What follows belongs to an exercise in optimizing a design on an open flow for small area, a short achievable clock period and few clock cycles; a production flow would make more cautious choices.
At most, simulation tests tie the RTL to the original design; equivalence was not proved.
Some runs may be left out. An edit can pass the tests and still lose a function that they never use.
The RTL of runs 10 to 13 was laid out without a check of its function.

File: flow/config.mk
export PLATFORM = sky130hd
export DESIGN_NAME = crypto_accelerator_top
export DESIGN_NICKNAME = crypto_accelerator_top
export VERILOG_FILES = /design/flow/design.v
export SDC_FILE = /design/flow/constraint.sdc
export NUM_CORES = 4
export LEC_CHECK = 0
export CAP_MARGIN = 20
export CORE_MARGIN = 2
export CORE_UTILIZATION = 35
export SLEW_MARGIN = 20
File: flow/constraint.sdc
create_clock -name core_clock -period 6.0 [get_ports {clk}]
set_input_delay 1.2000 -clock core_clock [delete_from_list [all_inputs] [get_ports {clk}]]
set_output_delay 1.2000 -clock core_clock [all_outputs]
set_load 0.01 [all_outputs]
File: flow/design.v
module performance_counter #(
    parameter COUNTER_WIDTH = 16
) (
    input  logic                        clk,
    input  logic                        rst_n,
    input  logic                        block_completed,
    output logic [COUNTER_WIDTH-1:0]    blocks_processed,
    output logic [COUNTER_WIDTH-1:0]    cycles_elapsed
);
    always_ff @(posedge clk or negedge rst_n) begin
        if (!rst_n)
            blocks_processed <= '0;
        else if (block_completed)
            blocks_processed <= blocks_processed + 1'b1;
    end
    always_ff @(posedge clk or negedge rst_n) begin
        if (!rst_n)
            cycles_elapsed <= '0;
        else
            cycles_elapsed <= cycles_elapsed + 1'b1;
    end
endmodule
module encrypt_engine #(
    parameter BLOCK_WIDTH = 32
) (
    input  logic [BLOCK_WIDTH-1:0]  data_in,
    output logic [BLOCK_WIDTH-1:0]  data_out
);
    localparam logic [8*32-1:0] KEYS = {
        32'h55555555, 32'hAAAAAAAA, 32'h76543210, 32'hFEDCBA98,
        32'h9ABCDEF0, 32'h12345678, 32'hCAFEBABE, 32'hDEADBEEF
    };
    always_comb begin
        data_out = data_in;
        for (int r = 0; r < 8; r++) begin
            data_out = data_out ^ KEYS[r*32 +: 32];
            data_out = {data_out[BLOCK_WIDTH-2:0], data_out[BLOCK_WIDTH-1]};
        end
    end
endmodule
module crypto_accelerator_top #(
    parameter BLOCK_WIDTH = 32,
    parameter COUNTER_WIDTH = 16
) (
    input  logic                        clk,
    input  logic                        rst_n,
    input  logic [BLOCK_WIDTH-1:0]      data_in,
    input  logic                        data_in_valid,
    output logic                        data_in_ready,
    output logic [BLOCK_WIDTH-1:0]      data_out,
    output logic                        data_out_valid,
    input  logic                        data_out_ready,
    output logic [COUNTER_WIDTH-1:0]    blocks_processed,
    output logic [COUNTER_WIDTH-1:0]    cycles_elapsed
);
    logic [BLOCK_WIDTH-1:0] encrypted;
    encrypt_engine #(.BLOCK_WIDTH(BLOCK_WIDTH)) u_encrypt_engine (
        .data_in  (data_in),
        .data_out (encrypted)
    );
    assign data_in_ready = !data_out_valid || data_out_ready;
    always_ff @(posedge clk or negedge rst_n) begin
        if (!rst_n)
            data_out_valid <= 1'b0;
        else if (data_in_ready)
            data_out_valid <= data_in_valid;
    end
    always_ff @(posedge clk) begin
        if (data_in_ready)
            data_out <= encrypted;
    end
    performance_counter #(.COUNTER_WIDTH(COUNTER_WIDTH)) u_performance_counter (
        .clk              (clk),
        .rst_n            (rst_n),
        .block_completed  (data_out_valid & data_out_ready),
        .blocks_processed (blocks_processed),
        .cycles_elapsed   (cycles_elapsed)
    );
endmodule
File: flow/run.sh
#!/bin/bash
# synth_recipe.tcl (not shown) runs the flow's synth.tcl, then flattens the netlist and writes it again
# the make line also repeats each setting of config.mk as NAME=value (left out here)
make -C /OpenROAD-flow-scripts/flow DESIGN_CONFIG=/design/flow/config.mk WORK_HOME=/design/flow/orfs CLKGATE_MAP_FILE= SYNTH_SCRIPT=/design/flow/synth_recipe.tcl finish
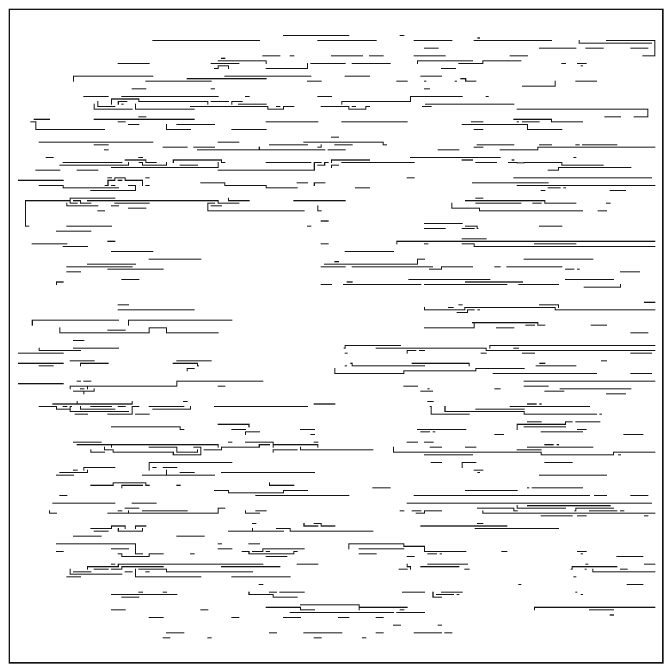
**Above:** run 1 (met1 routing).
longest straight run: 34.5 um
wire length on this layer: 2570 um
main direction: horizontal
share of all routed wire: 50%
met1 Use GR: 0.205
WL final: 5130 um
routed vias: 1626

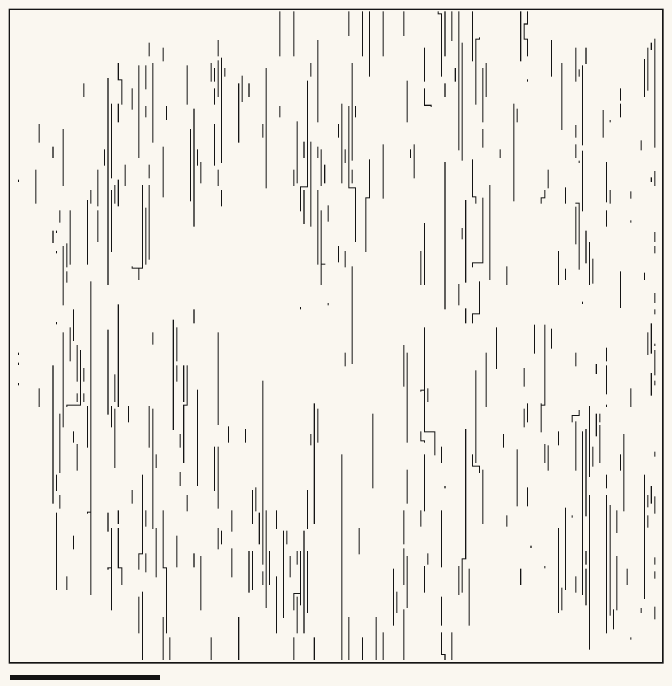
**Above:** run 1 (signal wires on met2).
Bar = 20 um.
wire length on this layer: 1980 um
share of all routed wire: 39%
met2 usage: 0.179

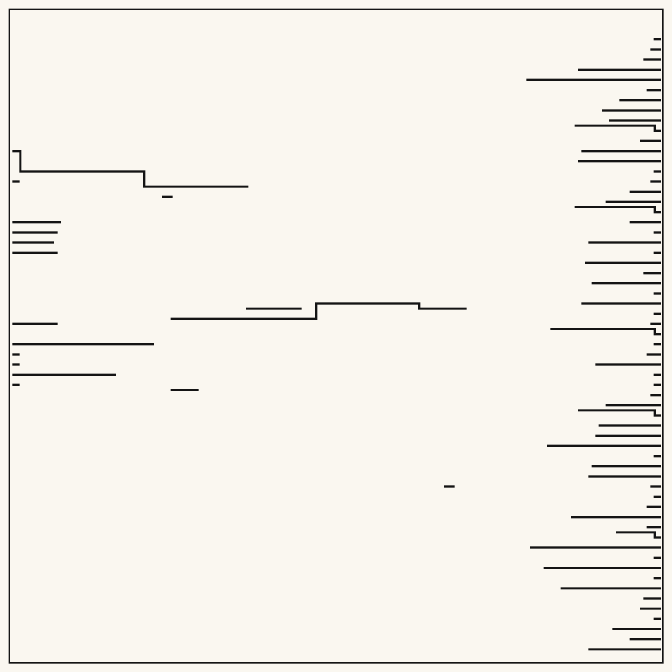
**Above:** run 1 (M3 wires).
main direction: horizontal
nets with wire on the layer: 74

==> run 1: metal layers <==
layer	up-vias	track usage	share of wire
met3	7	0.0436	0.10
met1	762	0.205	0.50
met5	-	0	0
met4	0	0.0629	0.013
li1	778	-	-
met2	79	0.179	0.39
==> run 1: cell families after synthesis <==
group                    synth area share
XOR/XNOR                            0.105
adder cells (fa/ha/maj)            0.0103
buffers and inverters              0.0263
flip-flops                          0.737
multiplexers                      0.00465
AND/OR/NAND/NOR                     0.117
==> run 1: cells in the final DEF, fill, tap and decap left out, drive strengths merged <==
cell	count
clkinvlp	1
mux2	1
xor2	8
ha	2
nand3	9
xnor2	21
buf	2
nor2	9
nor3	4
and4	2
nand2	10
and2	1
nand4	10
inv	17
clkbuf	12
clkinv	2
clkdlybuf4s50	101
dfrtp	33
nand2b	3
bufinv	1
edfxtp	32
==> run 1: flip-flops by register name, indices dropped and copies added (netlist names) <==
| signal | count |
|---|---|
| data_out_valid | 1 |
| u_performance_counter.blocks_processed | 16 |
| data_out | 32 |
| u_performance_counter.cycles_elapsed | 16 |
==> run 1: metrics by stage <==
stage / hold slack [ns] / utilization
final: 0.472 / 0.556
after global routing: 0.490 / 0.556
after CTS: 0.481 / 0.556
after detailed placement: 0.471 / 0.525
after global placement: 0.465 / 0.525
after floorplan: 0.507 / -
==> run 1: worst max-delay path, stage by stage <==
cell,delay [ns]
clkdlybuf4s50_1,0.51
nand2b_1,0.11
buf_4,0.37
clkdlybuf4s50_1,0.62
==> run 1: final timing paths <==
| kind | slack [ns] | startpoint | cells after the start | endpoint |
|---|---|---|---|---|
| setup / recovery | 1.97 | data_out_ready | 4 | data_in_ready |
| hold / removal | 0.47 | u_performance_counter.cycles_elapsed[15]$_DFF_PN0_ | 1 | u_performance_counter.cycles_elapsed[15]$_DFF_PN0_ |
| setup reg to reg | 4.54 | u_performance_counter.cycles_elapsed[0]$_DFF_PN0_ | 5 | u_performance_counter.cycles_elapsed[12]$_DFF_PN0_ |
| hold reg to reg | 0.47 | u_performance_counter.cycles_elapsed[15]$_DFF_PN0_ | 1 | u_performance_counter.cycles_elapsed[15]$_DFF_PN0_ |
| max in group asynchronous | 4.43 | rst_n | 2 | u_performance_counter.cycles_elapsed[10]$_DFF_PN0_ |
| min in group asynchronous | 1.27 | rst_n | 2 | u_performance_counter.blocks_processed[5]$_DFFE_PN0P_ |
==> run 1: final cells by class <==
| cell class | instances | area share |
|---|---|---|
| Sequential cell | 65 | 0.476 |
| Clock buffer | 12 | 0.0413 |
| Clock inverter | 4 | 0.0137 |
| Tap cell | 80 | 0.0266 |
| Inverter | 17 | 0.0170 |
| Timing Repair Buffer | 103 | 0.273 |
| Multi-Input combinational cell | 80 | 0.153 |
==> results.toml, run 1 <==
[job]
maxCapViolCount = 0

[grt]
grt_pass1_vias = 1550
antenna_found_initial = 0
grt_first_pass_wirelength_um = 7840
grtUsageTotal = 0.137
grt_overflow = 0
grt_start_max_net_pins = 35

[worst_setup_path]
crit_path_start_kind = "input port"
end_kind = "output port"
crit_fanout = 34
worstPathRequired_ns = 4.80
arrival_ns = 2.83
critPathKind = "input port to output port"

[clock_tree]
cts_tree = "built"
clk_latency_ns = 0.33
max-clock-path-buffers = 2
post-cts-setup-buffers = 0
holdBufCountCts = 0
cts-root-buf = "clkbuf_8"
cts_max_level = 3
cts_inserted_buffers = 9
cts.sinks = 65
path_clk_slew_ns = 0.07
post_cts_resized = 0

[yosys]
synth_top_area_share = 0.396
synthDistinctLibCells = 19
yosys.area.top_type = "edfxtp_1"
synth.area.top_cells = "edfxtp_1 40%, dfrtp_1 34%, xnor2_1 7.6%"
synth-seq-area-share = 0.737
synth_warnings = 3
yosysMostFrequentCell = "dfrtp_1"
synthTopCellsByCount = "33 x dfrtp_1, 32 x edfxtp_1, 21 x xnor2_1, 17 x inv_1, 10 x nand2_1"
synth_area_um2 = 2420
synth_seq_cells = 65
synth_cells = 162
avgSynthCellArea_um2 = 15.0
ys.flop_type = "dfrtp_1"
async_reset_ff_frac = 0.508
synth-edff-count = 32
synth_fp_nets = 200

[outcome]
status = "finished clean"

[placement]
dp_hpwl_um = 3570
pre_cts_slack_ns = 1.95
placed_area_um2 = 3550
numPortBuffers = 101
dp_cells = 345
gp_congestion = 0.705

[routing]
wl_per_cell_um = 14.2
drtPass1Iterations = 5
route.detailed.drc = 0
postRouteAntennaNets = 0
vias_per_cell = 4.50
drt-initial-drc-count = 68

[floorplan]
die_height_um = 87.2
dieArea_um2 = 7610
start_util = 0.359
rows = 30
fp.dieW_um = 87.2
ios = 102
core_um2 = 6760

[cells_and_area]
syn_to_final_growth_pct = 55.0
finish.instance_area_um2 = 3760
layout.area.seq_um2 = 1790
fin_cells = 361
multiInputGateArea_um2 = 573
drive_gt1_frac = 0.0854
antenna_cells = 0
final_nets = 314
fillers = 570

[sta]
fin_worst_skew_ns = 0.00692
finalSetupTns_ns = 0
fin_ws_ns = 1.97
worst_slew_pin_slew_ns = 0.421
rsz0062_at_grt = "false"
hold_viol = 0
max_slew_margin = 0.720
final-setup-viol-count = 0
fmax_ghz = 0.248
finalCritPeriodShare = 0.671
slew_violations = 0
fin_crit_ns = 4.03

[hold_path]
hp-class = "flip-flop to flip-flop"
Testbench counts for the RTL of run 1, summed over its fixed seeds: cycles 11,070.
**Run 1: drive-strength map**

Bar = 20 um.
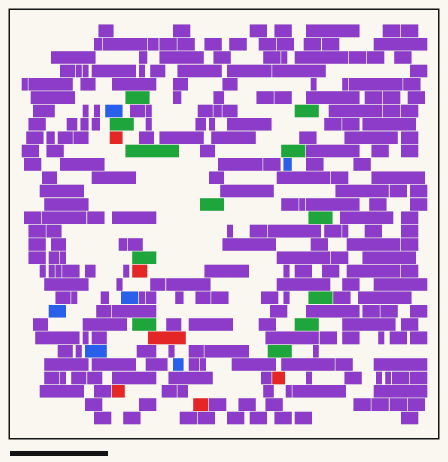

## Run 2: what changed since run 1
--- a/flow/config.mk
+++ b/flow/config.mk
@@ -8,4 +8,5 @@
 export CAP_MARGIN = 20
 export CORE_MARGIN = 2
 export CORE_UTILIZATION = 35
+export SETUP_SLACK_MARGIN = 4
 export SLEW_MARGIN = 20
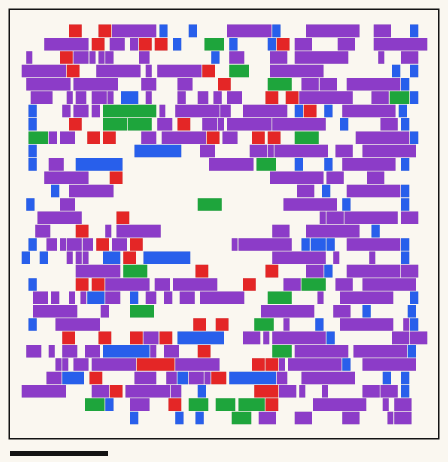
**Above:** run 2 (drive-strength map).
Bar = 20 um.
[x6 and larger] green | cells: 22
[x1 and smaller] purple | cells: 183
[x3 and x4] red | cells: 47
[x2] blue | cells: 71
Design Area, Final: 3810 um2
setup ws final: 3.23 ns
Buffers, non-clock: 144
area grow syn2layout: 57.2%

==> run 2 against run 1 <==
  * Core utilization up 0.80 points
  * Still clean
  * Global-route usage up 2.0 points
  * Highest routed layer unchanged
  * Critical path type unchanged
==> results.toml, run 2 <==
[sta]
finalCritPeriodShare = 0.462
fmax_ghz = 0.361
max_slew_margin = 0.715
finalSetupTns_ns = 0
rsz0062_at_grt = "true"
worst_slew_pin_slew_ns = 0.428
hold_viol = 0
final-setup-viol-count = 0
fin_hold_ws_ns = 0.544
fin_worst_skew_ns = 0.00972
slew_violations = 0
fin_crit_ns = 2.77

[worst_setup_path]
cp_slowest_stage_delay_ns = 0.15
r2r_start = "u_performance_counter.cycles_elapsed[1]$_DFF_PN0_"
crit_chain = "buf_8, nand2b_4, buf_6"
cp_top_family = "buffers and inverters"
end_kind = "output port"
rrSetupSlack_ns = 4.43
crit_path_start_kind = "input port"
critical_path_buf_inv_count = 2
worstPathRequired_ns = 4.80
arrival_ns = 1.57
critPathKind = "input port to output port"
cp.depth = 3
worstRegToRegCells = 7
slowest_stage = "nand2b_4"
crit_fanout = 2
r2r-end = "u_performance_counter.cycles_elapsed[12]$_DFF_PN0_"

[yosys]
synth_fp_nets = 200
synth.area.top_cells = "edfxtp_1 40%, dfrtp_1 34%, xnor2_1 7.6%"
synth_cells = 162
yosysMostFrequentCell = "dfrtp_1"
yosys.area.top_type = "edfxtp_1"
synth_warnings = 3
synth-edff-count = 32
ys.flop_type = "dfrtp_1"
async_reset_ff_frac = 0.508
synth-seq-area-share = 0.737
synth_seq_cells = 65
synth_area_um2 = 2420
avgSynthCellArea_um2 = 15.0
synthDistinctLibCells = 19

[clock_tree]
cts_max_level = 3
cts-root-buf = "clkbuf_8"
cts.sinks = 65
holdBufCountCts = 0
max-clock-path-buffers = 2
clk_latency_ns = 0.33
cts_tree = "built"
cts_inserted_buffers = 9

[placement]
gp_congestion = 0.738
numPortBuffers = 101
placed_area_um2 = 3550
dp_hpwl_um = 3730

[routing]
vias = 1793
drt-initial-drc-count = 52
wl_per_cell_um = 14.5
routed_wl_um = 5860
postRouteAntennaNets = 0
route.detailed.drc = 0
vias_per_cell = 4.45
drtPass1Iterations = 4

[cells_and_area]
final_nets = 356
top_regs = "data_out (32), u_performance_counter.blocks_processed (16), u_performance_counter.cycles_elapsed (16)"
multiInputGateArea_um2 = 589
final_common_cell = "buf_2"
layout_common_cells = "56 x buf_2, 42 x buf_4, 34 x clkdlybuf4s50_1"
antenna_cells = 0
largest-register = "data_out"
drive_gt1_frac = 0.433
layout.area.seq_um2 = 1790
largest_reg_flops = 32

[job]
maxCapViolCount = 0

[hold_path]
hold_start = "u_performance_counter.cycles_elapsed[15]$_DFF_PN0_"
hold_path_end = "u_performance_counter.cycles_elapsed[15]$_DFF_PN0_"
min_path_cells = 2
hp-class = "flip-flop to flip-flop"

[floorplan]
die_height_um = 87.2
ios = 102
core_um2 = 6760
rows = 30
dieArea_um2 = 7610
start_util = 0.359
fp.dieW_um = 87.2

[outcome]
status = "finished clean"

[grt]
grt_overflow = 0
grt_first_pass_wirelength_um = 8780
grt_pass1_vias = 1706
antenna_found_initial = 0
grtUsageTotal = 0.157
grt_start_max_net_pins = 34
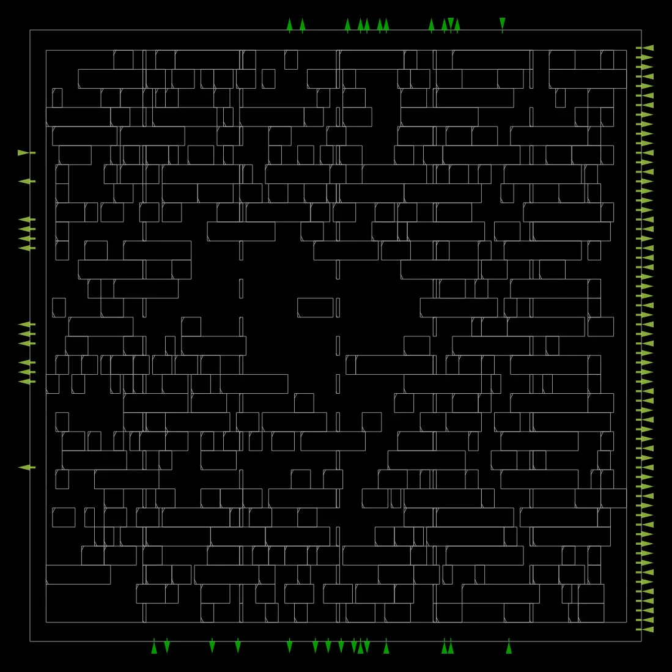
**Above:** run 2 (cell outlines without signal wires).
fillcell total: 629
post-layout util: 0.564
Seq cells: 65
n_taps: 80

## run 2: cell counts after synthesis
Identical to the previous run, type by type.
## run 2: layer usage
layer / vias to the layer above / wire [um] / global-route usage
met5: - / 0 / 0
met4: 0 / 63 / 0.0462
met3: 7 / 577 / 0.0616
met2: 92 / 2440 / 0.221
met1: 829 / 2780 / 0.224
li1: 865 / - / -
## run 2: worst max-delay path by stage
stage,startpoint,endpoint,slack (ns)
2_1_floorplan,data_out_ready,data_in_ready,3.27
3_3_place_gp,data_out_ready,data_in_ready,2.07
3_5_place_dp,data_out_ready,data_in_ready,2.04
4_1_cts,data_out_ready,data_in_ready,3.23
5_1_grt,data_out_ready,data_in_ready,3.22
6_report,data_out_ready,data_in_ready,3.23
## run 2: final cells by class
class | instances | area share
clock buffers | 10 | 0.0335
clock inverters | 6 | 0.0158
inverters | 17 | 0.0167
multi-input cells | 81 | 0.155
flip-flops and latches | 65 | 0.471
well taps | 80 | 0.0263
repair buffers | 144 | 0.282
## run 2: cell families after synthesis
family	count (synthesis)	share of synthesized area
xor+xnor	29	0.105
fa+ha+maj	2	0.0103
buf+inv	17	0.0263
flops	65	0.737
mux	1	0.00465
simple gates	48	0.117
## run 2: timing repair
item	4_1_cts	5_1_grt
resized for setup	288	1
pin swaps	0	0
setup endpoints to repair	110	66
setup buffers	34	8
cloned	1	0
## run 2: tightest hold or removal path, delay by kind of cell, from the launching register on
| kind | cells | cell delay, ns |
|---|---|---|
| flops | 1 | 0.34 |
| xor+xnor | 1 | 0.06 |
| buf+inv | 1 | 0.11 |
## run 2: metrics by stage
step	instances	setup WS, ns
floorplan	162	3.27
global placement	344	2.07
detailed placement	344	2.04
CTS	395	3.23
global route	403	3.22
finish	403	3.23
**Run 2: signal wires on met2**

Bar = 20 um.
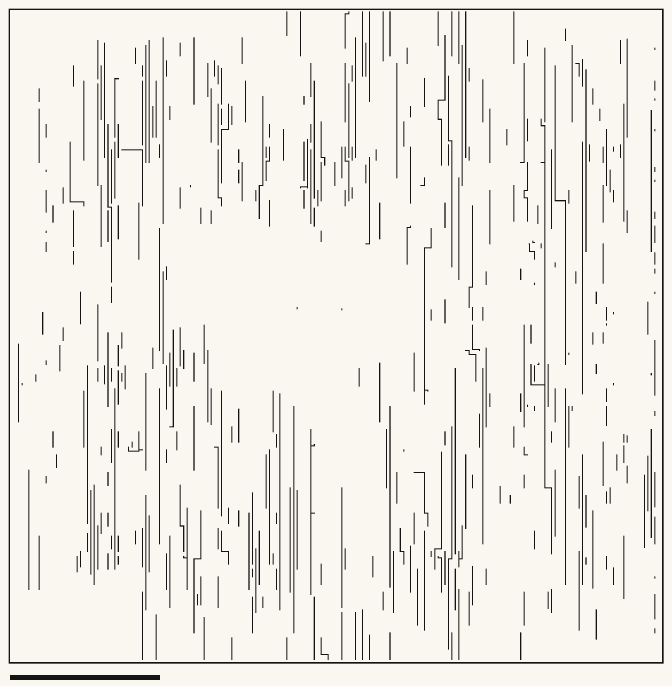

## Run 3: what changed since run 2
==> flow/flow/run.sh (new file) <==
#!/bin/bash
# Own layout flow: the standard ORFS flow, with every input and output port
# buffered by a plain sky130_fd_sc_hd__buf_1 (which timing repair then sizes as
# needed) instead of the delay buffer buffer_ports picks by default.
# The make output goes to flow_make.log in the work folder; each ORFS step also
# keeps its own log under orfs/logs/.
set -euo pipefail
export BUFFER_PORTS_ARGS="-buffer_cell sky130_fd_sc_hd__buf_1"
bash standard.sh > flow_make.log 2>&1
==> flow/standard.sh (new file) <==
#!/bin/bash
# synth_recipe.tcl (not shown) runs the flow's synth.tcl, then flattens the netlist and writes it again
# the make line also repeats each setting of config.mk as NAME=value (left out here)
make -C /OpenROAD-flow-scripts/flow DESIGN_CONFIG=/design/flow/config.mk WORK_HOME=/design/flow/orfs CLKGATE_MAP_FILE= SYNTH_SCRIPT=/design/flow/synth_recipe.tcl "${@:-finish}"
removed: flow/run.sh
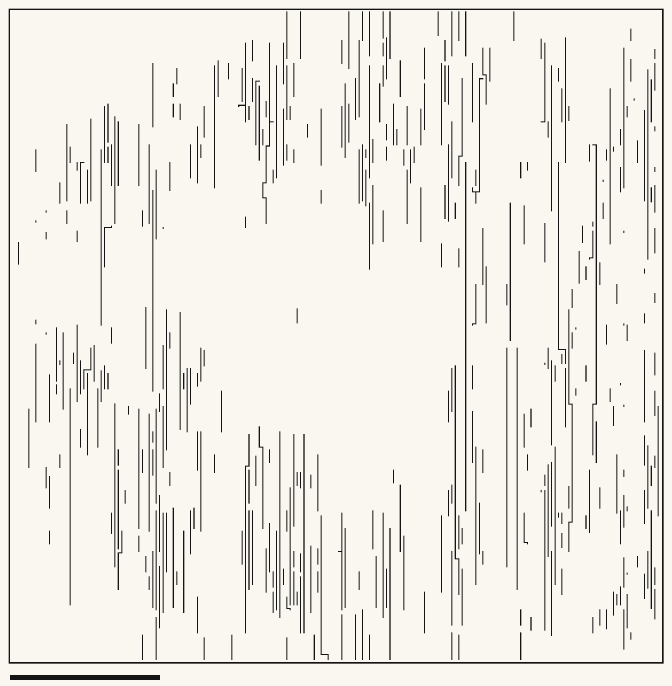
**Above:** run 3 (signal wires on met2).
Bar = 20 um.
routed vias: 1772
WL final: 5440 um

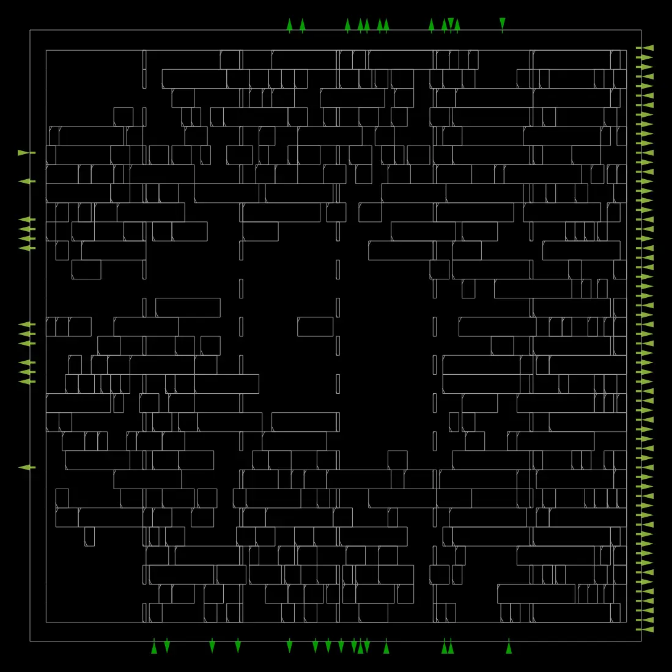
**Above:** run 3 (cell outlines without signal wires).
Seq area share: 0.504
fillcell total: 618
fin cells: 403

==> run 3 against run 2 <==
  * Largest cell class unchanged
  * Synthesized cell count stayed put
  * Clock skew shrank 0.0057 ns
  * Core utilization decreased by 3.7 points
  * Synthesized area unchanged
  * Hold slack worse by 0.050 ns
  * Flip-flop and latch count unchanged
  * Clock-buffer cell count decreased by 1
  * Via count decreased by 1.2%
==> results.toml, run 3 <==
[outcome]
status = "finished clean"

[grt]
grtUsageTotal = 0.142
grt_pass1_vias = 1643
grt_overflow = 0
grt_start_max_net_pins = 34
antenna_found_initial = 0
grt_first_pass_wirelength_um = 8070

[cells_and_area]
largest_reg_flops = 32
finish.instance_area_um2 = 3560
syn_to_final_growth_pct = 47.0
drive_gt1_frac = 0.418
final_nets = 357
utilization = 0.527
antenna_cells = 0
largest-register = "data_out"
layout_common_cells = "44 x buf_4, 43 x clkbuf_2, 41 x buf_1"
top_regs = "data_out (32), u_performance_counter.blocks_processed (16), u_performance_counter.cycles_elapsed (16)"
final_common_cell = "buf_4"

[floorplan]
die_height_um = 87.2
core_um2 = 6760
ios = 102
fp.dieW_um = 87.2
start_util = 0.359
rows = 30
dieArea_um2 = 7610

[clock_tree]
cts.sinks = 65
cts-root-buf = "clkbuf_8"
max-clock-path-buffers = 2
cts_tree = "built"
clk_latency_ns = 0.32
cts_inserted_buffers = 9
cts_max_level = 3
path_clk_slew_ns = 0.07

[worst_setup_path]
worstPathRequired_ns = 4.80
critPathKind = "input port to output port"
crit_path_start_kind = "input port"
end_kind = "output port"
arrival_ns = 1.57
crit_fanout = 2

[job]
maxCapViolCount = 0

[sta]
fmax_ghz = 0.361
finalCritPeriodShare = 0.462
hold_viol = 0
fin_crit_ns = 2.77
finalSetupTns_ns = 0
rsz0062_at_grt = "true"
slew_violations = 0
final-setup-viol-count = 0
max_slew_margin = 0.437
worst_slew_pin_slew_ns = 0.845
fin_worst_skew_ns = 0.00398
fin_hold_ws_ns = 0.494

[hold_path]
hp-class = "flip-flop to flip-flop"

[placement]
gp_congestion = 0.711
placed_area_um2 = 2910
dp_hpwl_um = 3360
numPortBuffers = 101
dp_cells = 343

[routing]
vias_per_cell = 4.40
drt-initial-drc-count = 29
wl_per_cell_um = 13.5
drtPass1Iterations = 4
postRouteAntennaNets = 0
route.detailed.drc = 0

[yosys]
synth_seq_cells = 65
synth_fp_nets = 200
synth-edff-count = 32
yosys.area.top_type = "edfxtp_1"
ys.flop_type = "dfrtp_1"
synthTopCellsByCount = "33 x dfrtp_1, 32 x edfxtp_1, 21 x xnor2_1, 17 x inv_1, 10 x nand2_1"
synth-seq-area-share = 0.737
synthDistinctLibCells = 19
synth.area.top_cells = "edfxtp_1 40%, dfrtp_1 34%, xnor2_1 7.6%"
async_reset_ff_frac = 0.508
synth_cells = 162
synth_area_um2 = 2420
yosysMostFrequentCell = "dfrtp_1"
synth_top_area_share = 0.396
synth_warnings = 3
avgSynthCellArea_um2 = 15.0
==> run 3: cell types whose count changed in the layout (fill, tap and decap cells not counted) <==
cell and delta:
nor3_1 -1, nor3_2 +1, buf_2 -45, clkbuf_2 +43, buf_6 -6, buf_4 +2
clkdlybuf4s50_1 -34, buf_1 +41, clkbuf_1 -1
==> run 3: kinds of logic (layout without fill, tap and decap cells) <==
group                    count (synthesis)  after routing  share of synthesized area
XOR/XNOR                                29             29                      0.105
flip-flops                              65             65                      0.737
AND/OR/NAND/NOR                         48             49                      0.117
multiplexers                             1              1                    0.00465
adder cells (fa/ha/maj)                  2              2                     0.0103
buffers and inverters                   17            177                     0.0263
==> run 3: path summary, 6_finish.rpt <==
check,startpoint,end,slack [ns],cells after the start
setup / recovery,data_out_ready,data_in_ready,3.23,3
hold / removal,u_performance_counter.blocks_processed[13]$_DFFE_PN0P_,u_performance_counter.blocks_processed[13]$_DFFE_PN0P_,0.49,1
max in group asynchronous,rst_n,u_performance_counter.cycles_elapsed[9]$_DFF_PN0_,4.45,1
setup reg to reg,u_performance_counter.cycles_elapsed[1]$_DFF_PN0_,u_performance_counter.cycles_elapsed[12]$_DFF_PN0_,4.45,7
hold reg to reg,u_performance_counter.blocks_processed[13]$_DFFE_PN0P_,u_performance_counter.blocks_processed[13]$_DFFE_PN0P_,0.49,1
min in group asynchronous,rst_n,u_performance_counter.blocks_processed[6]$_DFFE_PN0P_,0.96,1
==> run 3: cell type report <==
| cell class | count | area (um2) | area share |
|---|---|---|---|
| multi-input combinational | 81 | 594 | 0.167 |
| clock inverter | 6 | 60.1 | 0.0169 |
| sequential | 65 | 1790 | 0.504 |
| timing repair buffer | 145 | 826 | 0.232 |
| clock buffer | 9 | 124 | 0.0348 |
| inverter | 17 | 63.8 | 0.0179 |
| tap | 80 | 100 | 0.0281 |
==> run 3: timing repair <==
action / in CTS / in global routing
buffers inserted: 32 / 12
resized for setup: 27 / 49
endpoints found under the setup margin: 66 / 67
gates cloned: 1 / 0
hold buffers: 0 / 0
pin swaps: 0 / 0
==> run 3: critical path, cell delays in order <==
cell      delay, ns
buf_8          0.09
nand2b_4       0.15
buf_6          0.12
==> run 3: stage by stage <==
| stage | worst slack (ns) |
|---|---|
| 3_5_place_dp | 2.85 |
| 5_1_grt | 3.22 |
| 2_1_floorplan | 3.27 |
| 3_3_place_gp | 2.87 |
| 6_report | 3.23 |
| 4_1_cts | 3.23 |
==> run 3: routing by layer <==
layer	global-route usage	routed length, um	vias up
li1	-	-	864
met1	0.189	2480	825
met2	0.214	2450	81
met3	0.0550	489	2
met4	0.0503	22	0
met5	0	0	-
**Run 3: drive-strength map**

Bar = 20 um.
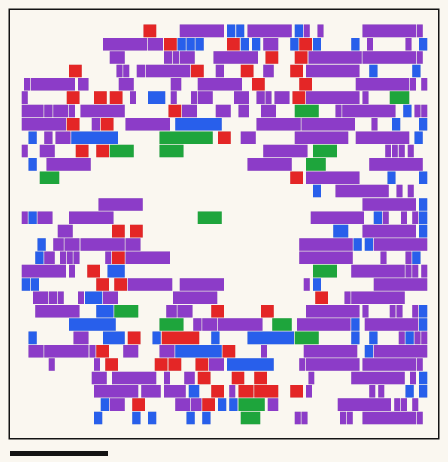

## Run 4: what changed since run 3
--- a/flow/design.v
+++ b/flow/design.v
@@ -54,20 +54,33 @@
     output logic [COUNTER_WIDTH-1:0]    cycles_elapsed
 );
     logic [BLOCK_WIDTH-1:0] encrypted;
+    logic [BLOCK_WIDTH-1:0] skid_data;
+    logic                   skid_valid;
+    logic                   out_load;
     encrypt_engine #(.BLOCK_WIDTH(BLOCK_WIDTH)) u_encrypt_engine (
         .data_in  (data_in),
         .data_out (encrypted)
     );
-    assign data_in_ready = !data_out_valid || data_out_ready;
+    assign data_in_ready = !skid_valid;
+    assign out_load = !data_out_valid || data_out_ready;
     always_ff @(posedge clk or negedge rst_n) begin
-        if (!rst_n)
+        if (!rst_n) begin
             data_out_valid <= 1'b0;
-        else if (data_in_ready)
-            data_out_valid <= data_in_valid;
+            skid_valid     <= 1'b0;
+        end else if (out_load) begin
+            data_out_valid <= skid_valid || data_in_valid;
+            skid_valid     <= 1'b0;
+        end else if (!skid_valid) begin
+            skid_valid     <= data_in_valid;
+        end
     end
     always_ff @(posedge clk) begin
-        if (data_in_ready)
-            data_out <= encrypted;
+        if (out_load)
+            data_out <= skid_valid ? skid_data : encrypted;
+    end
+    always_ff @(posedge clk) begin
+        if (!skid_valid)
+            skid_data <= encrypted;
     end
     performance_counter #(.COUNTER_WIDTH(COUNTER_WIDTH)) u_performance_counter (
         .clk              (clk),
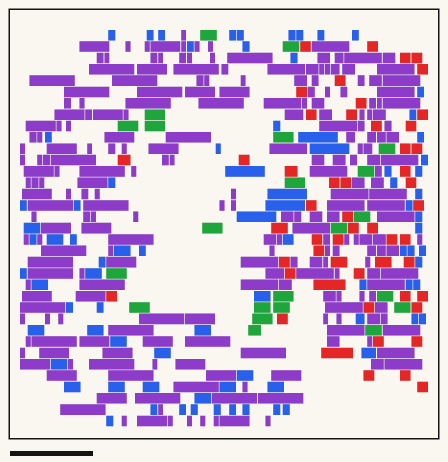
**Above:** run 4 (drive-strength map).
Bar = 20 um.
area grow syn2layout: 35.2%
setup ws final: 3.87 ns
Design Area, Final: 4600 um2
Buffers, non-clock: 145

==> run 4 against run 3 <==
  * Still clean
  * Cell count rose by 30%
  * Via count rose by 30%
  * First-iteration DRC count rose by 17%
  * Non-clock buffer count did not move
  * Clock skew rose by 0.0040 ns
  * Flip-flop and latch count rose by 33
  * Core utilization fell by 3.4 points
  * Synthesized area rose by 40%
  * Hold slack got worse by 0.023 ns
  * Critical path type is now flip-flop to output port
  * Critical endpoint is now data_out_valid
  * Largest cell class unchanged
==> results.toml, run 4 <==
[clock_tree]
max-clock-path-buffers = 2
clk_latency_ns = 0.35
cts_tree = "built"
cts_max_level = 3
path_clk_slew_ns = 0.09
cts.sinks = 98
cts-root-buf = "clkbuf_8"
cts_inserted_buffers = 9

[yosys]
synth_seq_cells = 98
synth.area.top_cells = "edfxtp_1 28%, dfrtp_1 25%, dfxtp_1 19%"
async_reset_ff_frac = 0.347
synth_warnings = 3
avgSynthCellArea_um2 = 14.2
synth_fp_nets = 277
yosysMostFrequentCell = "dfrtp_1"
synthDistinctLibCells = 24
synth-seq-area-share = 0.721
synth_area_um2 = 3400
ys.flop_type = "dfrtp_1"
synthTopCellsByCount = "34 x dfrtp_1, 32 x dfxtp_1, 32 x edfxtp_1, 23 x nand2_1, 20 x xnor2_1"
synth_cells = 239
synth_top_area_share = 0.282
yosys.area.top_type = "edfxtp_1"
synth-edff-count = 32

[sta]
fin_worst_skew_ns = 0.00798
max_slew_margin = 0.451
finalCritPeriodShare = 0.354
hold_viol = 0
final-setup-viol-count = 0
slew_violations = 0
finalSetupTns_ns = 0
worst_slew_pin_slew_ns = 0.824
rsz0062_at_grt = "true"
fmax_ghz = 0.470
fin_crit_ns = 2.13

[routing]
vias_per_cell = 4.42
postRouteAntennaNets = 0
wl_per_cell_um = 12.8
drtPass1Iterations = 5
drt-initial-drc-count = 34
route.detailed.drc = 0

[placement]
dp_cells = 464
numPortBuffers = 101
dp_hpwl_um = 4270
pre_cts_slack_ns = 3.51
placed_area_um2 = 3940
gp_congestion = 0.747

[grt]
grt_first_pass_wirelength_um = 10400
grtUsageTotal = 0.129
antenna_found_initial = 0
grt_use_met1 = 0.152
grt_pass1_vias = 2268
grt_start_max_net_pins = 48
grt_overflow = 0
met2_usage = 0.204
busiest_layer = "met2"

[worst_setup_path]
r2r_start = "u_performance_counter.blocks_processed[4]$_DFFE_PN0P_"
crit_fanout = 5
r2r-end = "u_performance_counter.blocks_processed[15]$_DFFE_PN0P_"
cp_top_family = "flip-flops"
critPathKind = "flip-flop to output port"
worstRegToRegCells = 6
worstPathRequired_ns = 4.80
critical_path_buf_inv_count = 1
end_kind = "output port"
arrival_ns = 0.93
cp_slowest_stage_delay_ns = 0.45
crit_path_start_kind = "flip-flop"
crit_chain = "buf_1"
slowest_stage = "dfrtp_2"
rrSetupSlack_ns = 4.34

[floorplan]
die_height_um = 103
fp.dieW_um = 103
start_util = 0.365
dieArea_um2 = 10500
rows = 35
core_um2 = 9330
ios = 102

[hold_path]
hold_start = "skid_data[16]$_DFF_P_"
hold_path_end = "skid_data[16]$_DFF_P_"
min_path_cells = 2
hp-class = "flip-flop to flip-flop"

[cells_and_area]
fin_cells = 523
final_common_cell = "clkbuf_2"
layout_common_cells = "46 x clkbuf_2, 44 x buf_4, 39 x buf_1"
drive_gt1_frac = 0.396
final_nets = 427
antenna_cells = 0
fillers = 872
top_regs = "data_out (32), skid_data (32)"

[outcome]
status = "finished clean"

[job]
maxCapViolCount = 0
Testbench counts for the RTL of run 4, summed over its fixed seeds: cycles 11,071.
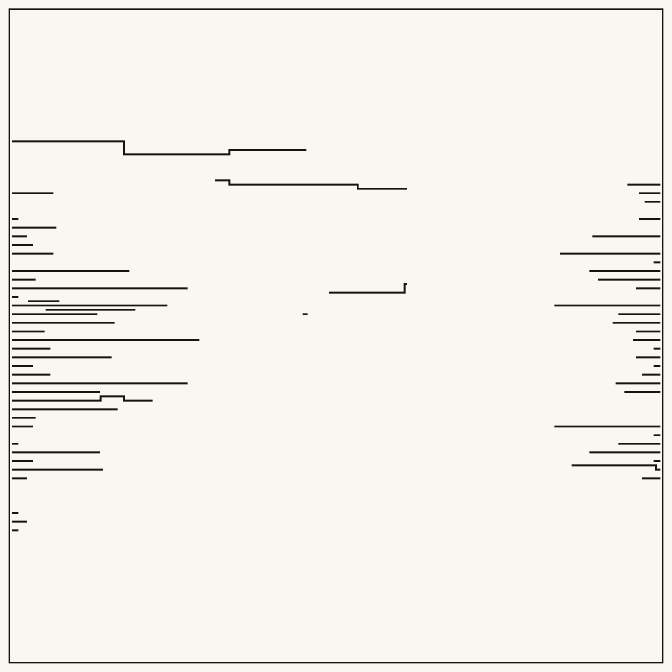
**Above:** run 4 (M3 wires).
WL final: 6690 um
routed vias: 2310
GRT met3 Usage: 0.0685

run 4: cell count changes after synthesis, sizes merged, moves of 3 or more:
cell	previous run	this run
nand2	10	23
mux2	1	19
inv	17	7
and3	0	4
clkbuf	0	5
nand4	10	6
nand3	9	13
o21ai	0	14
dfxtp	0	32
nand2b	3	0
run 4: timing repair:
action,CTS,global route
endpoints found under the setup margin,72,72
endpoints found under the hold margin,0,0
hold buffers,0,0
pin swaps,0,3
setup buffers,30,13
gates cloned,0,0
resized for setup,21,61
run 4: area by class of cell:
type,instances,area [um2],area share
well taps,129,161,0.0351
multi-input cells,128,917,0.199
clock buffers,10,138,0.0299
inverters,7,26.3,0.00571
repair buffers,145,850,0.185
clock inverters,6,50.0,0.0109
flip-flops and latches,98,2460,0.535
run 4: worst max path at each step:
| stage | start | endpoint | slack, ns | cells past startpoint |
|---|---|---|---|---|
| after global placement | data_out_ready | u_performance_counter.blocks_processed[15]$_DFFE_PN0P_ | 3.52 | 5 |
| after detailed placement | data_out_ready | u_performance_counter.blocks_processed[15]$_DFFE_PN0P_ | 3.51 | 5 |
| final | data_out_valid$_DFFE_PN0P_ | data_out_valid | 3.87 | 1 |
| after floorplan | data_out_ready | u_performance_counter.blocks_processed[15]$_DFFE_PN0P_ | 3.72 | 5 |
| after CTS | data_out_valid$_DFFE_PN0P_ | data_out_valid | 3.83 | 1 |
| after global routing | skid_valid$_DFF_PN0_ | data_in_ready | 3.81 | 2 |
run 4: kinds of logic (layout without fill, tap and decap cells):
kind of cell               count (synthesis)  after routing  share of synthesized area
DFF                                       98             98                      0.721
and+or+nand+nor                           64             64                     0.0974
xor gates and xnor gates                  29             29                     0.0746
muxes                                     19             19                     0.0629
AOI/OAI and AO/OA                         14             14                     0.0206
buffers and inverters                     13            168                     0.0165
adders and majority gates                  2              2                    0.00735
run 4: routing by layer:
| metal | vias up | wire length [um] |
|---|---|---|
| met5 | - | 0 |
| met4 | 0 | 25 |
| met3 | 2 | 600 |
| met2 | 71 | 3210 |
| met1 | 1112 | 2860 |
| li1 | 1125 | - |
run 4: through the flow:
step	hold slack, ns	util
after detailed placement	0.455	0.422
after floorplan	0.431	-
after global placement	0.442	0.422
after CTS	0.478	0.470
final	0.471	0.493
after global routing	0.499	0.493
**Run 4: signal wires on met2**

Bar = 20 um.
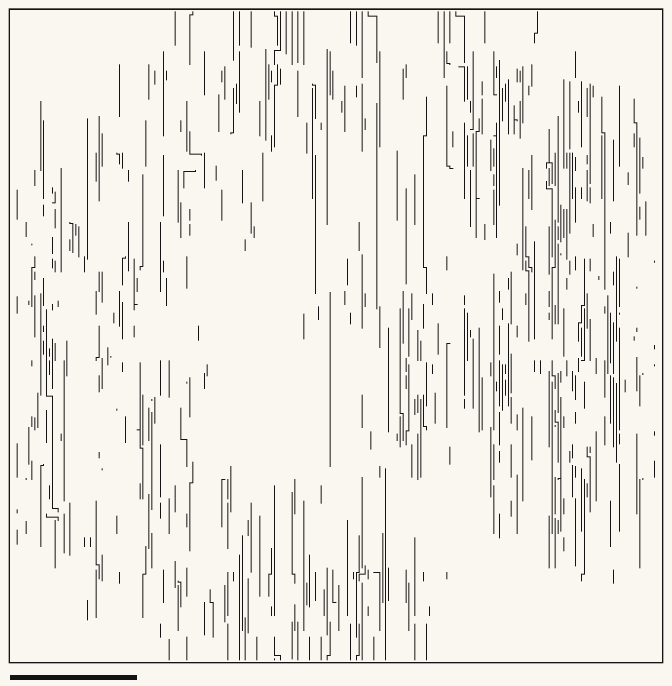

## Run 5: what changed since run 4
==> flow/run.sh (new file) <==
#!/bin/bash
# synth_recipe.tcl (not shown) runs the flow's synth.tcl, then flattens the netlist and writes it again
# the make line also repeats each setting of config.mk as NAME=value (left out here)
make -C /OpenROAD-flow-scripts/flow DESIGN_CONFIG=/design/flow/config.mk WORK_HOME=/design/flow/orfs CLKGATE_MAP_FILE= SYNTH_SCRIPT=/design/flow/synth_recipe.tcl finish
--- a/flow/config.mk
+++ b/flow/config.mk
@@ -8,5 +8,4 @@
 export CAP_MARGIN = 20
 export CORE_MARGIN = 2
 export CORE_UTILIZATION = 35
-export SETUP_SLACK_MARGIN = 4
 export SLEW_MARGIN = 20
removed: flow/flow/run.sh
removed: flow/standard.sh
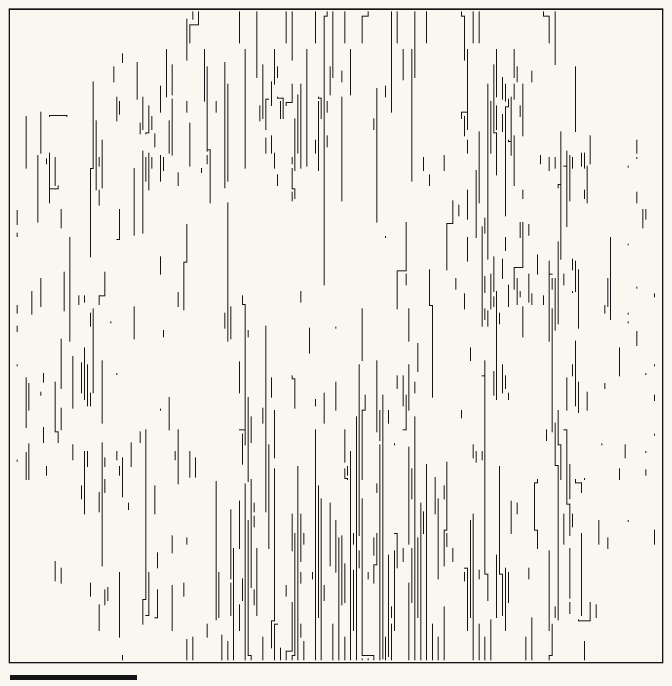
**Above:** run 5 (signal wires on met2).
Bar = 20 um.
main direction: vertical
share of all routed wire: 50%
longest straight run: 42.3 um
wire length on this layer: 3100 um

==> run 5 against run 4 <==
  * Core utilization up 2.2 points
  * Flip-flop and latch count unchanged
  * Critical endpoint is now data_in_ready
==> results.toml, run 5 <==
[outcome]
status = "finished clean"

[sta]
final-setup-viol-count = 0
worst_slew_pin_slew_ns = 0.502
slew_violations = 0
max_slew_margin = 0.666
finalSetupTns_ns = 0
rsz0062_at_grt = "false"
fin_hold_ws_ns = 0.472
fin_worst_skew_ns = 0.0106
finalCritPeriodShare = 0.477
hold_viol = 0
fmax_ghz = 0.349
fin_crit_ns = 2.86

[placement]
dp_cells = 466
dp_hpwl_um = 4310
gp_congestion = 0.745
numPortBuffers = 101

[yosys]
synth_fp_nets = 277
synth-seq-area-share = 0.721
synth.area.top_cells = "edfxtp_1 28%, dfrtp_1 25%, dfxtp_1 19%"
synth-edff-count = 32
yosysMostFrequentCell = "dfrtp_1"
synthDistinctLibCells = 24
synthTopCellsByCount = "34 x dfrtp_1, 32 x dfxtp_1, 32 x edfxtp_1, 23 x nand2_1, 20 x xnor2_1"
synth_seq_cells = 98
synth_warnings = 3
avgSynthCellArea_um2 = 14.2
yosys.area.top_type = "edfxtp_1"
async_reset_ff_frac = 0.347
ys.flop_type = "dfrtp_1"
synth_cells = 239
synth_area_um2 = 3400
synth_top_area_share = 0.282

[floorplan]
fp.dieW_um = 103
dieArea_um2 = 10500
die_height_um = 103
start_util = 0.365
ios = 102
core_um2 = 9330

[job]
maxCapViolCount = 0

[worst_setup_path]
crit_path_start_kind = "flip-flop"
worstPathRequired_ns = 4.80
crit_fanout = 48
arrival_ns = 1.66
cp_slowest_stage_delay_ns = 0.49
crit_chain = "buf_4, inv_1, clkdlybuf4s50_1"
slowest_stage = "clkdlybuf4s50_1"
critPathKind = "flip-flop to output port"
critical_path_buf_inv_count = 3
end_kind = "output port"
cp_top_family = "buffers and inverters"

[hold_path]
hp-class = "flip-flop to flip-flop"

[cells_and_area]
syn_to_final_growth_pct = 41.2
layout_common_cells = "101 x clkdlybuf4s50_1, 34 x dfrtp_1, 32 x edfxtp_1, 32 x dfxtp_1, 23 x nand2_1"
final_common_cell = "clkdlybuf4s50_1"
antenna_cells = 0
fin_cells = 482
layout.area.seq_um2 = 2450
final_nets = 386
top_regs = "data_out (32), skid_data (32)"
multiInputGateArea_um2 = 895
drive_gt1_frac = 0.122

[clock_tree]
cts-root-buf = "clkbuf_8"
max-clock-path-buffers = 2
cts_inserted_buffers = 9
cts.sinks = 98
cts_max_level = 3
holdBufCountCts = 0
path_clk_slew_ns = 0.09
clk_latency_ns = 0.35
cts_tree = "built"
post-cts-setup-buffers = 0
post_cts_resized = 0

[routing]
vias = 2109
routed_wl_um = 6160
drt-initial-drc-count = 34
route.detailed.drc = 0
vias_per_cell = 4.38
wl_per_cell_um = 12.8
drtPass1Iterations = 4
postRouteAntennaNets = 0

[grt]
grtUsageTotal = 0.123
grt_overflow = 0
grt_pass1_vias = 1963
antenna_found_initial = 0
grt_start_max_net_pins = 49
grt_first_pass_wirelength_um = 9850
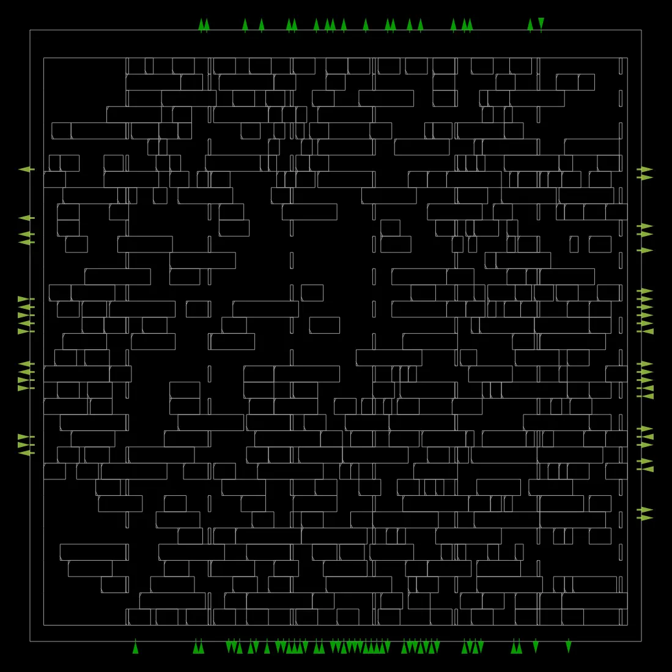
**Above:** run 5 (cell outlines without signal wires).
Cell Rows: 35
fillcell total: 848
post-layout util: 0.515
Seq area share: 0.510

## run 5: cells by family (layout without fill, tap and decap cells)
| logic type | after synthesis | count (layout) | synth area share |
|---|---|---|---|
| XOR/XNOR | 29 | 29 | 0.0746 |
| flip-flops | 98 | 98 | 0.721 |
| buffers and inverters | 13 | 127 | 0.0165 |
| adder cells (fa/ha/maj) | 2 | 2 | 0.00735 |
| multiplexers | 19 | 19 | 0.0629 |
| AND/OR/NAND/NOR | 64 | 64 | 0.0974 |
| AO/OA/AOI/OAI | 14 | 14 | 0.0206 |
## run 5: cell type report
type,instances,share of cell area
clock inverter,5,0.0177
inverter,7,0.00547
multi-input combinational,128,0.186
timing repair buffer,104,0.215
sequential,98,0.510
tap,129,0.0336
clock buffer,11,0.0315
## run 5: final timing paths
kind / cells past startpoint / slack, ns / startpoint / to
min reg2reg: 2 / 0.47 / skid_data[7]$_DFF_P_ / skid_data[7]$_DFF_P_
max in group asynchronous: 2 / 4.44 / rst_n / u_performance_counter.cycles_elapsed[14]$_DFF_PN0_
max: 3 / 3.14 / skid_valid$_DFF_PN0_ / data_in_ready
min: 2 / 0.47 / skid_data[7]$_DFF_P_ / skid_data[7]$_DFF_P_
min in group asynchronous: 2 / 1.25 / rst_n / u_performance_counter.blocks_processed[13]$_DFFE_PN0P_
max reg2reg: 4 / 4.42 / data_out_valid$_DFFE_PN0P_ / u_performance_counter.blocks_processed[15]$_DFFE_PN0P_
## run 5: worst reg2reg max path, cell delays in order, from the launching register on
cell	delay (ns)
dfrtp_1	0.44
nand4_2	0.16
or4_4	0.56
nor4_4	0.16
xor2_1	0.17
## run 5: metal layers
layer | vias up | GRT usage | part of all wire
met4 | 0 | 0.0523 | 0.016
met3 | 11 | 0.0359 | 0.051
met1 | 998 | 0.157 | 0.43
li1 | 1045 | - | -
met2 | 55 | 0.198 | 0.50
met5 | - | 0 | 0
## run 5: through the flow
stage          cell area (um2)  setup slack, ns
2_1_floorplan             3400             3.66
3_3_place_gp              4570             3.17
3_5_place_dp              4570             3.13
4_1_cts                   4800             3.09
5_1_grt                   4800             2.99
6_report                  4800             3.14
**Run 5: met1 routing**

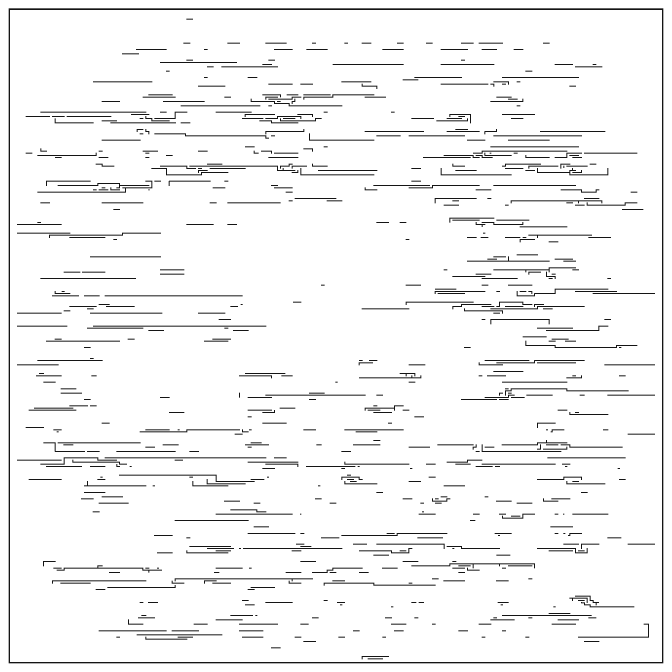

## Run 6: what changed since run 5
--- a/flow/config.mk
+++ b/flow/config.mk
@@ -8,4 +8,5 @@
 export CAP_MARGIN = 20
 export CORE_MARGIN = 2
 export CORE_UTILIZATION = 35
+export SETUP_SLACK_MARGIN = 4
 export SLEW_MARGIN = 20
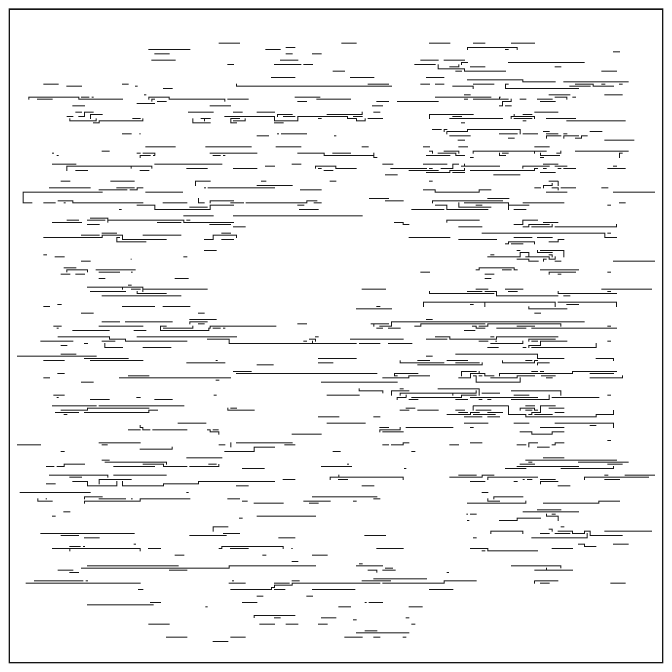
**Above:** run 6 (met1 routing).
routed vias: 2319
WL final: 7200 um
met1 Use GR: 0.163

==> run 6 against run 5 <==
  * Synthesized area did not move
  * Register-to-register slack got worse by 0.16 ns
  * Die area did not move
  * Via count rose by 10%
  * Largest cell class unchanged
  * Setup slack improved by 0.67 ns
  * Flip-flop and latch count did not move
  * Critical path depth fell by 1
  * Cell count rose by 10%
  * Non-clock buffer count rose by 48
==> results.toml, run 6 <==
[yosys]
synth_cells = 239
synth-seq-area-share = 0.721
synthDistinctLibCells = 24
synth-edff-count = 32
avgSynthCellArea_um2 = 14.2
async_reset_ff_frac = 0.347
ys.flop_type = "dfrtp_1"
synth_area_um2 = 3400
yosys.area.top_type = "edfxtp_1"
synth_fp_nets = 277
yosysMostFrequentCell = "dfrtp_1"
synthTopCellsByCount = "34 x dfrtp_1, 32 x dfxtp_1, 32 x edfxtp_1, 23 x nand2_1, 20 x xnor2_1"
synth_seq_cells = 98
synth_top_area_share = 0.282
synth_warnings = 3
synth.area.top_cells = "edfxtp_1 28%, dfrtp_1 25%, dfxtp_1 19%"

[placement]
numPortBuffers = 101
dp_hpwl_um = 4480
gp_congestion = 0.773
dp_cells = 464

[sta]
rsz0062_at_grt = "true"
final-setup-viol-count = 0
worst_slew_pin_slew_ns = 0.499
finalCritPeriodShare = 0.365
hold_viol = 0
fin_crit_ns = 2.19
slew_violations = 0
fin_worst_skew_ns = 0.00954
fmax_ghz = 0.456
fin_hold_ws_ns = 0.472
max_slew_margin = 0.667
finalSetupTns_ns = 0

[floorplan]
die_height_um = 103
fp.dieW_um = 103
start_util = 0.365
dieArea_um2 = 10500
core_um2 = 9330
ios = 102
rows = 35

[grt]
met2_usage = 0.229
grt_first_pass_wirelength_um = 11100
grt_start_max_net_pins = 35
grtUsageTotal = 0.139
busiest_layer = "met2"
grtUsageMet3 = 0.0685
grt_pass1_vias = 2364
antenna_found_initial = 0
grt_overflow = 0

[clock_tree]
cts.sinks = 98
cts_inserted_buffers = 9
cts_max_level = 3
max-clock-path-buffers = 2
cts-root-buf = "clkbuf_8"
clk_latency_ns = 0.35
holdBufCountCts = 0
cts_tree = "built"
path_clk_slew_ns = 0.09

[routing]
vias_per_cell = 4.38
route.detailed.drc = 0
postRouteAntennaNets = 0
drtPass1Iterations = 4
wl_per_cell_um = 13.6
drt-initial-drc-count = 43

[cells_and_area]
top_regs = "data_out (32), skid_data (32)"
final_nets = 434
fin_cells = 530
fillers = 868
syn_to_final_growth_pct = 46.2
layout_common_cells = "50 x buf_2, 47 x buf_4, 34 x clkdlybuf4s50_1"
final_common_cell = "buf_2"
antenna_cells = 0
drive_gt1_frac = 0.424

[worst_setup_path]
crit_chain = "inv_2, buf_6"
crit_path_start_kind = "flip-flop"
crit_fanout = 2
slowest_stage = "dfrtp_4"
end_kind = "output port"
worstPathRequired_ns = 4.80
critPathKind = "flip-flop to output port"
cp_slowest_stage_delay_ns = 0.50
arrival_ns = 0.99

[hold_path]
hp-class = "flip-flop to flip-flop"

[job]
maxCapViolCount = 0

[outcome]
status = "finished clean"
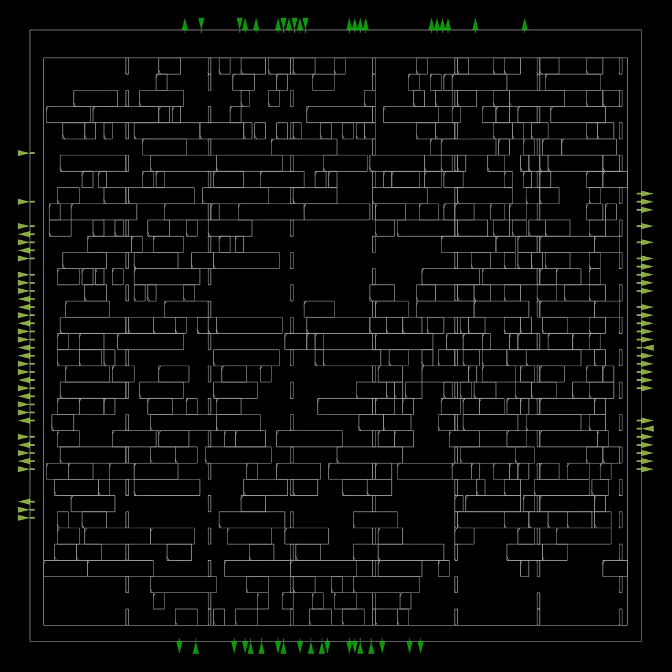
**Above:** run 6 (cell outlines without signal wires).
Seq area share: 0.495
post-layout util: 0.533

[run 6: cell counts after synthesis]
No cell type changed its count.
[run 6: area by class of cell]
class	instances	area, um2	area share
multi-input combinational	128	933	0.188
timing repair buffer	152	1190	0.239
tap	129	161	0.0324
sequential	98	2460	0.495
clock buffer	10	138	0.0277
clock inverter	6	65.1	0.0131
inverter	7	26.3	0.00528
[run 6: kinds of logic after synthesis]
group | Yosys count | share of synthesized area
AND/OR/NAND/NOR | 64 | 0.0974
XOR/XNOR | 29 | 0.0746
flip-flops | 98 | 0.721
multiplexers | 19 | 0.0629
AO/OA/AOI/OAI | 14 | 0.0206
adder cells (fa/ha/maj) | 2 | 0.00735
buffers and inverters | 13 | 0.0165
[run 6: path summary, 6_finish.rpt]
check / from / end / slack, ns / cells after the start
setup / recovery: skid_valid$_DFF_PN0_ / data_in_ready / 3.81 / 2
hold / removal: skid_data[25]$_DFF_P_ / skid_data[25]$_DFF_P_ / 0.47 / 2
min in group asynchronous: rst_n / u_performance_counter.blocks_processed[12]$_DFFE_PN0P_ / 1.26 / 2
setup reg to reg: data_out_valid$_DFFE_PN0P_ / u_performance_counter.blocks_processed[13]$_DFFE_PN0P_ / 4.26 / 7
hold reg to reg: skid_data[25]$_DFF_P_ / skid_data[25]$_DFF_P_ / 0.47 / 2
max in group asynchronous: rst_n / skid_valid$_DFF_PN0_ / 4.40 / 2
[run 6: critical path: cells and delay by family, from the launching register on]
family | cells | cell delay [ns]
buffers and inverters | 2 | 0.15
DFF | 1 | 0.50
[run 6: metal layers]
| layer | up-vias | routed length [um] |
|---|---|---|
| li1 | 1133 | - |
| met1 | 1105 | 2990 |
| met2 | 79 | 3510 |
| met3 | 2 | 680 |
| met4 | 0 | 19 |
| met5 | - | 0 |
[run 6: repair_timing]
action | 4_1_cts | 5_1_grt
pin swaps | 5 | 4
buffers inserted | 41 | 9
setup endpoints to repair | 109 | 74
gates resized for setup | 290 | 12
[run 6: per-stage QoR]
stage               setup slack, ns  instance area, um2
finish                         3.81                4970
floorplan                      3.72                3420
global placement               3.16                4570
CTS                            3.77                4840
detailed placement             3.13                4570
global route                   3.75                4970
**Run 6: drive-strength map**

Bar = 20 um.
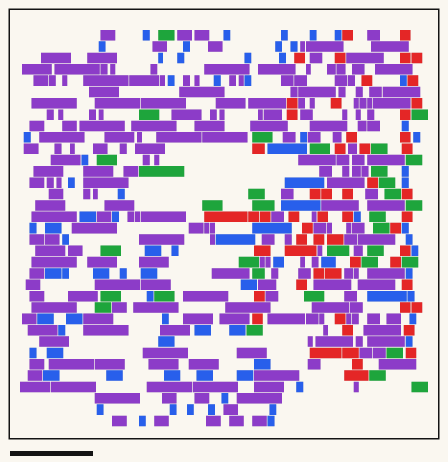

## Run 7: what changed since run 6
--- a/flow/design.v
+++ b/flow/design.v
@@ -55,23 +55,30 @@
 );
     logic [BLOCK_WIDTH-1:0] encrypted;
     logic [BLOCK_WIDTH-1:0] skid_data;
-    logic                   skid_valid;
+    logic                   skid_valid;    
+    logic                   in_ready;      
+    logic                   out_empty;     
     logic                   out_load;
     encrypt_engine #(.BLOCK_WIDTH(BLOCK_WIDTH)) u_encrypt_engine (
         .data_in  (data_in),
         .data_out (encrypted)
     );
-    assign data_in_ready = !skid_valid;
-    assign out_load = !data_out_valid || data_out_ready;
+    assign data_in_ready = in_ready;
+    assign out_load = out_empty || data_out_ready;
     always_ff @(posedge clk or negedge rst_n) begin
         if (!rst_n) begin
             data_out_valid <= 1'b0;
+            out_empty      <= 1'b1;
             skid_valid     <= 1'b0;
+            in_ready       <= 1'b1;
         end else if (out_load) begin
             data_out_valid <= skid_valid || data_in_valid;
+            out_empty      <= !(skid_valid || data_in_valid);
             skid_valid     <= 1'b0;
+            in_ready       <= 1'b1;
         end else if (!skid_valid) begin
             skid_valid     <= data_in_valid;
+            in_ready       <= !data_in_valid;
         end
     end
     always_ff @(posedge clk) begin
@@ -85,7 +92,7 @@
     performance_counter #(.COUNTER_WIDTH(COUNTER_WIDTH)) u_performance_counter (
         .clk              (clk),
         .rst_n            (rst_n),
-        .block_completed  (data_out_valid & data_out_ready),
+        .block_completed  (!out_empty && data_out_ready),
         .blocks_processed (blocks_processed),
         .cycles_elapsed   (cycles_elapsed)
     );
==> flow/flow/run.sh (new file) <==
#!/bin/bash
# Own layout flow: the standard ORFS flow, with every input and output port
# buffered by a plain sky130_fd_sc_hd__buf_1 (which timing repair then sizes as
# needed) instead of the delay buffer buffer_ports picks by default.
# The make output goes to flow_make.log in the work folder; each ORFS step also
# keeps its own log under orfs/logs/.
set -euo pipefail
export BUFFER_PORTS_ARGS="-buffer_cell sky130_fd_sc_hd__buf_1"
bash standard.sh > flow_make.log 2>&1
==> flow/standard.sh (new file) <==
#!/bin/bash
# synth_recipe.tcl (not shown) runs the flow's synth.tcl, then flattens the netlist and writes it again
# the make line also repeats each setting of config.mk as NAME=value (left out here)
make -C /OpenROAD-flow-scripts/flow DESIGN_CONFIG=/design/flow/config.mk WORK_HOME=/design/flow/orfs CLKGATE_MAP_FILE= SYNTH_SCRIPT=/design/flow/synth_recipe.tcl "${@:-finish}"
removed: flow/run.sh
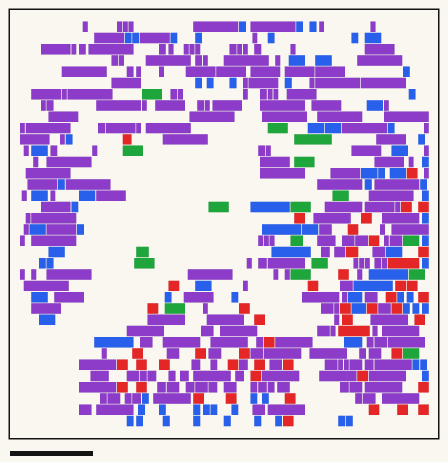
**Above:** run 7 (drive-strength map).
Bar = 20 um.
[x3 and x4] red | cells: 50
[x2] blue | cells: 87
[x6 and larger] green | cells: 17
[x1 and smaller] purple | cells: 240
Buffers, non-clock: 147
setup ws final: 3.81 ns
Design Area, Final: 4630 um2
area grow syn2layout: 34.1%

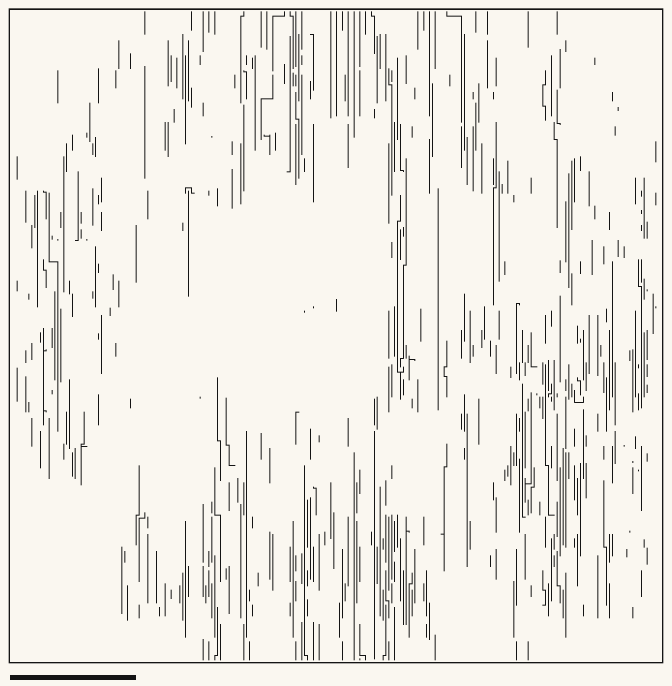
**Above:** run 7 (signal wires on met2).
Bar = 20 um.
wire length on this layer: 3170 um
share of all routed wire: 49%
longest straight run: 36.0 um
nets with wire on the layer: 366
main direction: vertical
WL final: 6530 um
routed vias: 2257
met2 usage: 0.190

==> run 7 against run 6 <==
  * Core utilization down 5.5 points
  * Clock-buffer cell count is 2 higher
  * First-iteration DRC count up 47%
  * Global-route usage shrank 1.8 points
  * Synthesized cell count fell by 1.3%
  * Cell count down 0.57%
  * Setup slack better by 0.0060 ns
  * Critical path depth is 1 lower
==> results.toml, run 7 <==
[clock_tree]
cts.sinks = 100
cts_inserted_buffers = 9
max-clock-path-buffers = 2
clk_latency_ns = 0.35
cts_tree = "built"
holdBufCountCts = 0
cts_max_level = 3
path_clk_slew_ns = 0.09
cts-root-buf = "clkbuf_8"

[yosys]
synth_cells = 236
avgSynthCellArea_um2 = 14.6
synth_top_area_share = 0.278
ys.flop_type = "dfrtp_1"
synth-seq-area-share = 0.726
synth-edff-count = 32
synthDistinctLibCells = 27
synth_warnings = 3
synth_fp_nets = 274
synth_area_um2 = 3450
synthTopCellsByCount = "34 x dfrtp_1, 32 x dfxtp_1, 32 x edfxtp_1, 22 x nand2_1, 19 x mux2_2"
yosysMostFrequentCell = "dfrtp_1"
yosys.area.top_type = "edfxtp_1"
synth_seq_cells = 100
async_reset_ff_frac = 0.360
synth.area.top_cells = "edfxtp_1 28%, dfrtp_1 25%, dfxtp_1 19%"

[worst_setup_path]
cp_slowest_stage_delay_ns = 0.55
crit_fanout = 2
rrSetupSlack_ns = 4.35
arrival_ns = 0.99
worstPathRequired_ns = 4.80
cp_top_family = "flip-flops"
critical_path_buf_inv_count = 1
worstRegToRegCells = 1
slowest_stage = "dfstp_2"
endpoint = "data_in_ready"
cp.depth = 1
critPathKind = "flip-flop to output port"
crit_path_start_kind = "flip-flop"
crit_chain = "buf_6"
end_kind = "output port"
r2r-end = "data_out[1]$_DFFE_PP_"
r2r_start = "skid_valid$_DFF_PN0_"
crit_start = "in_ready$_DFFE_PN1P_"

[cells_and_area]
antenna_cells = 0
fin_cells = 527
final_common_cell = "clkbuf_2"
layout_common_cells = "54 x clkbuf_2, 46 x buf_4, 38 x buf_1"
top_regs = "data_out (32), skid_data (32)"
drive_gt1_frac = 0.391
final_nets = 427

[placement]
placed_area_um2 = 3990
numPortBuffers = 101
dp_cells = 465
dp_hpwl_um = 4070
gp_congestion = 0.718

[grt]
grt_start_max_net_pins = 49
grt_pass1_vias = 2109
grtUsageTotal = 0.121
grt_overflow = 0
antenna_found_initial = 0
grt_first_pass_wirelength_um = 9840

[floorplan]
start_util = 0.356
core_um2 = 9680
rows = 36
fp.dieW_um = 103
ios = 102
die_height_um = 103
dieArea_um2 = 10700

[sta]
finalCritPeriodShare = 0.364
fmax_ghz = 0.458
rsz0062_at_grt = "true"
finalSetupTns_ns = 0
final-setup-viol-count = 0
worst_slew_pin_slew_ns = 0.890
hold_viol = 0
fin_crit_ns = 2.19
fin_worst_skew_ns = 0.0129
max_slew_margin = 0.407
slew_violations = 0

[outcome]
status = "finished clean"

[routing]
vias_per_cell = 4.28
wl_per_cell_um = 12.4
route.detailed.drc = 0
postRouteAntennaNets = 0
drt-initial-drc-count = 63
drtPass1Iterations = 4

[hold_path]
hp-class = "flip-flop to flip-flop"

[job]
maxCapViolCount = 0
Testbench counts for the RTL of run 7, summed over its fixed seeds: cycles 11,071.
[run 7: cell families after synthesis]
group | share of synthesized area
xor gates and xnor gates | 0.0736
buffers and inverters | 0.00834
and+or+nand+nor | 0.103
muxes | 0.0620
DFF | 0.726
adders and majority gates | 0.00725
AOI/OAI and AO/OA | 0.0203
[run 7: timing repair]
| item | 4_1_cts | 5_1_grt |
|---|---|---|
| buffers inserted | 31 | 15 |
| endpoints found under the setup margin | 66 | 68 |
| resized for setup | 11 | 62 |
| pin swaps | 0 | 1 |
| gates cloned | 0 | 0 |
| endpoints found under the hold margin | 0 | 0 |
[run 7: per-stage QoR]
| stage | hold WS, ns | utilization | setup slack [ns] |
|---|---|---|---|
| global route | 0.497 | 0.478 | 3.76 |
| floorplan | 0.431 | - | 3.99 |
| detailed placement | 0.458 | 0.412 | 3.66 |
| global placement | 0.443 | 0.412 | 3.72 |
| finish | 0.477 | 0.478 | 3.81 |
| CTS | 0.480 | 0.457 | 3.79 |
[run 7: tightest hold or removal path, cell delays in order (launching register included)]
cell and delay [ns]:
dfxtp_1 0.32, nand2_1 0.04, o21ai_0 0.08
[run 7: worst min-delay path by stage]
stage	from	endpoint	slack (ns)	cells past startpoint
after floorplan	skid_data[11]$_DFF_P_	skid_data[11]$_DFF_P_	0.43	2
after global placement	skid_data[28]$_DFF_P_	skid_data[28]$_DFF_P_	0.44	2
after detailed placement	skid_data[14]$_DFF_P_	skid_data[14]$_DFF_P_	0.46	2
after CTS	skid_data[30]$_DFF_P_	skid_data[30]$_DFF_P_	0.48	2
after global routing	skid_data[4]$_DFF_P_	skid_data[4]$_DFF_P_	0.50	1
final	skid_data[30]$_DFF_P_	skid_data[30]$_DFF_P_	0.48	2
[run 7: metal layers]
layer	wire length, um	GRT usage	part of all wire
met5	0	0	0
met4	97	0.0577	0.015
met3	373	0.0349	0.057
met2	3170	0.190	0.49
met1	2880	0.154	0.44
[run 7: area by class of cell]
cell class | instances | area [um2]
multi-input cells | 129 | 927
flip-flops and latches | 100 | 2510
clock buffers | 12 | 156
fillers | 902 | 5050
clock inverters | 4 | 28.8
repair buffers | 147 | 835
well taps | 133 | 166
inverters | 2 | 7.51
**Run 7: M3 wires**

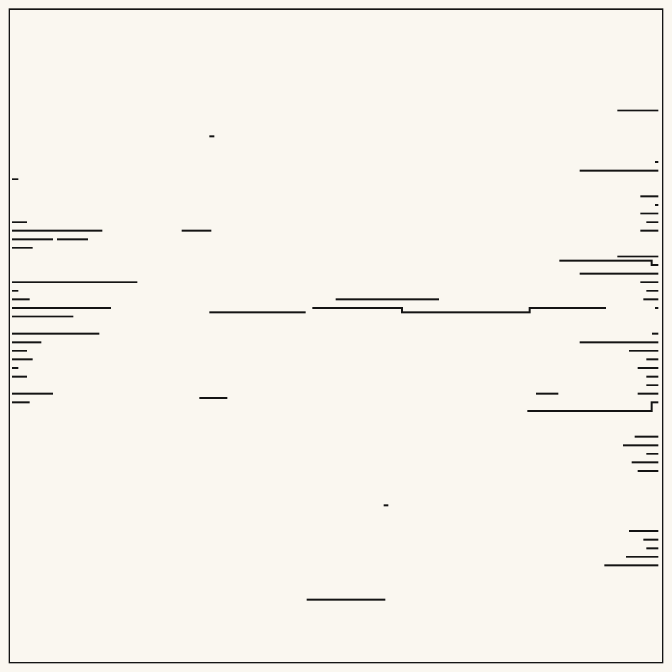

## Run 8: what changed since run 7
--- a/flow/config.mk
+++ b/flow/config.mk
@@ -7,6 +7,6 @@
 export LEC_CHECK = 0
 export CAP_MARGIN = 20
 export CORE_MARGIN = 2
-export CORE_UTILIZATION = 35
+export CORE_UTILIZATION = 60
 export SETUP_SLACK_MARGIN = 4
 export SLEW_MARGIN = 20
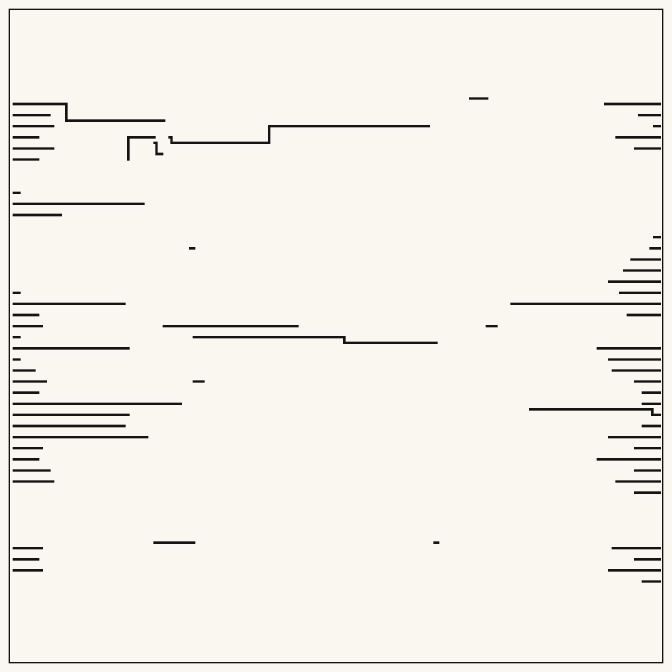
**Above:** run 8 (M3 wires).
share of all routed wire: 6.6%
wire length on this layer: 449 um
nets with wire on the layer: 65

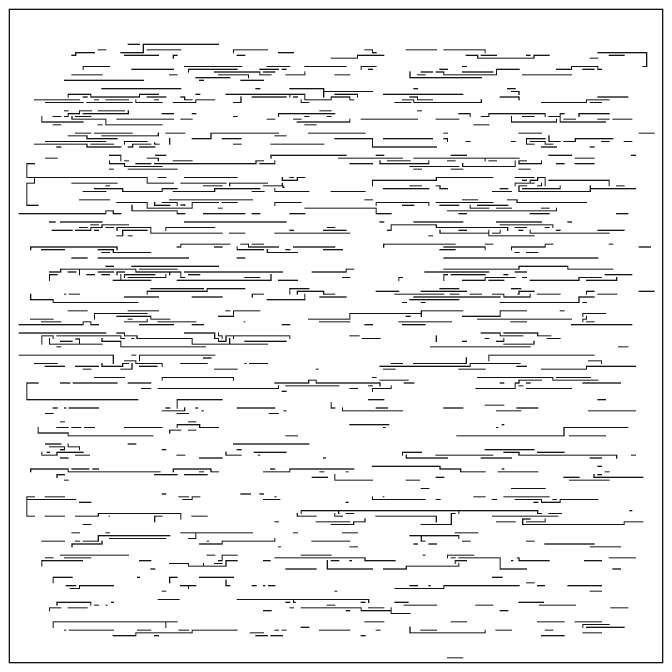
**Above:** run 8 (met1 routing).
share of all routed wire: 42%
nets with wire on the layer: 351
wire length on this layer: 2840 um
longest straight run: 29.0 um
main direction: horizontal

==> run 8 against run 7 <==
  * Highest routed layer unchanged
  * Global-route usage rose by 9.1 points
  * Flip-flop and latch count did not move
  * Critical path type unchanged
  * Synthesized cell count did not move
  * Clock skew fell by 0.0027 ns
  * Core utilization rose by 34 points
  * Clock-buffer cell count fell by 1
  * Register-to-register slack improved by 0.04 ns
==> results.toml, run 8 <==
[worst_setup_path]
arrival_ns = 1.00
critical_path_buf_inv_count = 1
crit_path_start_kind = "flip-flop"
cp_top_family = "flip-flops"
r2r_start = "u_performance_counter.cycles_elapsed[3]$_DFF_PN0_"
end_kind = "output port"
crit_fanout = 2
cp_slowest_stage_delay_ns = 0.55
slowest_stage = "dfstp_2"
worstPathRequired_ns = 4.80
critPathKind = "flip-flop to output port"
crit_chain = "buf_6"

[routing]
postRouteAntennaNets = 0
vias = 2293
drtPass1Iterations = 4
routed_wl_um = 6810
route.detailed.drc = 0
vias_per_cell = 4.95
drt-initial-drc-count = 117
wl_per_cell_um = 14.7

[floorplan]
core_um2 = 5540
dieArea_um2 = 6380
rows = 27
start_util = 0.623
die_height_um = 79.9

[sta]
worst_slew_pin_slew_ns = 0.878
fin_worst_skew_ns = 0.0101
finalCritPeriodShare = 0.366
slew_violations = 0
hold_viol = 0
fmax_ghz = 0.456
fin_crit_ns = 2.20
final-setup-viol-count = 0
max_slew_margin = 0.415
finalSetupTns_ns = 0
rsz0062_at_grt = "true"

[cells_and_area]
syn_to_final_growth_pct = 31.5
layout_common_cells = "46 x buf_1, 44 x buf_4, 37 x clkbuf_2"
fin_cells = 463
drive_gt1_frac = 0.366
top_regs = "data_out (32), skid_data (32)"
final_common_cell = "buf_1"

[grt]
grt_pass1_vias = 2146
grt_first_pass_wirelength_um = 10100
antenna_found_initial = 0
grtUsageTotal = 0.212
grt_start_max_net_pins = 49
grt_overflow = 0

[yosys]
synth-edff-count = 32
synth_seq_cells = 100
synth_area_um2 = 3450
synth_cells = 236
yosysMostFrequentCell = "dfrtp_1"
async_reset_ff_frac = 0.360
synth-seq-area-share = 0.726
ys.flop_type = "dfrtp_1"
synth.area.top_cells = "edfxtp_1 28%, dfrtp_1 25%, dfxtp_1 19%"
synthDistinctLibCells = 27
synth_fp_nets = 274
yosys.area.top_type = "edfxtp_1"
synth_top_area_share = 0.278

[placement]
numPortBuffers = 101
gp_congestion = 0.714
dp_cells = 405

[clock_tree]
holdBufCountCts = 0
max-clock-path-buffers = 2
clk_latency_ns = 0.35
cts_max_level = 3
cts_inserted_buffers = 9
path_clk_slew_ns = 0.08
cts_tree = "built"
cts-root-buf = "clkbuf_8"
cts.sinks = 100

[hold_path]
hp-class = "flip-flop to flip-flop"
hold_start = "skid_data[24]$_DFF_P_"

[job]
maxCapViolCount = 0

[outcome]
status = "finished clean"
## run 8: cell counts after synthesis
No cell type changed its count.
## run 8: cells by family after synthesis
kind of cell	Yosys count	share of synthesized area
flops	100	0.726
simple gates	65	0.103
xor+xnor	29	0.0736
mux	19	0.0620
compound gates	14	0.0203
buf+inv	7	0.00834
fa+ha+maj	2	0.00725
## run 8: per-layer routing
layer / vias up / GRT usage / routed length (um)
met4: 0 / 0.0712 / 126
met3: 11 / 0.0690 / 448
li1: 1116 / - / -
met2: 75 / 0.349 / 3390
met1: 1091 / 0.267 / 2840
met5: - / 0 / 0
## run 8: timing repair
action | CTS | global route
setup endpoints to repair | 66 | 71
buffers inserted | 31 | 11
gates resized for setup | 20 | 46
pin swaps | 0 | 4
## run 8: worst paths after layout
| check | endpoint | slack [ns] | depth (start not counted) |
|---|---|---|---|
| max in group asynchronous | u_performance_counter.blocks_processed[2]$_DFFE_PN0P_ | 4.44 | 1 |
| min in group asynchronous | u_performance_counter.blocks_processed[14]$_DFFE_PN0P_ | 0.95 | 1 |
| min | skid_data[24]$_DFF_P_ | 0.47 | 2 |
| max | data_in_ready | 3.80 | 1 |
| min reg2reg | skid_data[24]$_DFF_P_ | 0.47 | 2 |
| max reg2reg | u_performance_counter.cycles_elapsed[8]$_DFF_PN0_ | 4.39 | 6 |
## run 8: final cells by class
class                           instances  area, um2
Tap cell                               72       90.1
Timing Repair Buffer                  144        805
Inverter                                2       7.51
Sequential cell                       100       2510
Clock inverter                          5       60.1
Fill cell                             342       1000
Multi-Input combinational cell        129        927
Clock buffer                           11        141
## run 8: metrics by stage
step | worst slack [ns] | util | hold WS, ns | instance area (um2)
after floorplan | 3.99 | - | 0.431 | 3460
after global placement | 3.71 | 0.707 | 0.443 | 3920
after detailed placement | 3.66 | 0.707 | 0.454 | 3920
after CTS | 3.79 | 0.792 | 0.475 | 4390
after global routing | 3.78 | 0.819 | 0.495 | 4540
final | 3.80 | 0.819 | 0.471 | 4540
**Run 8: signal wires on met2**

Bar = 20 um.
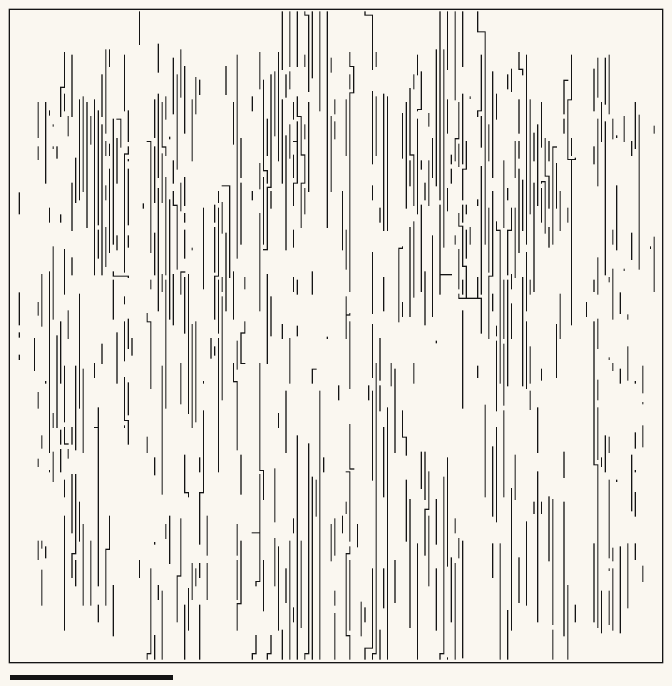

## Run 9: what changed since run 8
--- a/flow/config.mk
+++ b/flow/config.mk
@@ -7,6 +7,5 @@
 export LEC_CHECK = 0
 export CAP_MARGIN = 20
 export CORE_MARGIN = 2
-export CORE_UTILIZATION = 60
-export SETUP_SLACK_MARGIN = 4
+export CORE_UTILIZATION = 35
 export SLEW_MARGIN = 20
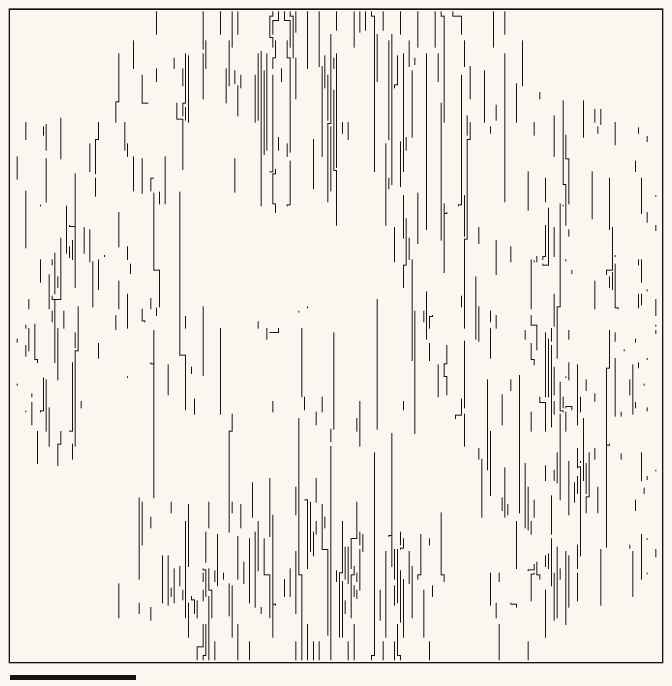
**Above:** run 9 (signal wires on met2).
Bar = 20 um.
wire length on this layer: 2830 um
share of all routed wire: 47%
nets with wire on the layer: 319
longest straight run: 33.8 um
main direction: vertical
met2 usage: 0.169
WL final: 6080 um
routed vias: 2096

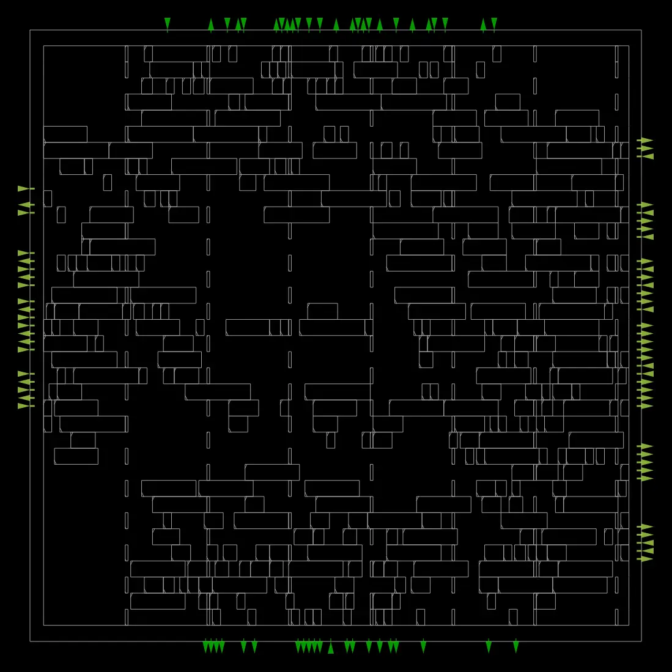
**Above:** run 9 (cell outlines without signal wires).
n_taps: 133
Seq cells: 100
post-layout util: 0.431

==> run 9 against run 8 <==
  * Still clean on timing, DRC and antenna
  * Critical path depth is the same
  * Non-clock buffer count shrank 43
  * Via count shrank 8.6%
  * Routed wire length shrank 11%
  * Fmax shrank 2.3%
==> results.toml, run 9 <==
[clock_tree]
cts_inserted_buffers = 9
post-cts-setup-buffers = 0
post_cts_resized = 0
cts-root-buf = "clkbuf_8"
clk_latency_ns = 0.35
path_clk_slew_ns = 0.09
cts_max_level = 3
cts_tree = "built"
holdBufCountCts = 0
max-clock-path-buffers = 2
cts.sinks = 100

[sta]
fin_ws_ns = 3.75
fin_crit_ns = 2.25
hold_viol = 0
rsz0062_at_grt = "false"
fin_worst_skew_ns = 0.0106
fmax_ghz = 0.445
fin_hold_ws_ns = 0.472
slew_violations = 0
max_slew_margin = 0.416
worst_slew_pin_slew_ns = 0.875
finalSetupTns_ns = 0
final-setup-viol-count = 0
finalCritPeriodShare = 0.375

[cells_and_area]
fillers = 939
drive_gt1_frac = 0.121
syn_to_final_growth_pct = 20.8
antenna_cells = 0
final_nets = 381
layout_common_cells = "100 x buf_1, 33 x dfrtp_1, 32 x edfxtp_1, 32 x dfxtp_1, 22 x nand2_1"
final_common_cell = "buf_1"
top_regs = "data_out (32), skid_data (32)"

[placement]
gp_congestion = 0.784
pre_cts_slack_ns = 3.48
numPortBuffers = 101
dp_hpwl_um = 4180

[worst_setup_path]
cp_top_family = "flip-flops"
slowest_stage = "dfstp_2"
arrival_ns = 1.05
end_kind = "output port"
crit_fanout = 2
crit_path_start_kind = "flip-flop"
critPathKind = "flip-flop to output port"
crit_chain = "buf_1"
critical_path_buf_inv_count = 1
worstPathRequired_ns = 4.80
cp_slowest_stage_delay_ns = 0.54

[outcome]
status = "finished clean"

[floorplan]
ios = 102
dieArea_um2 = 10700
core_um2 = 9680
die_height_um = 103
rows = 36
fp.dieW_um = 103
start_util = 0.356

[yosys]
synth_seq_cells = 100
synthTopCellsByCount = "34 x dfrtp_1, 32 x dfxtp_1, 32 x edfxtp_1, 22 x nand2_1, 19 x mux2_2"
synth_top_area_share = 0.278
synth_warnings = 3
yosys.area.top_type = "edfxtp_1"
yosysMostFrequentCell = "dfrtp_1"
avgSynthCellArea_um2 = 14.6
synth-edff-count = 32
synth-seq-area-share = 0.726
ys.flop_type = "dfrtp_1"
synthDistinctLibCells = 27
async_reset_ff_frac = 0.360
synth_area_um2 = 3450
synth_cells = 236
synth_fp_nets = 274
synth.area.top_cells = "edfxtp_1 28%, dfrtp_1 25%, dfxtp_1 19%"

[grt]
grtUsageTotal = 0.114
grt_start_max_net_pins = 49
grt_pass1_vias = 1925
antenna_found_initial = 0
grt_overflow = 0
grt_first_pass_wirelength_um = 9170

[hold_path]
hp-class = "flip-flop to flip-flop"

[routing]
drtPass1Iterations = 4
wl_per_cell_um = 12.6
postRouteAntennaNets = 0
drt-initial-drc-count = 59
vias_per_cell = 4.36
route.detailed.drc = 0

[job]
maxCapViolCount = 0
[run 9: area by class of cell]
cell class	instances	area, um2	share of cell area
flip-flops and latches	100	2510	0.601
multi-input cells	129	918	0.220
repair buffers	101	380	0.0912
well taps	133	166	0.0399
clock buffers	11	131	0.0315
clock inverters	5	60.1	0.0144
inverters	2	7.51	0.00180
[run 9: per-layer routing]
layer	GRT usage	vias up	wire, um
met5	0	-	0
met4	0.0516	0	49
met3	0.0491	4	420
met2	0.169	70	2830
met1	0.145	999	2770
li1	-	1023	-
[run 9: worst paths after layout]
kind | to | slack [ns] | startpoint | cells after the start
worst max-delay path | data_in_ready | 3.75 | in_ready$_DFFE_PN1P_ | 1
worst min-delay path | skid_data[14]$_DFF_P_ | 0.47 | skid_data[14]$_DFF_P_ | 2
worst max register to register | data_out_valid$_DFFE_PN0P_ | 4.34 | out_empty$_DFFE_PN1P_ | 3
worst min register to register | skid_data[14]$_DFF_P_ | 0.47 | skid_data[14]$_DFF_P_ | 2
max in group asynchronous | skid_valid$_DFF_PN0_ | 4.45 | rst_n | 1
min in group asynchronous | u_performance_counter.blocks_processed[15]$_DFFE_PN0P_ | 0.94 | rst_n | 1
[run 9: per-stage QoR]
stage,instance area (um2),cells,util
floorplan,3450,236,-
global placement,3980,465,0.411
finish,4170,481,0.431
CTS,4170,481,0.431
detailed placement,3980,465,0.411
global route,4170,481,0.431
[run 9: logic make-up (layout without fill, tap and decap cells)]
kind of cell | count (synthesis) | after routing | synth area share
mux | 19 | 19 | 0.0620
flops | 100 | 100 | 0.726
simple gates | 65 | 65 | 0.103
xor+xnor | 29 | 29 | 0.0736
buf+inv | 7 | 119 | 0.00834
fa+ha+maj | 2 | 2 | 0.00725
compound gates | 14 | 14 | 0.0203
**Run 9: drive-strength map**

Bar = 20 um.
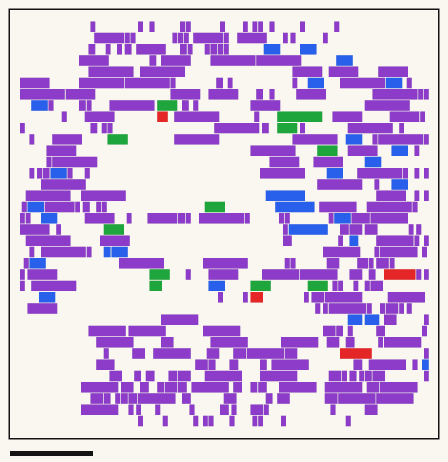

## Run 10: what changed since run 9
--- a/flow/design.v
+++ b/flow/design.v
@@ -65,7 +65,7 @@
     );
     assign data_in_ready = in_ready;
     assign out_load = out_empty || data_out_ready;
-    always_ff @(posedge clk or negedge rst_n) begin
+    always_ff @(posedge clk) begin
         if (!rst_n) begin
             data_out_valid <= 1'b0;
             out_empty      <= 1'b1;
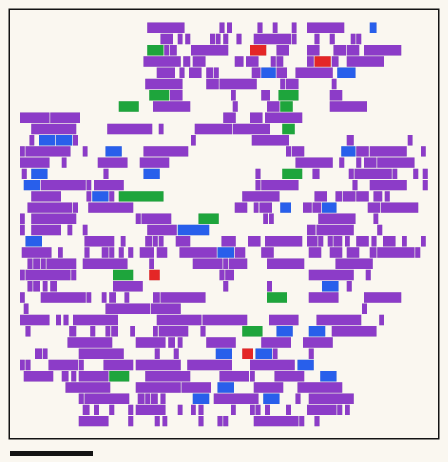
**Above:** run 10 (drive-strength map).
Bar = 20 um.
[x1 and smaller] purple | cells: 313
[x6 and larger] green | cells: 13
[x2] blue | cells: 26
[x3 and x4] red | cells: 4
Design Area, Final: 4200 um2
area grow syn2layout: 21.1%
setup ws final: 3.79 ns
Buffers, non-clock: 102

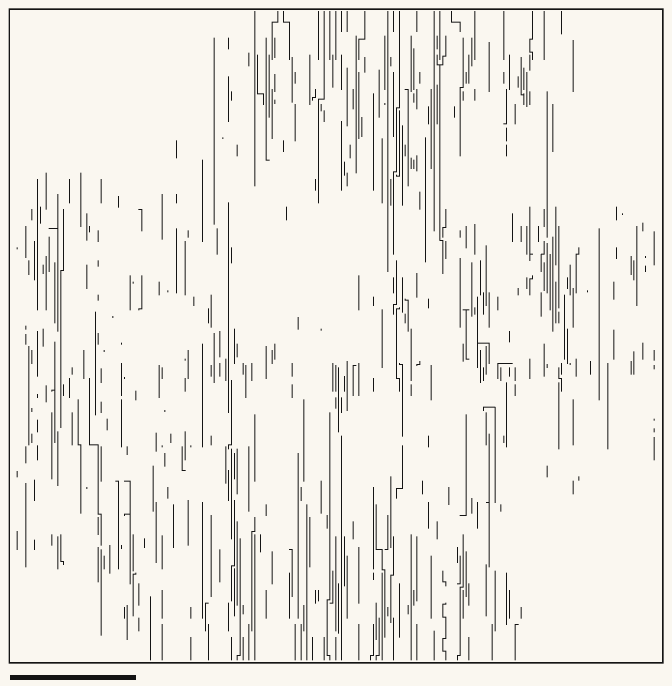
**Above:** run 10 (signal wires on met2).
Bar = 20 um.
WL final: 6400 um
routed vias: 2150
met2 usage: 0.194

==> run 10 against run 9 <==
  * Highest routed layer unchanged
  * Flip-flop and latch count unchanged
  * Global-route usage increased by 1.4 points
  * Critical path depth unchanged
  * Critical path type unchanged
  * Register-to-register slack improved by 0.02 ns
  * Clock-buffer cell count decreased by 1
  * Die area increased by 0.52%
  * Synthesized cell count increased by 3.0%
  * Hold slack improved by 0.0033 ns
==> results.toml, run 10 <==
[clock_tree]
cts_inserted_buffers = 9
cts.sinks = 100
max-clock-path-buffers = 2
holdBufCountCts = 0
post_cts_resized = 0
cts_max_level = 3
post-cts-setup-buffers = 0
cts_tree = "built"
cts-root-buf = "clkbuf_8"
path_clk_slew_ns = 0.10
clk_latency_ns = 0.36

[cells_and_area]
drive_gt1_frac = 0.121
antenna_cells = 0
multiInputGateArea_um2 = 956
top_regs = "data_out (32), skid_data (32)"
fillers = 949
final_nets = 389
layout_common_cells = "100 x buf_1, 35 x dfxtp_1, 32 x edfxtp_1, 32 x dfrtp_1, 26 x nand2_1"
utilization = 0.434
final_common_cell = "buf_1"
fin_cells = 489
layout.area.seq_um2 = 2480

[worst_setup_path]
critPathKind = "flip-flop to output port"
crit_chain = "buf_1"
crit_path_start_kind = "flip-flop"
critical_path_buf_inv_count = 1
cp_slowest_stage_delay_ns = 0.46
slowest_stage = "dfrtp_1"
end_kind = "output port"
cp_top_family = "flip-flops"
arrival_ns = 1.01
worstPathRequired_ns = 4.80
crit_fanout = 5
rrSetupSlack_ns = 4.36

[yosys]
synthTopCellsByCount = "36 x dfxtp_1, 32 x dfrtp_1, 32 x edfxtp_1, 26 x nand2_1"
synth_seq_cells = 100
avgSynthCellArea_um2 = 14.3
async_reset_ff_frac = 0.320
synth_warnings = 3
synth-seq-area-share = 0.715
synth_area_um2 = 3470
synthDistinctLibCells = 32
synth_fp_nets = 281
ys.flop_type = "dfxtp_1"
synth-edff-count = 32
synth.area.top_cells = "edfxtp_1 28%, dfrtp_1 23%, dfxtp_1 21%"
synth_cells = 243
yosysMostFrequentCell = "dfxtp_1"
yosys.area.top_type = "edfxtp_1"
synth_top_area_share = 0.277

[grt]
grt_start_max_net_pins = 50
antenna_found_initial = 0
grtUsageTotal = 0.128
grt_pass1_vias = 2170
grt_first_pass_wirelength_um = 10700
grt_overflow = 0

[sta]
fmax_ghz = 0.453
finalCritPeriodShare = 0.368
worst_slew_pin_slew_ns = 0.915
fin_crit_ns = 2.21
max_slew_margin = 0.390
slew_violations = 0
fin_worst_skew_ns = 0.0112
fin_hold_ws_ns = 0.475
final-setup-viol-count = 0
finalSetupTns_ns = 0
hold_viol = 0
rsz0062_at_grt = "false"

[floorplan]
ios = 102
dieArea_um2 = 10700
fp.dieW_um = 104
core_um2 = 9680
rows = 36
start_util = 0.358
die_height_um = 104

[routing]
drt-initial-drc-count = 66
postRouteAntennaNets = 0
wl_per_cell_um = 13.1
drtPass1Iterations = 4
route.detailed.drc = 0
vias_per_cell = 4.40

[placement]
pre_cts_slack_ns = 3.42
gp_congestion = 0.725
dp_cells = 473
numPortBuffers = 101
placed_area_um2 = 4010
dp_hpwl_um = 4570

[hold_path]
hp-class = "flip-flop to flip-flop"

[job]
maxCapViolCount = 0

[outcome]
status = "finished clean"
run 10: cell types whose count changed after synthesis, sizes merged, moves of 3 or more:
cell and change:
dfxtp +4, and4 +3, xor2 -4, and3 -8, xnor2 +4, nand2 +4
nand4 +3
run 10: final timing paths:
check                           cells after the start                                             startpoint                                                    end
worst max-delay path                                1  u_performance_counter.blocks_processed[2]$_DFFE_PN0P_                                    blocks_processed[2]
worst min-delay path                                2                                   skid_data[5]$_DFF_P_                                   skid_data[5]$_DFF_P_
worst max register to register                      1                                  skid_valid$_SDFF_PP0_                                 data_out[22]$_DFFE_PP_
worst min register to register                      2                                   skid_data[5]$_DFF_P_                                   skid_data[5]$_DFF_P_
max in group asynchronous                           1                                                  rst_n      u_performance_counter.cycles_elapsed[2]$_DFF_PN0_
min in group asynchronous                           1                                                  rst_n  u_performance_counter.blocks_processed[5]$_DFFE_PN0P_
run 10: cells by family (layout without fill, tap and decap cells):
kind of cell / after synthesis / after routing / share of synthesized area
AND/OR/NAND/NOR: 68 / 68 / 0.105
AO/OA/AOI/OAI: 16 / 16 / 0.0252
adder cells (fa/ha/maj): 2 / 2 / 0.00721
multiplexers: 20 / 20 / 0.0645
buffers and inverters: 8 / 121 / 0.00937
XOR/XNOR: 29 / 29 / 0.0732
flip-flops: 100 / 100 / 0.715
run 10: cell type report:
type                            count  area share
Sequential cell                   100       0.591
Clock buffer                       10      0.0304
Tap cell                          133      0.0396
Multi-Input combinational cell    135       0.227
Clock inverter                      6      0.0167
Inverter                            3     0.00268
Timing Repair Buffer              102      0.0923
run 10: metal layers:
metal,GRT usage,share of wire
met2,0.194,0.46
met4,0.0550,0.014
met1,0.154,0.43
met3,0.0629,0.090
met5,0,0
run 10: worst min-delay path: cells and delay by family (launching register included):
| kind | cells | cell delay [ns] |
|---|---|---|
| simple gates | 1 | 0.04 |
| flops | 1 | 0.32 |
| compound gates | 1 | 0.07 |
**Run 10: M3 wires**

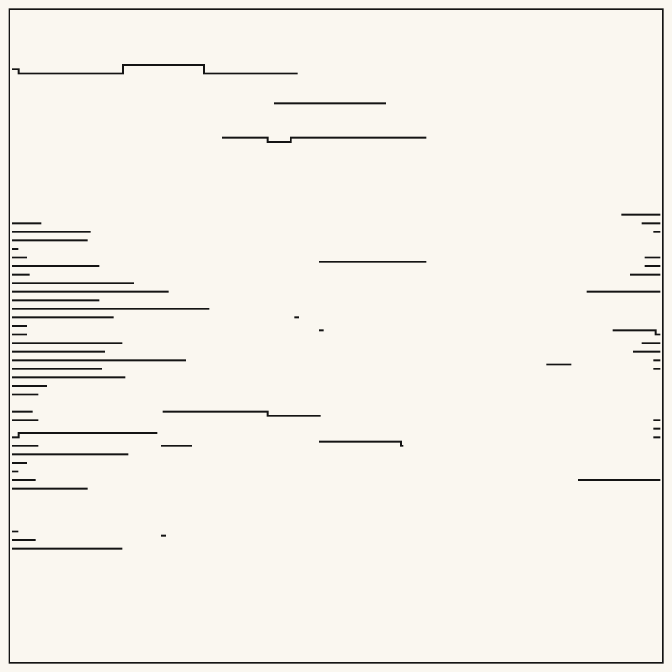

## Run 11: what changed since run 10
--- a/flow/config.mk
+++ b/flow/config.mk
@@ -8,4 +8,6 @@
 export CAP_MARGIN = 20
 export CORE_MARGIN = 2
 export CORE_UTILIZATION = 35
+export SETUP_SLACK_MARGIN = 4.2
 export SLEW_MARGIN = 20
+export TNS_END_PERCENT = 0
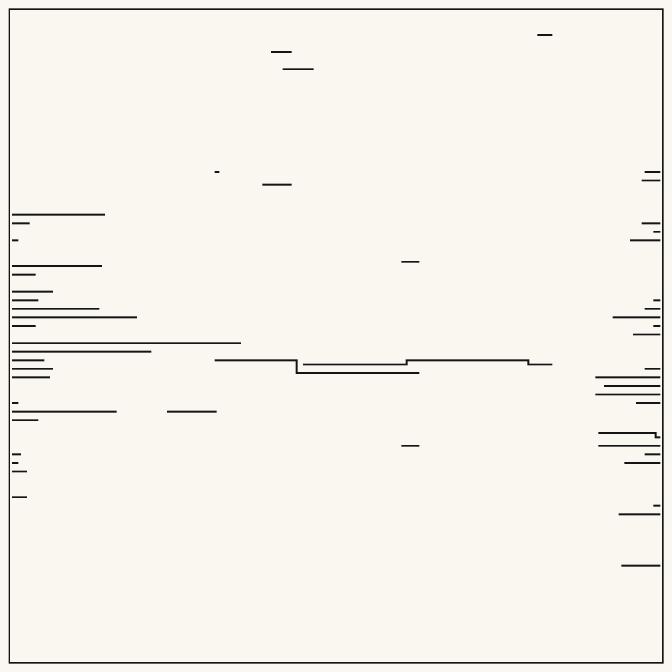
**Above:** run 11 (M3 wires).
share of all routed wire: 5.7%
longest straight run: 36.1 um
nets with wire on the layer: 48
WL final: 6820 um
routed vias: 2255

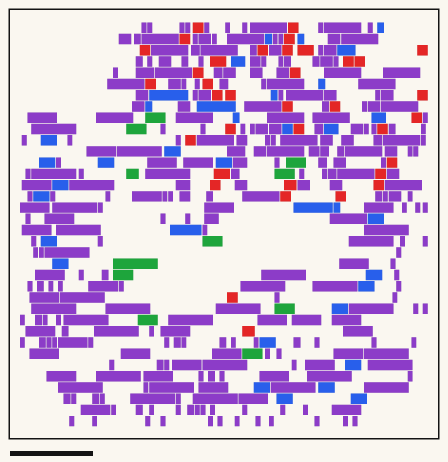
**Above:** run 11 (drive-strength map).
Bar = 20 um.
area grow syn2layout: 27.9%
setup ws final: 3.89 ns

==> run 11 against run 10 <==
  * Synthesized area did not move
  * Core utilization rose by 2.4 points
  * Die area did not move
  * Via count rose by 4.9%
  * Clock-buffer cell count rose by 1
  * Register-to-register slack got worse by 0.02 ns
  * Critical path depth did not move
  * Non-clock buffer count rose by 28
==> results.toml, run 11 <==
[sta]
worst_slew_pin_slew_ns = 0.949
finalCritPeriodShare = 0.352
fin_worst_skew_ns = 0.0122
max_slew_margin = 0.368
rsz0062_at_grt = "true"
fin_crit_ns = 2.11
slew_violations = 0
fin_hold_ws_ns = 0.475
finalSetupTns_ns = 0
final-setup-viol-count = 0
hold_viol = 0
fmax_ghz = 0.474

[grt]
antenna_found_initial = 0
grt_start_max_net_pins = 50
grtUsageTotal = 0.132
grt_first_pass_wirelength_um = 11100
grt_overflow = 0
grt_pass1_vias = 2205

[worst_setup_path]
critPathKind = "flip-flop to output port"
crit_path_start_kind = "flip-flop"
arrival_ns = 0.91
critical_path_buf_inv_count = 1
crit_chain = "buf_2"
crit_fanout = 3
cp_slowest_stage_delay_ns = 0.41
end_kind = "output port"
slowest_stage = "dfrtp_1"
cp_top_family = "flip-flops"
worstPathRequired_ns = 4.80

[yosys]
yosysMostFrequentCell = "dfxtp_1"
synthTopCellsByCount = "36 x dfxtp_1, 32 x dfrtp_1, 32 x edfxtp_1, 26 x nand2_1"
synth_cells = 243
synth_area_um2 = 3470
synth-edff-count = 32
synth_warnings = 3
synth_seq_cells = 100
synth_top_area_share = 0.277
yosys.area.top_type = "edfxtp_1"
ys.flop_type = "dfxtp_1"
synthDistinctLibCells = 32
avgSynthCellArea_um2 = 14.3
synth_fp_nets = 281
synth-seq-area-share = 0.715
async_reset_ff_frac = 0.320
synth.area.top_cells = "edfxtp_1 28%, dfrtp_1 23%, dfxtp_1 21%"

[routing]
route.detailed.drc = 0
drt-initial-drc-count = 102
postRouteAntennaNets = 0
wl_per_cell_um = 13.2
drtPass1Iterations = 4
vias_per_cell = 4.35

[floorplan]
ios = 102
dieArea_um2 = 10700
start_util = 0.358
rows = 36
fp.dieW_um = 104
core_um2 = 9680
die_height_um = 104

[clock_tree]
max-clock-path-buffers = 2
path_clk_slew_ns = 0.09
cts-root-buf = "clkbuf_8"
cts_max_level = 3
cts.sinks = 100
cts_tree = "built"
clk_latency_ns = 0.36
cts_inserted_buffers = 9

[cells_and_area]
final_nets = 418
final_common_cell = "buf_1"
finish.instance_area_um2 = 4440
layout_common_cells = "94 x buf_1, 35 x dfxtp_1, 32 x edfxtp_1"
antenna_cells = 0
fin_cells = 518
fillers = 930
drive_gt1_frac = 0.216
top_regs = "data_out (32), skid_data (32)"

[outcome]
status = "finished clean"

[placement]
pre_cts_slack_ns = 3.35
placed_area_um2 = 4010
dp_hpwl_um = 4400
numPortBuffers = 101
dp_cells = 472
gp_congestion = 0.740

[hold_path]
hp-class = "flip-flop to flip-flop"

[job]
maxCapViolCount = 0
run 11: cell counts after synthesis:
No cell type changed its count.
run 11: final timing paths:
path	slack [ns]	from	endpoint	cells after the start
min in group asynchronous	0.93	rst_n	u_performance_counter.cycles_elapsed[14]$_DFF_PN0_	1
worst min-delay path	0.48	skid_data[5]$_DFF_P_	skid_data[5]$_DFF_P_	2
worst max-delay path	3.89	u_performance_counter.cycles_elapsed[12]$_DFF_PN0_	cycles_elapsed[12]	1
worst min register to register	0.48	skid_data[5]$_DFF_P_	skid_data[5]$_DFF_P_	2
max in group asynchronous	4.47	rst_n	u_performance_counter.blocks_processed[5]$_DFFE_PN0P_	1
worst max register to register	4.34	skid_valid$_SDFF_PP0_	data_out[21]$_DFFE_PP_	1
run 11: layer usage:
metal  global-route usage  share of wire
met1                0.164           0.44
met2                0.208           0.48
met3               0.0403          0.057
met4               0.0676          0.021
met5                    0              0
run 11: cell families after synthesis:
family | count (synthesis) | share of synthesized area
flops | 100 | 0.715
simple gates | 68 | 0.105
xor+xnor | 29 | 0.0732
mux | 20 | 0.0645
compound gates | 16 | 0.0252
buf+inv | 8 | 0.00937
fa+ha+maj | 2 | 0.00721
run 11: cell type report:
cell class | instances | area (um2) | share of cell area
Timing Repair inverter | 1 | 7.51 | 0.00169
Multi-Input combinational cell | 135 | 963 | 0.217
Clock buffer | 11 | 131 | 0.0296
Clock inverter | 5 | 61.3 | 0.0138
Tap cell | 133 | 166 | 0.0375
Sequential cell | 100 | 2490 | 0.560
Timing Repair Buffer | 130 | 606 | 0.136
Inverter | 3 | 15.0 | 0.00338
run 11: timing repair:
item | 4_1_cts | 5_1_grt
hold endpoints to repair | 0 | 0
buffers inserted | 23 | 6
hold buffers | 0 | 0
gates cloned | 1 | 0
setup endpoints to repair | 107 | 112
resized for setup | 9 | 1
run 11: per-stage QoR:
stage           util
2_1_floorplan      -
3_3_place_gp   0.414
3_5_place_dp   0.414
4_1_cts        0.453
5_1_grt        0.458
6_report       0.458
**Run 11: signal wires on met2**

Bar = 20 um.
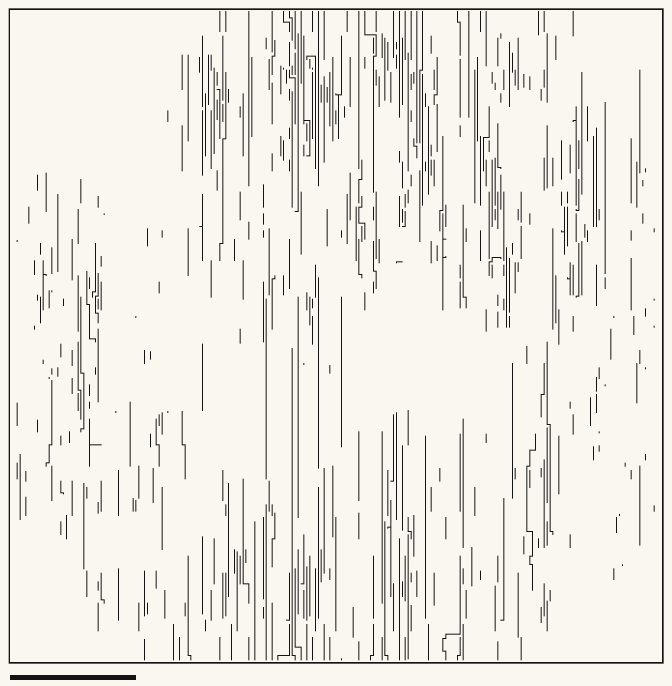

## Run 12: what changed since run 11
--- a/flow/config.mk
+++ b/flow/config.mk
@@ -8,6 +8,6 @@
 export CAP_MARGIN = 20
 export CORE_MARGIN = 2
 export CORE_UTILIZATION = 35
-export SETUP_SLACK_MARGIN = 4.2
+export SETUP_SLACK_MARGIN = 4
 export SLEW_MARGIN = 20
 export TNS_END_PERCENT = 0
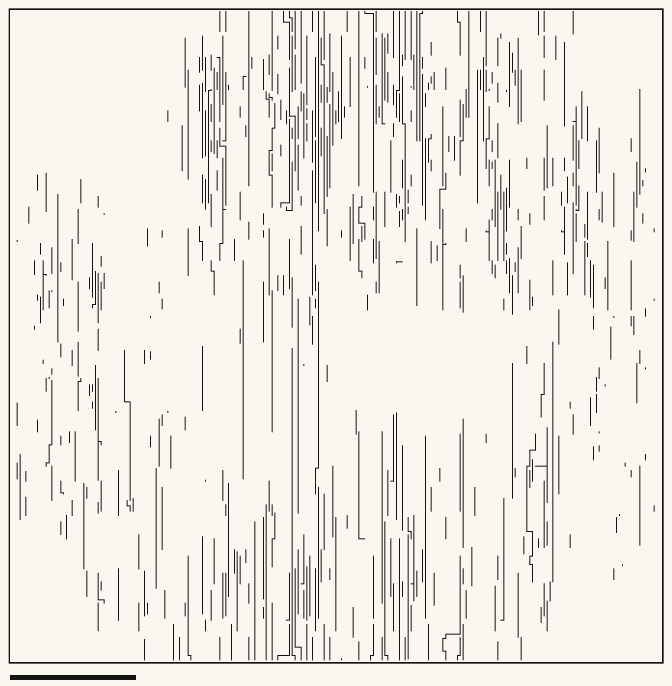
**Above:** run 12 (signal wires on met2).
Bar = 20 um.
met2 usage: 0.191
routed vias: 2302
WL final: 6990 um

==> run 12 against run 11 <==
  * Register-to-register slack hardly changed
  * Flip-flop and latch count stayed put
  * Largest cell class unchanged
  * Synthesized cell count stayed put
  * Sequential share of layout area is 0.45 points lower
  * First-iteration DRC count is 8.8% higher
  * Core utilization is 0.47 points higher
  * Critical endpoint is now cycles_elapsed[6]
  * Still clean
  * Hold slack hardly changed
  * Routed wire length is 2.5% higher
  * Fmax is 2.1% lower
==> results.toml, run 12 <==
[clock_tree]
cts-root-buf = "clkbuf_8"
max-clock-path-buffers = 2
clk_latency_ns = 0.36
path_clk_slew_ns = 0.09
cts.sinks = 100
cts_inserted_buffers = 9
cts_max_level = 3
holdBufCountCts = 0
cts_tree = "built"

[yosys]
synth_seq_cells = 100
synthTopCellsByCount = "36 x dfxtp_1, 32 x dfrtp_1, 32 x edfxtp_1, 26 x nand2_1"
ys.flop_type = "dfxtp_1"
synth_area_um2 = 3470
synth_fp_nets = 281
async_reset_ff_frac = 0.320
synth_cells = 243
synth-edff-count = 32
yosys.area.top_type = "edfxtp_1"
synth-seq-area-share = 0.715
synth_top_area_share = 0.277
synth.area.top_cells = "edfxtp_1 28%, dfrtp_1 23%, dfxtp_1 21%"
avgSynthCellArea_um2 = 14.3
yosysMostFrequentCell = "dfxtp_1"
synthDistinctLibCells = 32
synth_warnings = 3

[worst_setup_path]
crit_start = "u_performance_counter.cycles_elapsed[6]$_DFF_PN0_"
cp_slowest_stage_delay_ns = 0.44
critPathKind = "flip-flop to output port"
cp.depth = 1
slowest_stage = "dfrtp_1"
crit_chain = "clkbuf_2"
worstPathRequired_ns = 4.80
endpoint = "cycles_elapsed[6]"
worstRegToRegCells = 1
arrival_ns = 0.96
r2r_start = "skid_valid$_SDFF_PP0_"
end_kind = "output port"
rrSetupSlack_ns = 4.34
r2r-end = "data_out[19]$_DFFE_PP_"
critical_path_buf_inv_count = 1
crit_path_start_kind = "flip-flop"
cp_top_family = "flip-flops"
crit_fanout = 5

[floorplan]
start_util = 0.358
rows = 36
core_um2 = 9680
ios = 102
dieArea_um2 = 10700
fp.dieW_um = 104
die_height_um = 104

[grt]
antenna_found_initial = 0
grt_overflow = 0
grt_first_pass_wirelength_um = 10500
grtUsageTotal = 0.125
grt_pass1_vias = 2074
grt_start_max_net_pins = 50

[sta]
finalCritPeriodShare = 0.359
worst_slew_pin_slew_ns = 0.948
rsz0062_at_grt = "true"
final-setup-viol-count = 0
fmax_ghz = 0.464
max_slew_margin = 0.368
fin_crit_ns = 2.16
finalSetupTns_ns = 0
slew_violations = 0
fin_worst_skew_ns = 0.0164
hold_viol = 0

[placement]
gp_congestion = 0.740
dp_hpwl_um = 4400
dp_cells = 472
numPortBuffers = 101

[routing]
postRouteAntennaNets = 0
drtPass1Iterations = 4
route.detailed.drc = 0
drt-initial-drc-count = 111
vias_per_cell = 4.40
wl_per_cell_um = 13.4

[cells_and_area]
final_nets = 423
layout_common_cells = "92 x buf_1, 35 x dfxtp_1, 34 x buf_4"
drive_gt1_frac = 0.241
top_regs = "data_out (32), skid_data (32)"
fin_cells = 523
final_common_cell = "buf_1"
antenna_cells = 0

[hold_path]
hp-class = "flip-flop to flip-flop"

[outcome]
status = "finished clean"

[job]
maxCapViolCount = 0
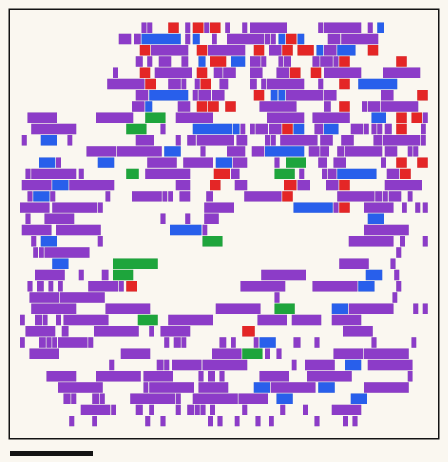
**Above:** run 12 (drive-strength map).
Bar = 20 um.
Buffers, non-clock: 135
area grow syn2layout: 29.2%
Design Area, Final: 4480 um2

run 12: cell types whose count changed in the layout (fill, tap and decap cells not counted):
cell,delta
buf_2,-5
dfrtp_1,-4
buf_4,+5
buf_1,-2
dfrtp_2,+4
clkbuf_2,+7
run 12: routing by layer:
layer | track usage | share of wire | routed length (um) | vias up
li1 | - | - | - | 1126
met1 | 0.160 | 0.44 | 3080 | 1108
met2 | 0.191 | 0.48 | 3370 | 59
met3 | 0.0409 | 0.059 | 409 | 9
met4 | 0.0637 | 0.019 | 130 | 0
met5 | 0 | 0 | 0 | -
run 12: how the worst min path moves through the flow:
stage                                     start                    end  cells past startpoint
after floorplan           skid_data[11]$_DFF_P_  skid_data[11]$_DFF_P_                      2
after global placement    skid_data[28]$_DFF_P_  skid_data[28]$_DFF_P_                      2
after detailed placement  skid_data[30]$_DFF_P_  skid_data[30]$_DFF_P_                      2
after CTS                 skid_data[30]$_DFF_P_  skid_data[30]$_DFF_P_                      2
after global routing      skid_data[13]$_DFF_P_  skid_data[13]$_DFF_P_                      1
final                      skid_data[5]$_DFF_P_   skid_data[5]$_DFF_P_                      2
run 12: layout make-up:
class,count,area (um2)
Fill cell,933,5200
Sequential cell,100,2490
Multi-Input combinational cell,135,963
Timing Repair Buffer,135,646
Tap cell,133,166
Clock buffer,11,131
Clock inverter,5,61.3
Inverter,3,15.0
Timing Repair inverter,1,7.51
run 12: cell families (layout without fill, tap and decap cells):
kind of cell    Yosys count  after routing  synth area share
simple gates             68             68             0.105
compound gates           16             16            0.0252
flops                   100            100             0.715
fa+ha+maj                 2              2           0.00721
xor+xnor                 29             29            0.0732
buf+inv                   8            155           0.00937
mux                      20             20            0.0645
run 12: repair_timing:
item	CTS	global route
cloned	0	1
buffers inserted	0	34
resized for setup	0	16
setup endpoints to repair	99	100
run 12: per-stage QoR:
step / area [um2] / utilization / setup slack [ns] / hold slack (ns)
after floorplan: 3480 / - / 3.83 / 0.431
after global placement: 4010 / 0.414 / 3.37 / 0.444
after detailed placement: 4010 / 0.414 / 3.35 / 0.455
after CTS: 4200 / 0.434 / 3.75 / 0.478
after global routing: 4480 / 0.463 / 3.82 / 0.499
final: 4480 / 0.463 / 3.84 / 0.476
**Run 12: M3 wires**

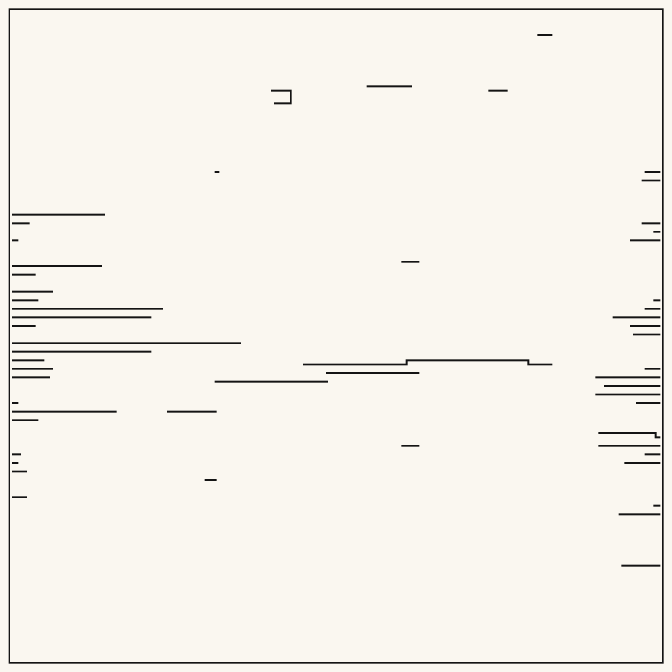

## Run 13: what changed since run 12
--- a/flow/design.v
+++ b/flow/design.v
@@ -7,13 +7,13 @@
     output logic [COUNTER_WIDTH-1:0]    blocks_processed,
     output logic [COUNTER_WIDTH-1:0]    cycles_elapsed
 );
-    always_ff @(posedge clk or negedge rst_n) begin
+    always_ff @(posedge clk) begin
         if (!rst_n)
             blocks_processed <= '0;
         else if (block_completed)
             blocks_processed <= blocks_processed + 1'b1;
     end
-    always_ff @(posedge clk or negedge rst_n) begin
+    always_ff @(posedge clk) begin
         if (!rst_n)
             cycles_elapsed <= '0;
         else
--- a/flow/config.mk
+++ b/flow/config.mk
@@ -8,6 +8,4 @@
 export CAP_MARGIN = 20
 export CORE_MARGIN = 2
 export CORE_UTILIZATION = 35
-export SETUP_SLACK_MARGIN = 4
 export SLEW_MARGIN = 20
-export TNS_END_PERCENT = 0
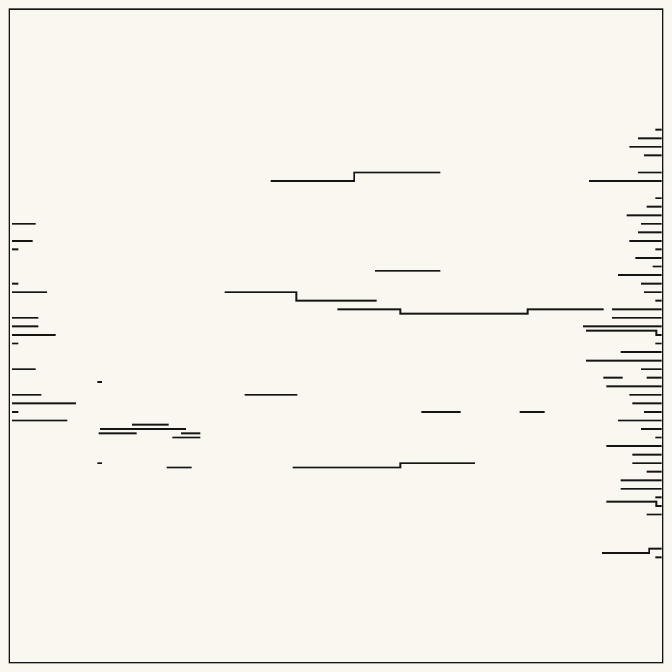
**Above:** run 13 (M3 wires).
longest straight run: 20.2 um
share of all routed wire: 6.7%
nets with wire on the layer: 68
main direction: horizontal
wire length on this layer: 460 um

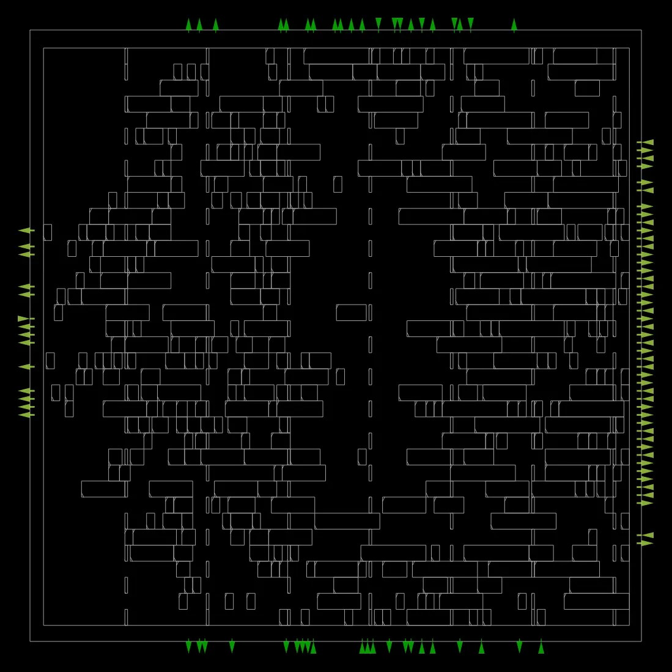
**Above:** run 13 (cell outlines without signal wires).
Cell Rows: 36
fillcell total: 974
fin cells: 529
post-layout util: 0.429
core footprint: 9730 um2

==> run 13 against run 12 <==
  * Clock skew fell by 0.0062 ns
  * Register-to-register slack got worse by 0.18 ns
  * Setup slack got worse by 0.31 ns
  * Synthesized area rose by 0.25%
  * Die area rose by 0.24%
  * Synthesized cell count rose by 19%
  * Via count rose by 7.6%
  * Critical path depth rose by 3
==> results.toml, run 13 <==
[worst_setup_path]
endpoint = "u_performance_counter.blocks_processed[9]$_SDFFE_PN0P_"
worstRegToRegCells = 4
crit_path_start_kind = "input port"
crit_start = "rst_n"
crit_chain = "buf_1, inv_1, or4_1, o21ai_0"
critPathKind = "input port to flip-flop"
r2r_start = "u_performance_counter.blocks_processed[2]$_SDFFE_PN0P_"
end_kind = "flip-flop"
cp_slowest_stage_delay_ns = 0.64
crit_fanout = 31
arrival_ns = 2.75

[cells_and_area]
antenna_cells = 0
top_regs = "data_out (32), skid_data (32)"
drive_gt1_frac = 0.0985
final_common_cell = "buf_1"
layout.area.seq_um2 = 2320
final_nets = 430

[yosys]
synth_top_area_share = 0.391
synth_area_um2 = 3480
synth.area.top_cells = "dfxtp_1 39%, edfxtp_1 28%, mux2_2 5.8%"
ys.flop_type = "dfxtp_1"
synth_seq_cells = 100
synthTopCellsByCount = "68 x dfxtp_1, 32 x edfxtp_1, 28 x nor2_1, 27 x nand2_1, 19 x o21ai_0"
async_reset_ff_frac = 0
synth-edff-count = 32
synth_cells = 290
yosysMostFrequentCell = "dfxtp_1"
yosys.area.top_type = "dfxtp_1"
synth-seq-area-share = 0.667

[routing]
drtPass1Iterations = 4
drt-initial-drc-count = 95
route.detailed.drc = 0
wl_per_cell_um = 13.1
vias_per_cell = 4.68
postRouteAntennaNets = 0

[grt]
grt_overflow = 0
grt_start_max_net_pins = 50
grt_pass1_vias = 2339
antenna_found_initial = 0
grtUsageTotal = 0.132

[floorplan]
die_height_um = 104
fp.dieW_um = 104
ios = 102

[clock_tree]
cts.sinks = 100
post_cts_resized = 0
cts_inserted_buffers = 9
path_clk_slew_ns = 0.09
clk_latency_ns = 0.36
cts_max_level = 3

[sta]
finalSetupTns_ns = 0
max_slew_margin = 0.366
fin_worst_skew_ns = 0.0101
fin_crit_ns = 2.46
slew_violations = 0
fmax_ghz = 0.406
hold_viol = 0
finalCritPeriodShare = 0.411
rsz0062_at_grt = "false"
fin_hold_ws_ns = 0.474

[placement]
gp_congestion = 0.709
dp_hpwl_um = 4780
numPortBuffers = 101

[hold_path]
min_path_cells = 2

[outcome]
status = "finished clean"
run 13: cell types whose count changed after synthesis, moves of 4 or more:
cell      delta
xnor2_1     -10
nor2_1      +19
nor3_1       +4
dfrtp_1     -32
or4_1        +4
o21ai_0      +5
clkbuf_1     +5
nor4_1       +5
dfxtp_1     +32
a21oi_1      +7
run 13: layout make-up:
type	instances	share of cell area
clock buffer	9	0.0297
inverter	6	0.00540
clock inverter	6	0.0138
multi-input combinational	173	0.262
sequential	100	0.557
tap	133	0.0399
timing repair buffer	102	0.0927
run 13: worst min path at each step:
stage | from | endpoint | slack (ns)
after CTS | skid_data[8]$_DFF_P_ | skid_data[8]$_DFF_P_ | 0.48
final | skid_data[14]$_DFF_P_ | skid_data[14]$_DFF_P_ | 0.47
after global routing | skid_data[19]$_DFF_P_ | skid_data[19]$_DFF_P_ | 0.50
after floorplan | skid_data[11]$_DFF_P_ | skid_data[11]$_DFF_P_ | 0.43
after detailed placement | skid_data[26]$_DFF_P_ | skid_data[26]$_DFF_P_ | 0.46
after global placement | skid_data[16]$_DFF_P_ | skid_data[16]$_DFF_P_ | 0.44
run 13: kinds of logic after synthesis:
logic type      count (synthesis)  synth area share
buf+inv                        17            0.0187
simple gates                   99             0.142
mux                            20            0.0640
compound gates                 34            0.0554
fa+ha+maj                       2           0.00719
flops                         100             0.667
xor+xnor                       18            0.0453
run 13: worst max-delay path: cells and delay by family:
kind | cells | cell delay, ns
buffers and inverters | 2 | 0.82
and+or+nand+nor | 1 | 0.64
AOI/OAI and AO/OA | 1 | 0.08
run 13: layer usage:
metal	global-route usage	routed length [um]
met2	0.210	3190
met1	0.167	3180
met3	0.0522	459
met4	0.0405	78
met5	0	0
run 13: stage by stage:
step / worst slack [ns] / cells / cell area, um2
CTS: 3.53 / 529 / 4170
global placement: 3.20 / 514 / 3990
detailed placement: 3.16 / 514 / 3990
finish: 3.54 / 529 / 4170
floorplan: 3.59 / 290 / 3480
global route: 3.38 / 529 / 4170

## port drivers added, routing unchanged
Ports are ideal in the flow. The routed layouts listed here were re-timed in OpenROAD. Step 1: set_driving_cell puts a clkbuf_16 on clk and a buf_2 on each other input, an assumption about the parent block. Step 2 adds t to the input delays and takes it off the output delays; t is the mean of the earliest and latest rising clock arrival at the registers after step 1. Input paths then give back, and output paths get back, about the clock's delay inside the block. Slacks: no drivers / after step 1 / after step 2; pairs: no drivers / after step 1.
| run | t, ns | setup WS [ns] | slew at the worst register clock pin (ns) | cell pins on the clock port's net |
|---|---|---|---|---|
| run 1 | 0.350 | 1.975 / 1.952 / 1.952 | 0.07 / 0.07 | 1 |
| run 2 | 0.355 | 3.231 / 3.192 / 3.192 | 0.08 / 0.08 | 1 |
| run 3 | 0.351 | 3.230 / 3.191 / 3.191 | 0.07 / 0.07 | 1 |
| run 4 | 0.373 | 3.874 / 3.844 / 3.590 | 0.10 / 0.10 | 1 |
| run 5 | 0.373 | 3.136 / 3.106 / 3.109 | 0.09 / 0.09 | 1 |
| run 6 | 0.372 | 3.809 / 3.781 / 3.573 | 0.09 / 0.09 | 1 |
| run 7 | 0.373 | 3.815 / 3.781 / 3.678 | 0.10 / 0.10 | 1 |
| run 8 | 0.376 | 3.805 / 3.775 / 3.648 | 0.09 / 0.09 | 1 |
| run 9 | 0.381 | 3.752 / 3.718 / 3.479 | 0.10 / 0.10 | 1 |
| run 10 | 0.383 | 3.790 / 3.760 / 3.423 | 0.10 / 0.10 | 1 |
| run 11 | 0.384 | 3.888 / 3.855 / 3.639 | 0.10 / 0.10 | 1 |
| run 12 | 0.384 | 3.844 / 3.810 / 3.629 | 0.10 / 0.10 | 1 |
| run 13 | 0.384 | 3.536 / 3.544 / 3.161 | 0.10 / 0.10 | 1 |
After both steps setup and hold are still met in every run listed. The setup slack of run 13, which loses most, moves by +0.008 ns with the drivers and by -0.375 ns with both steps.
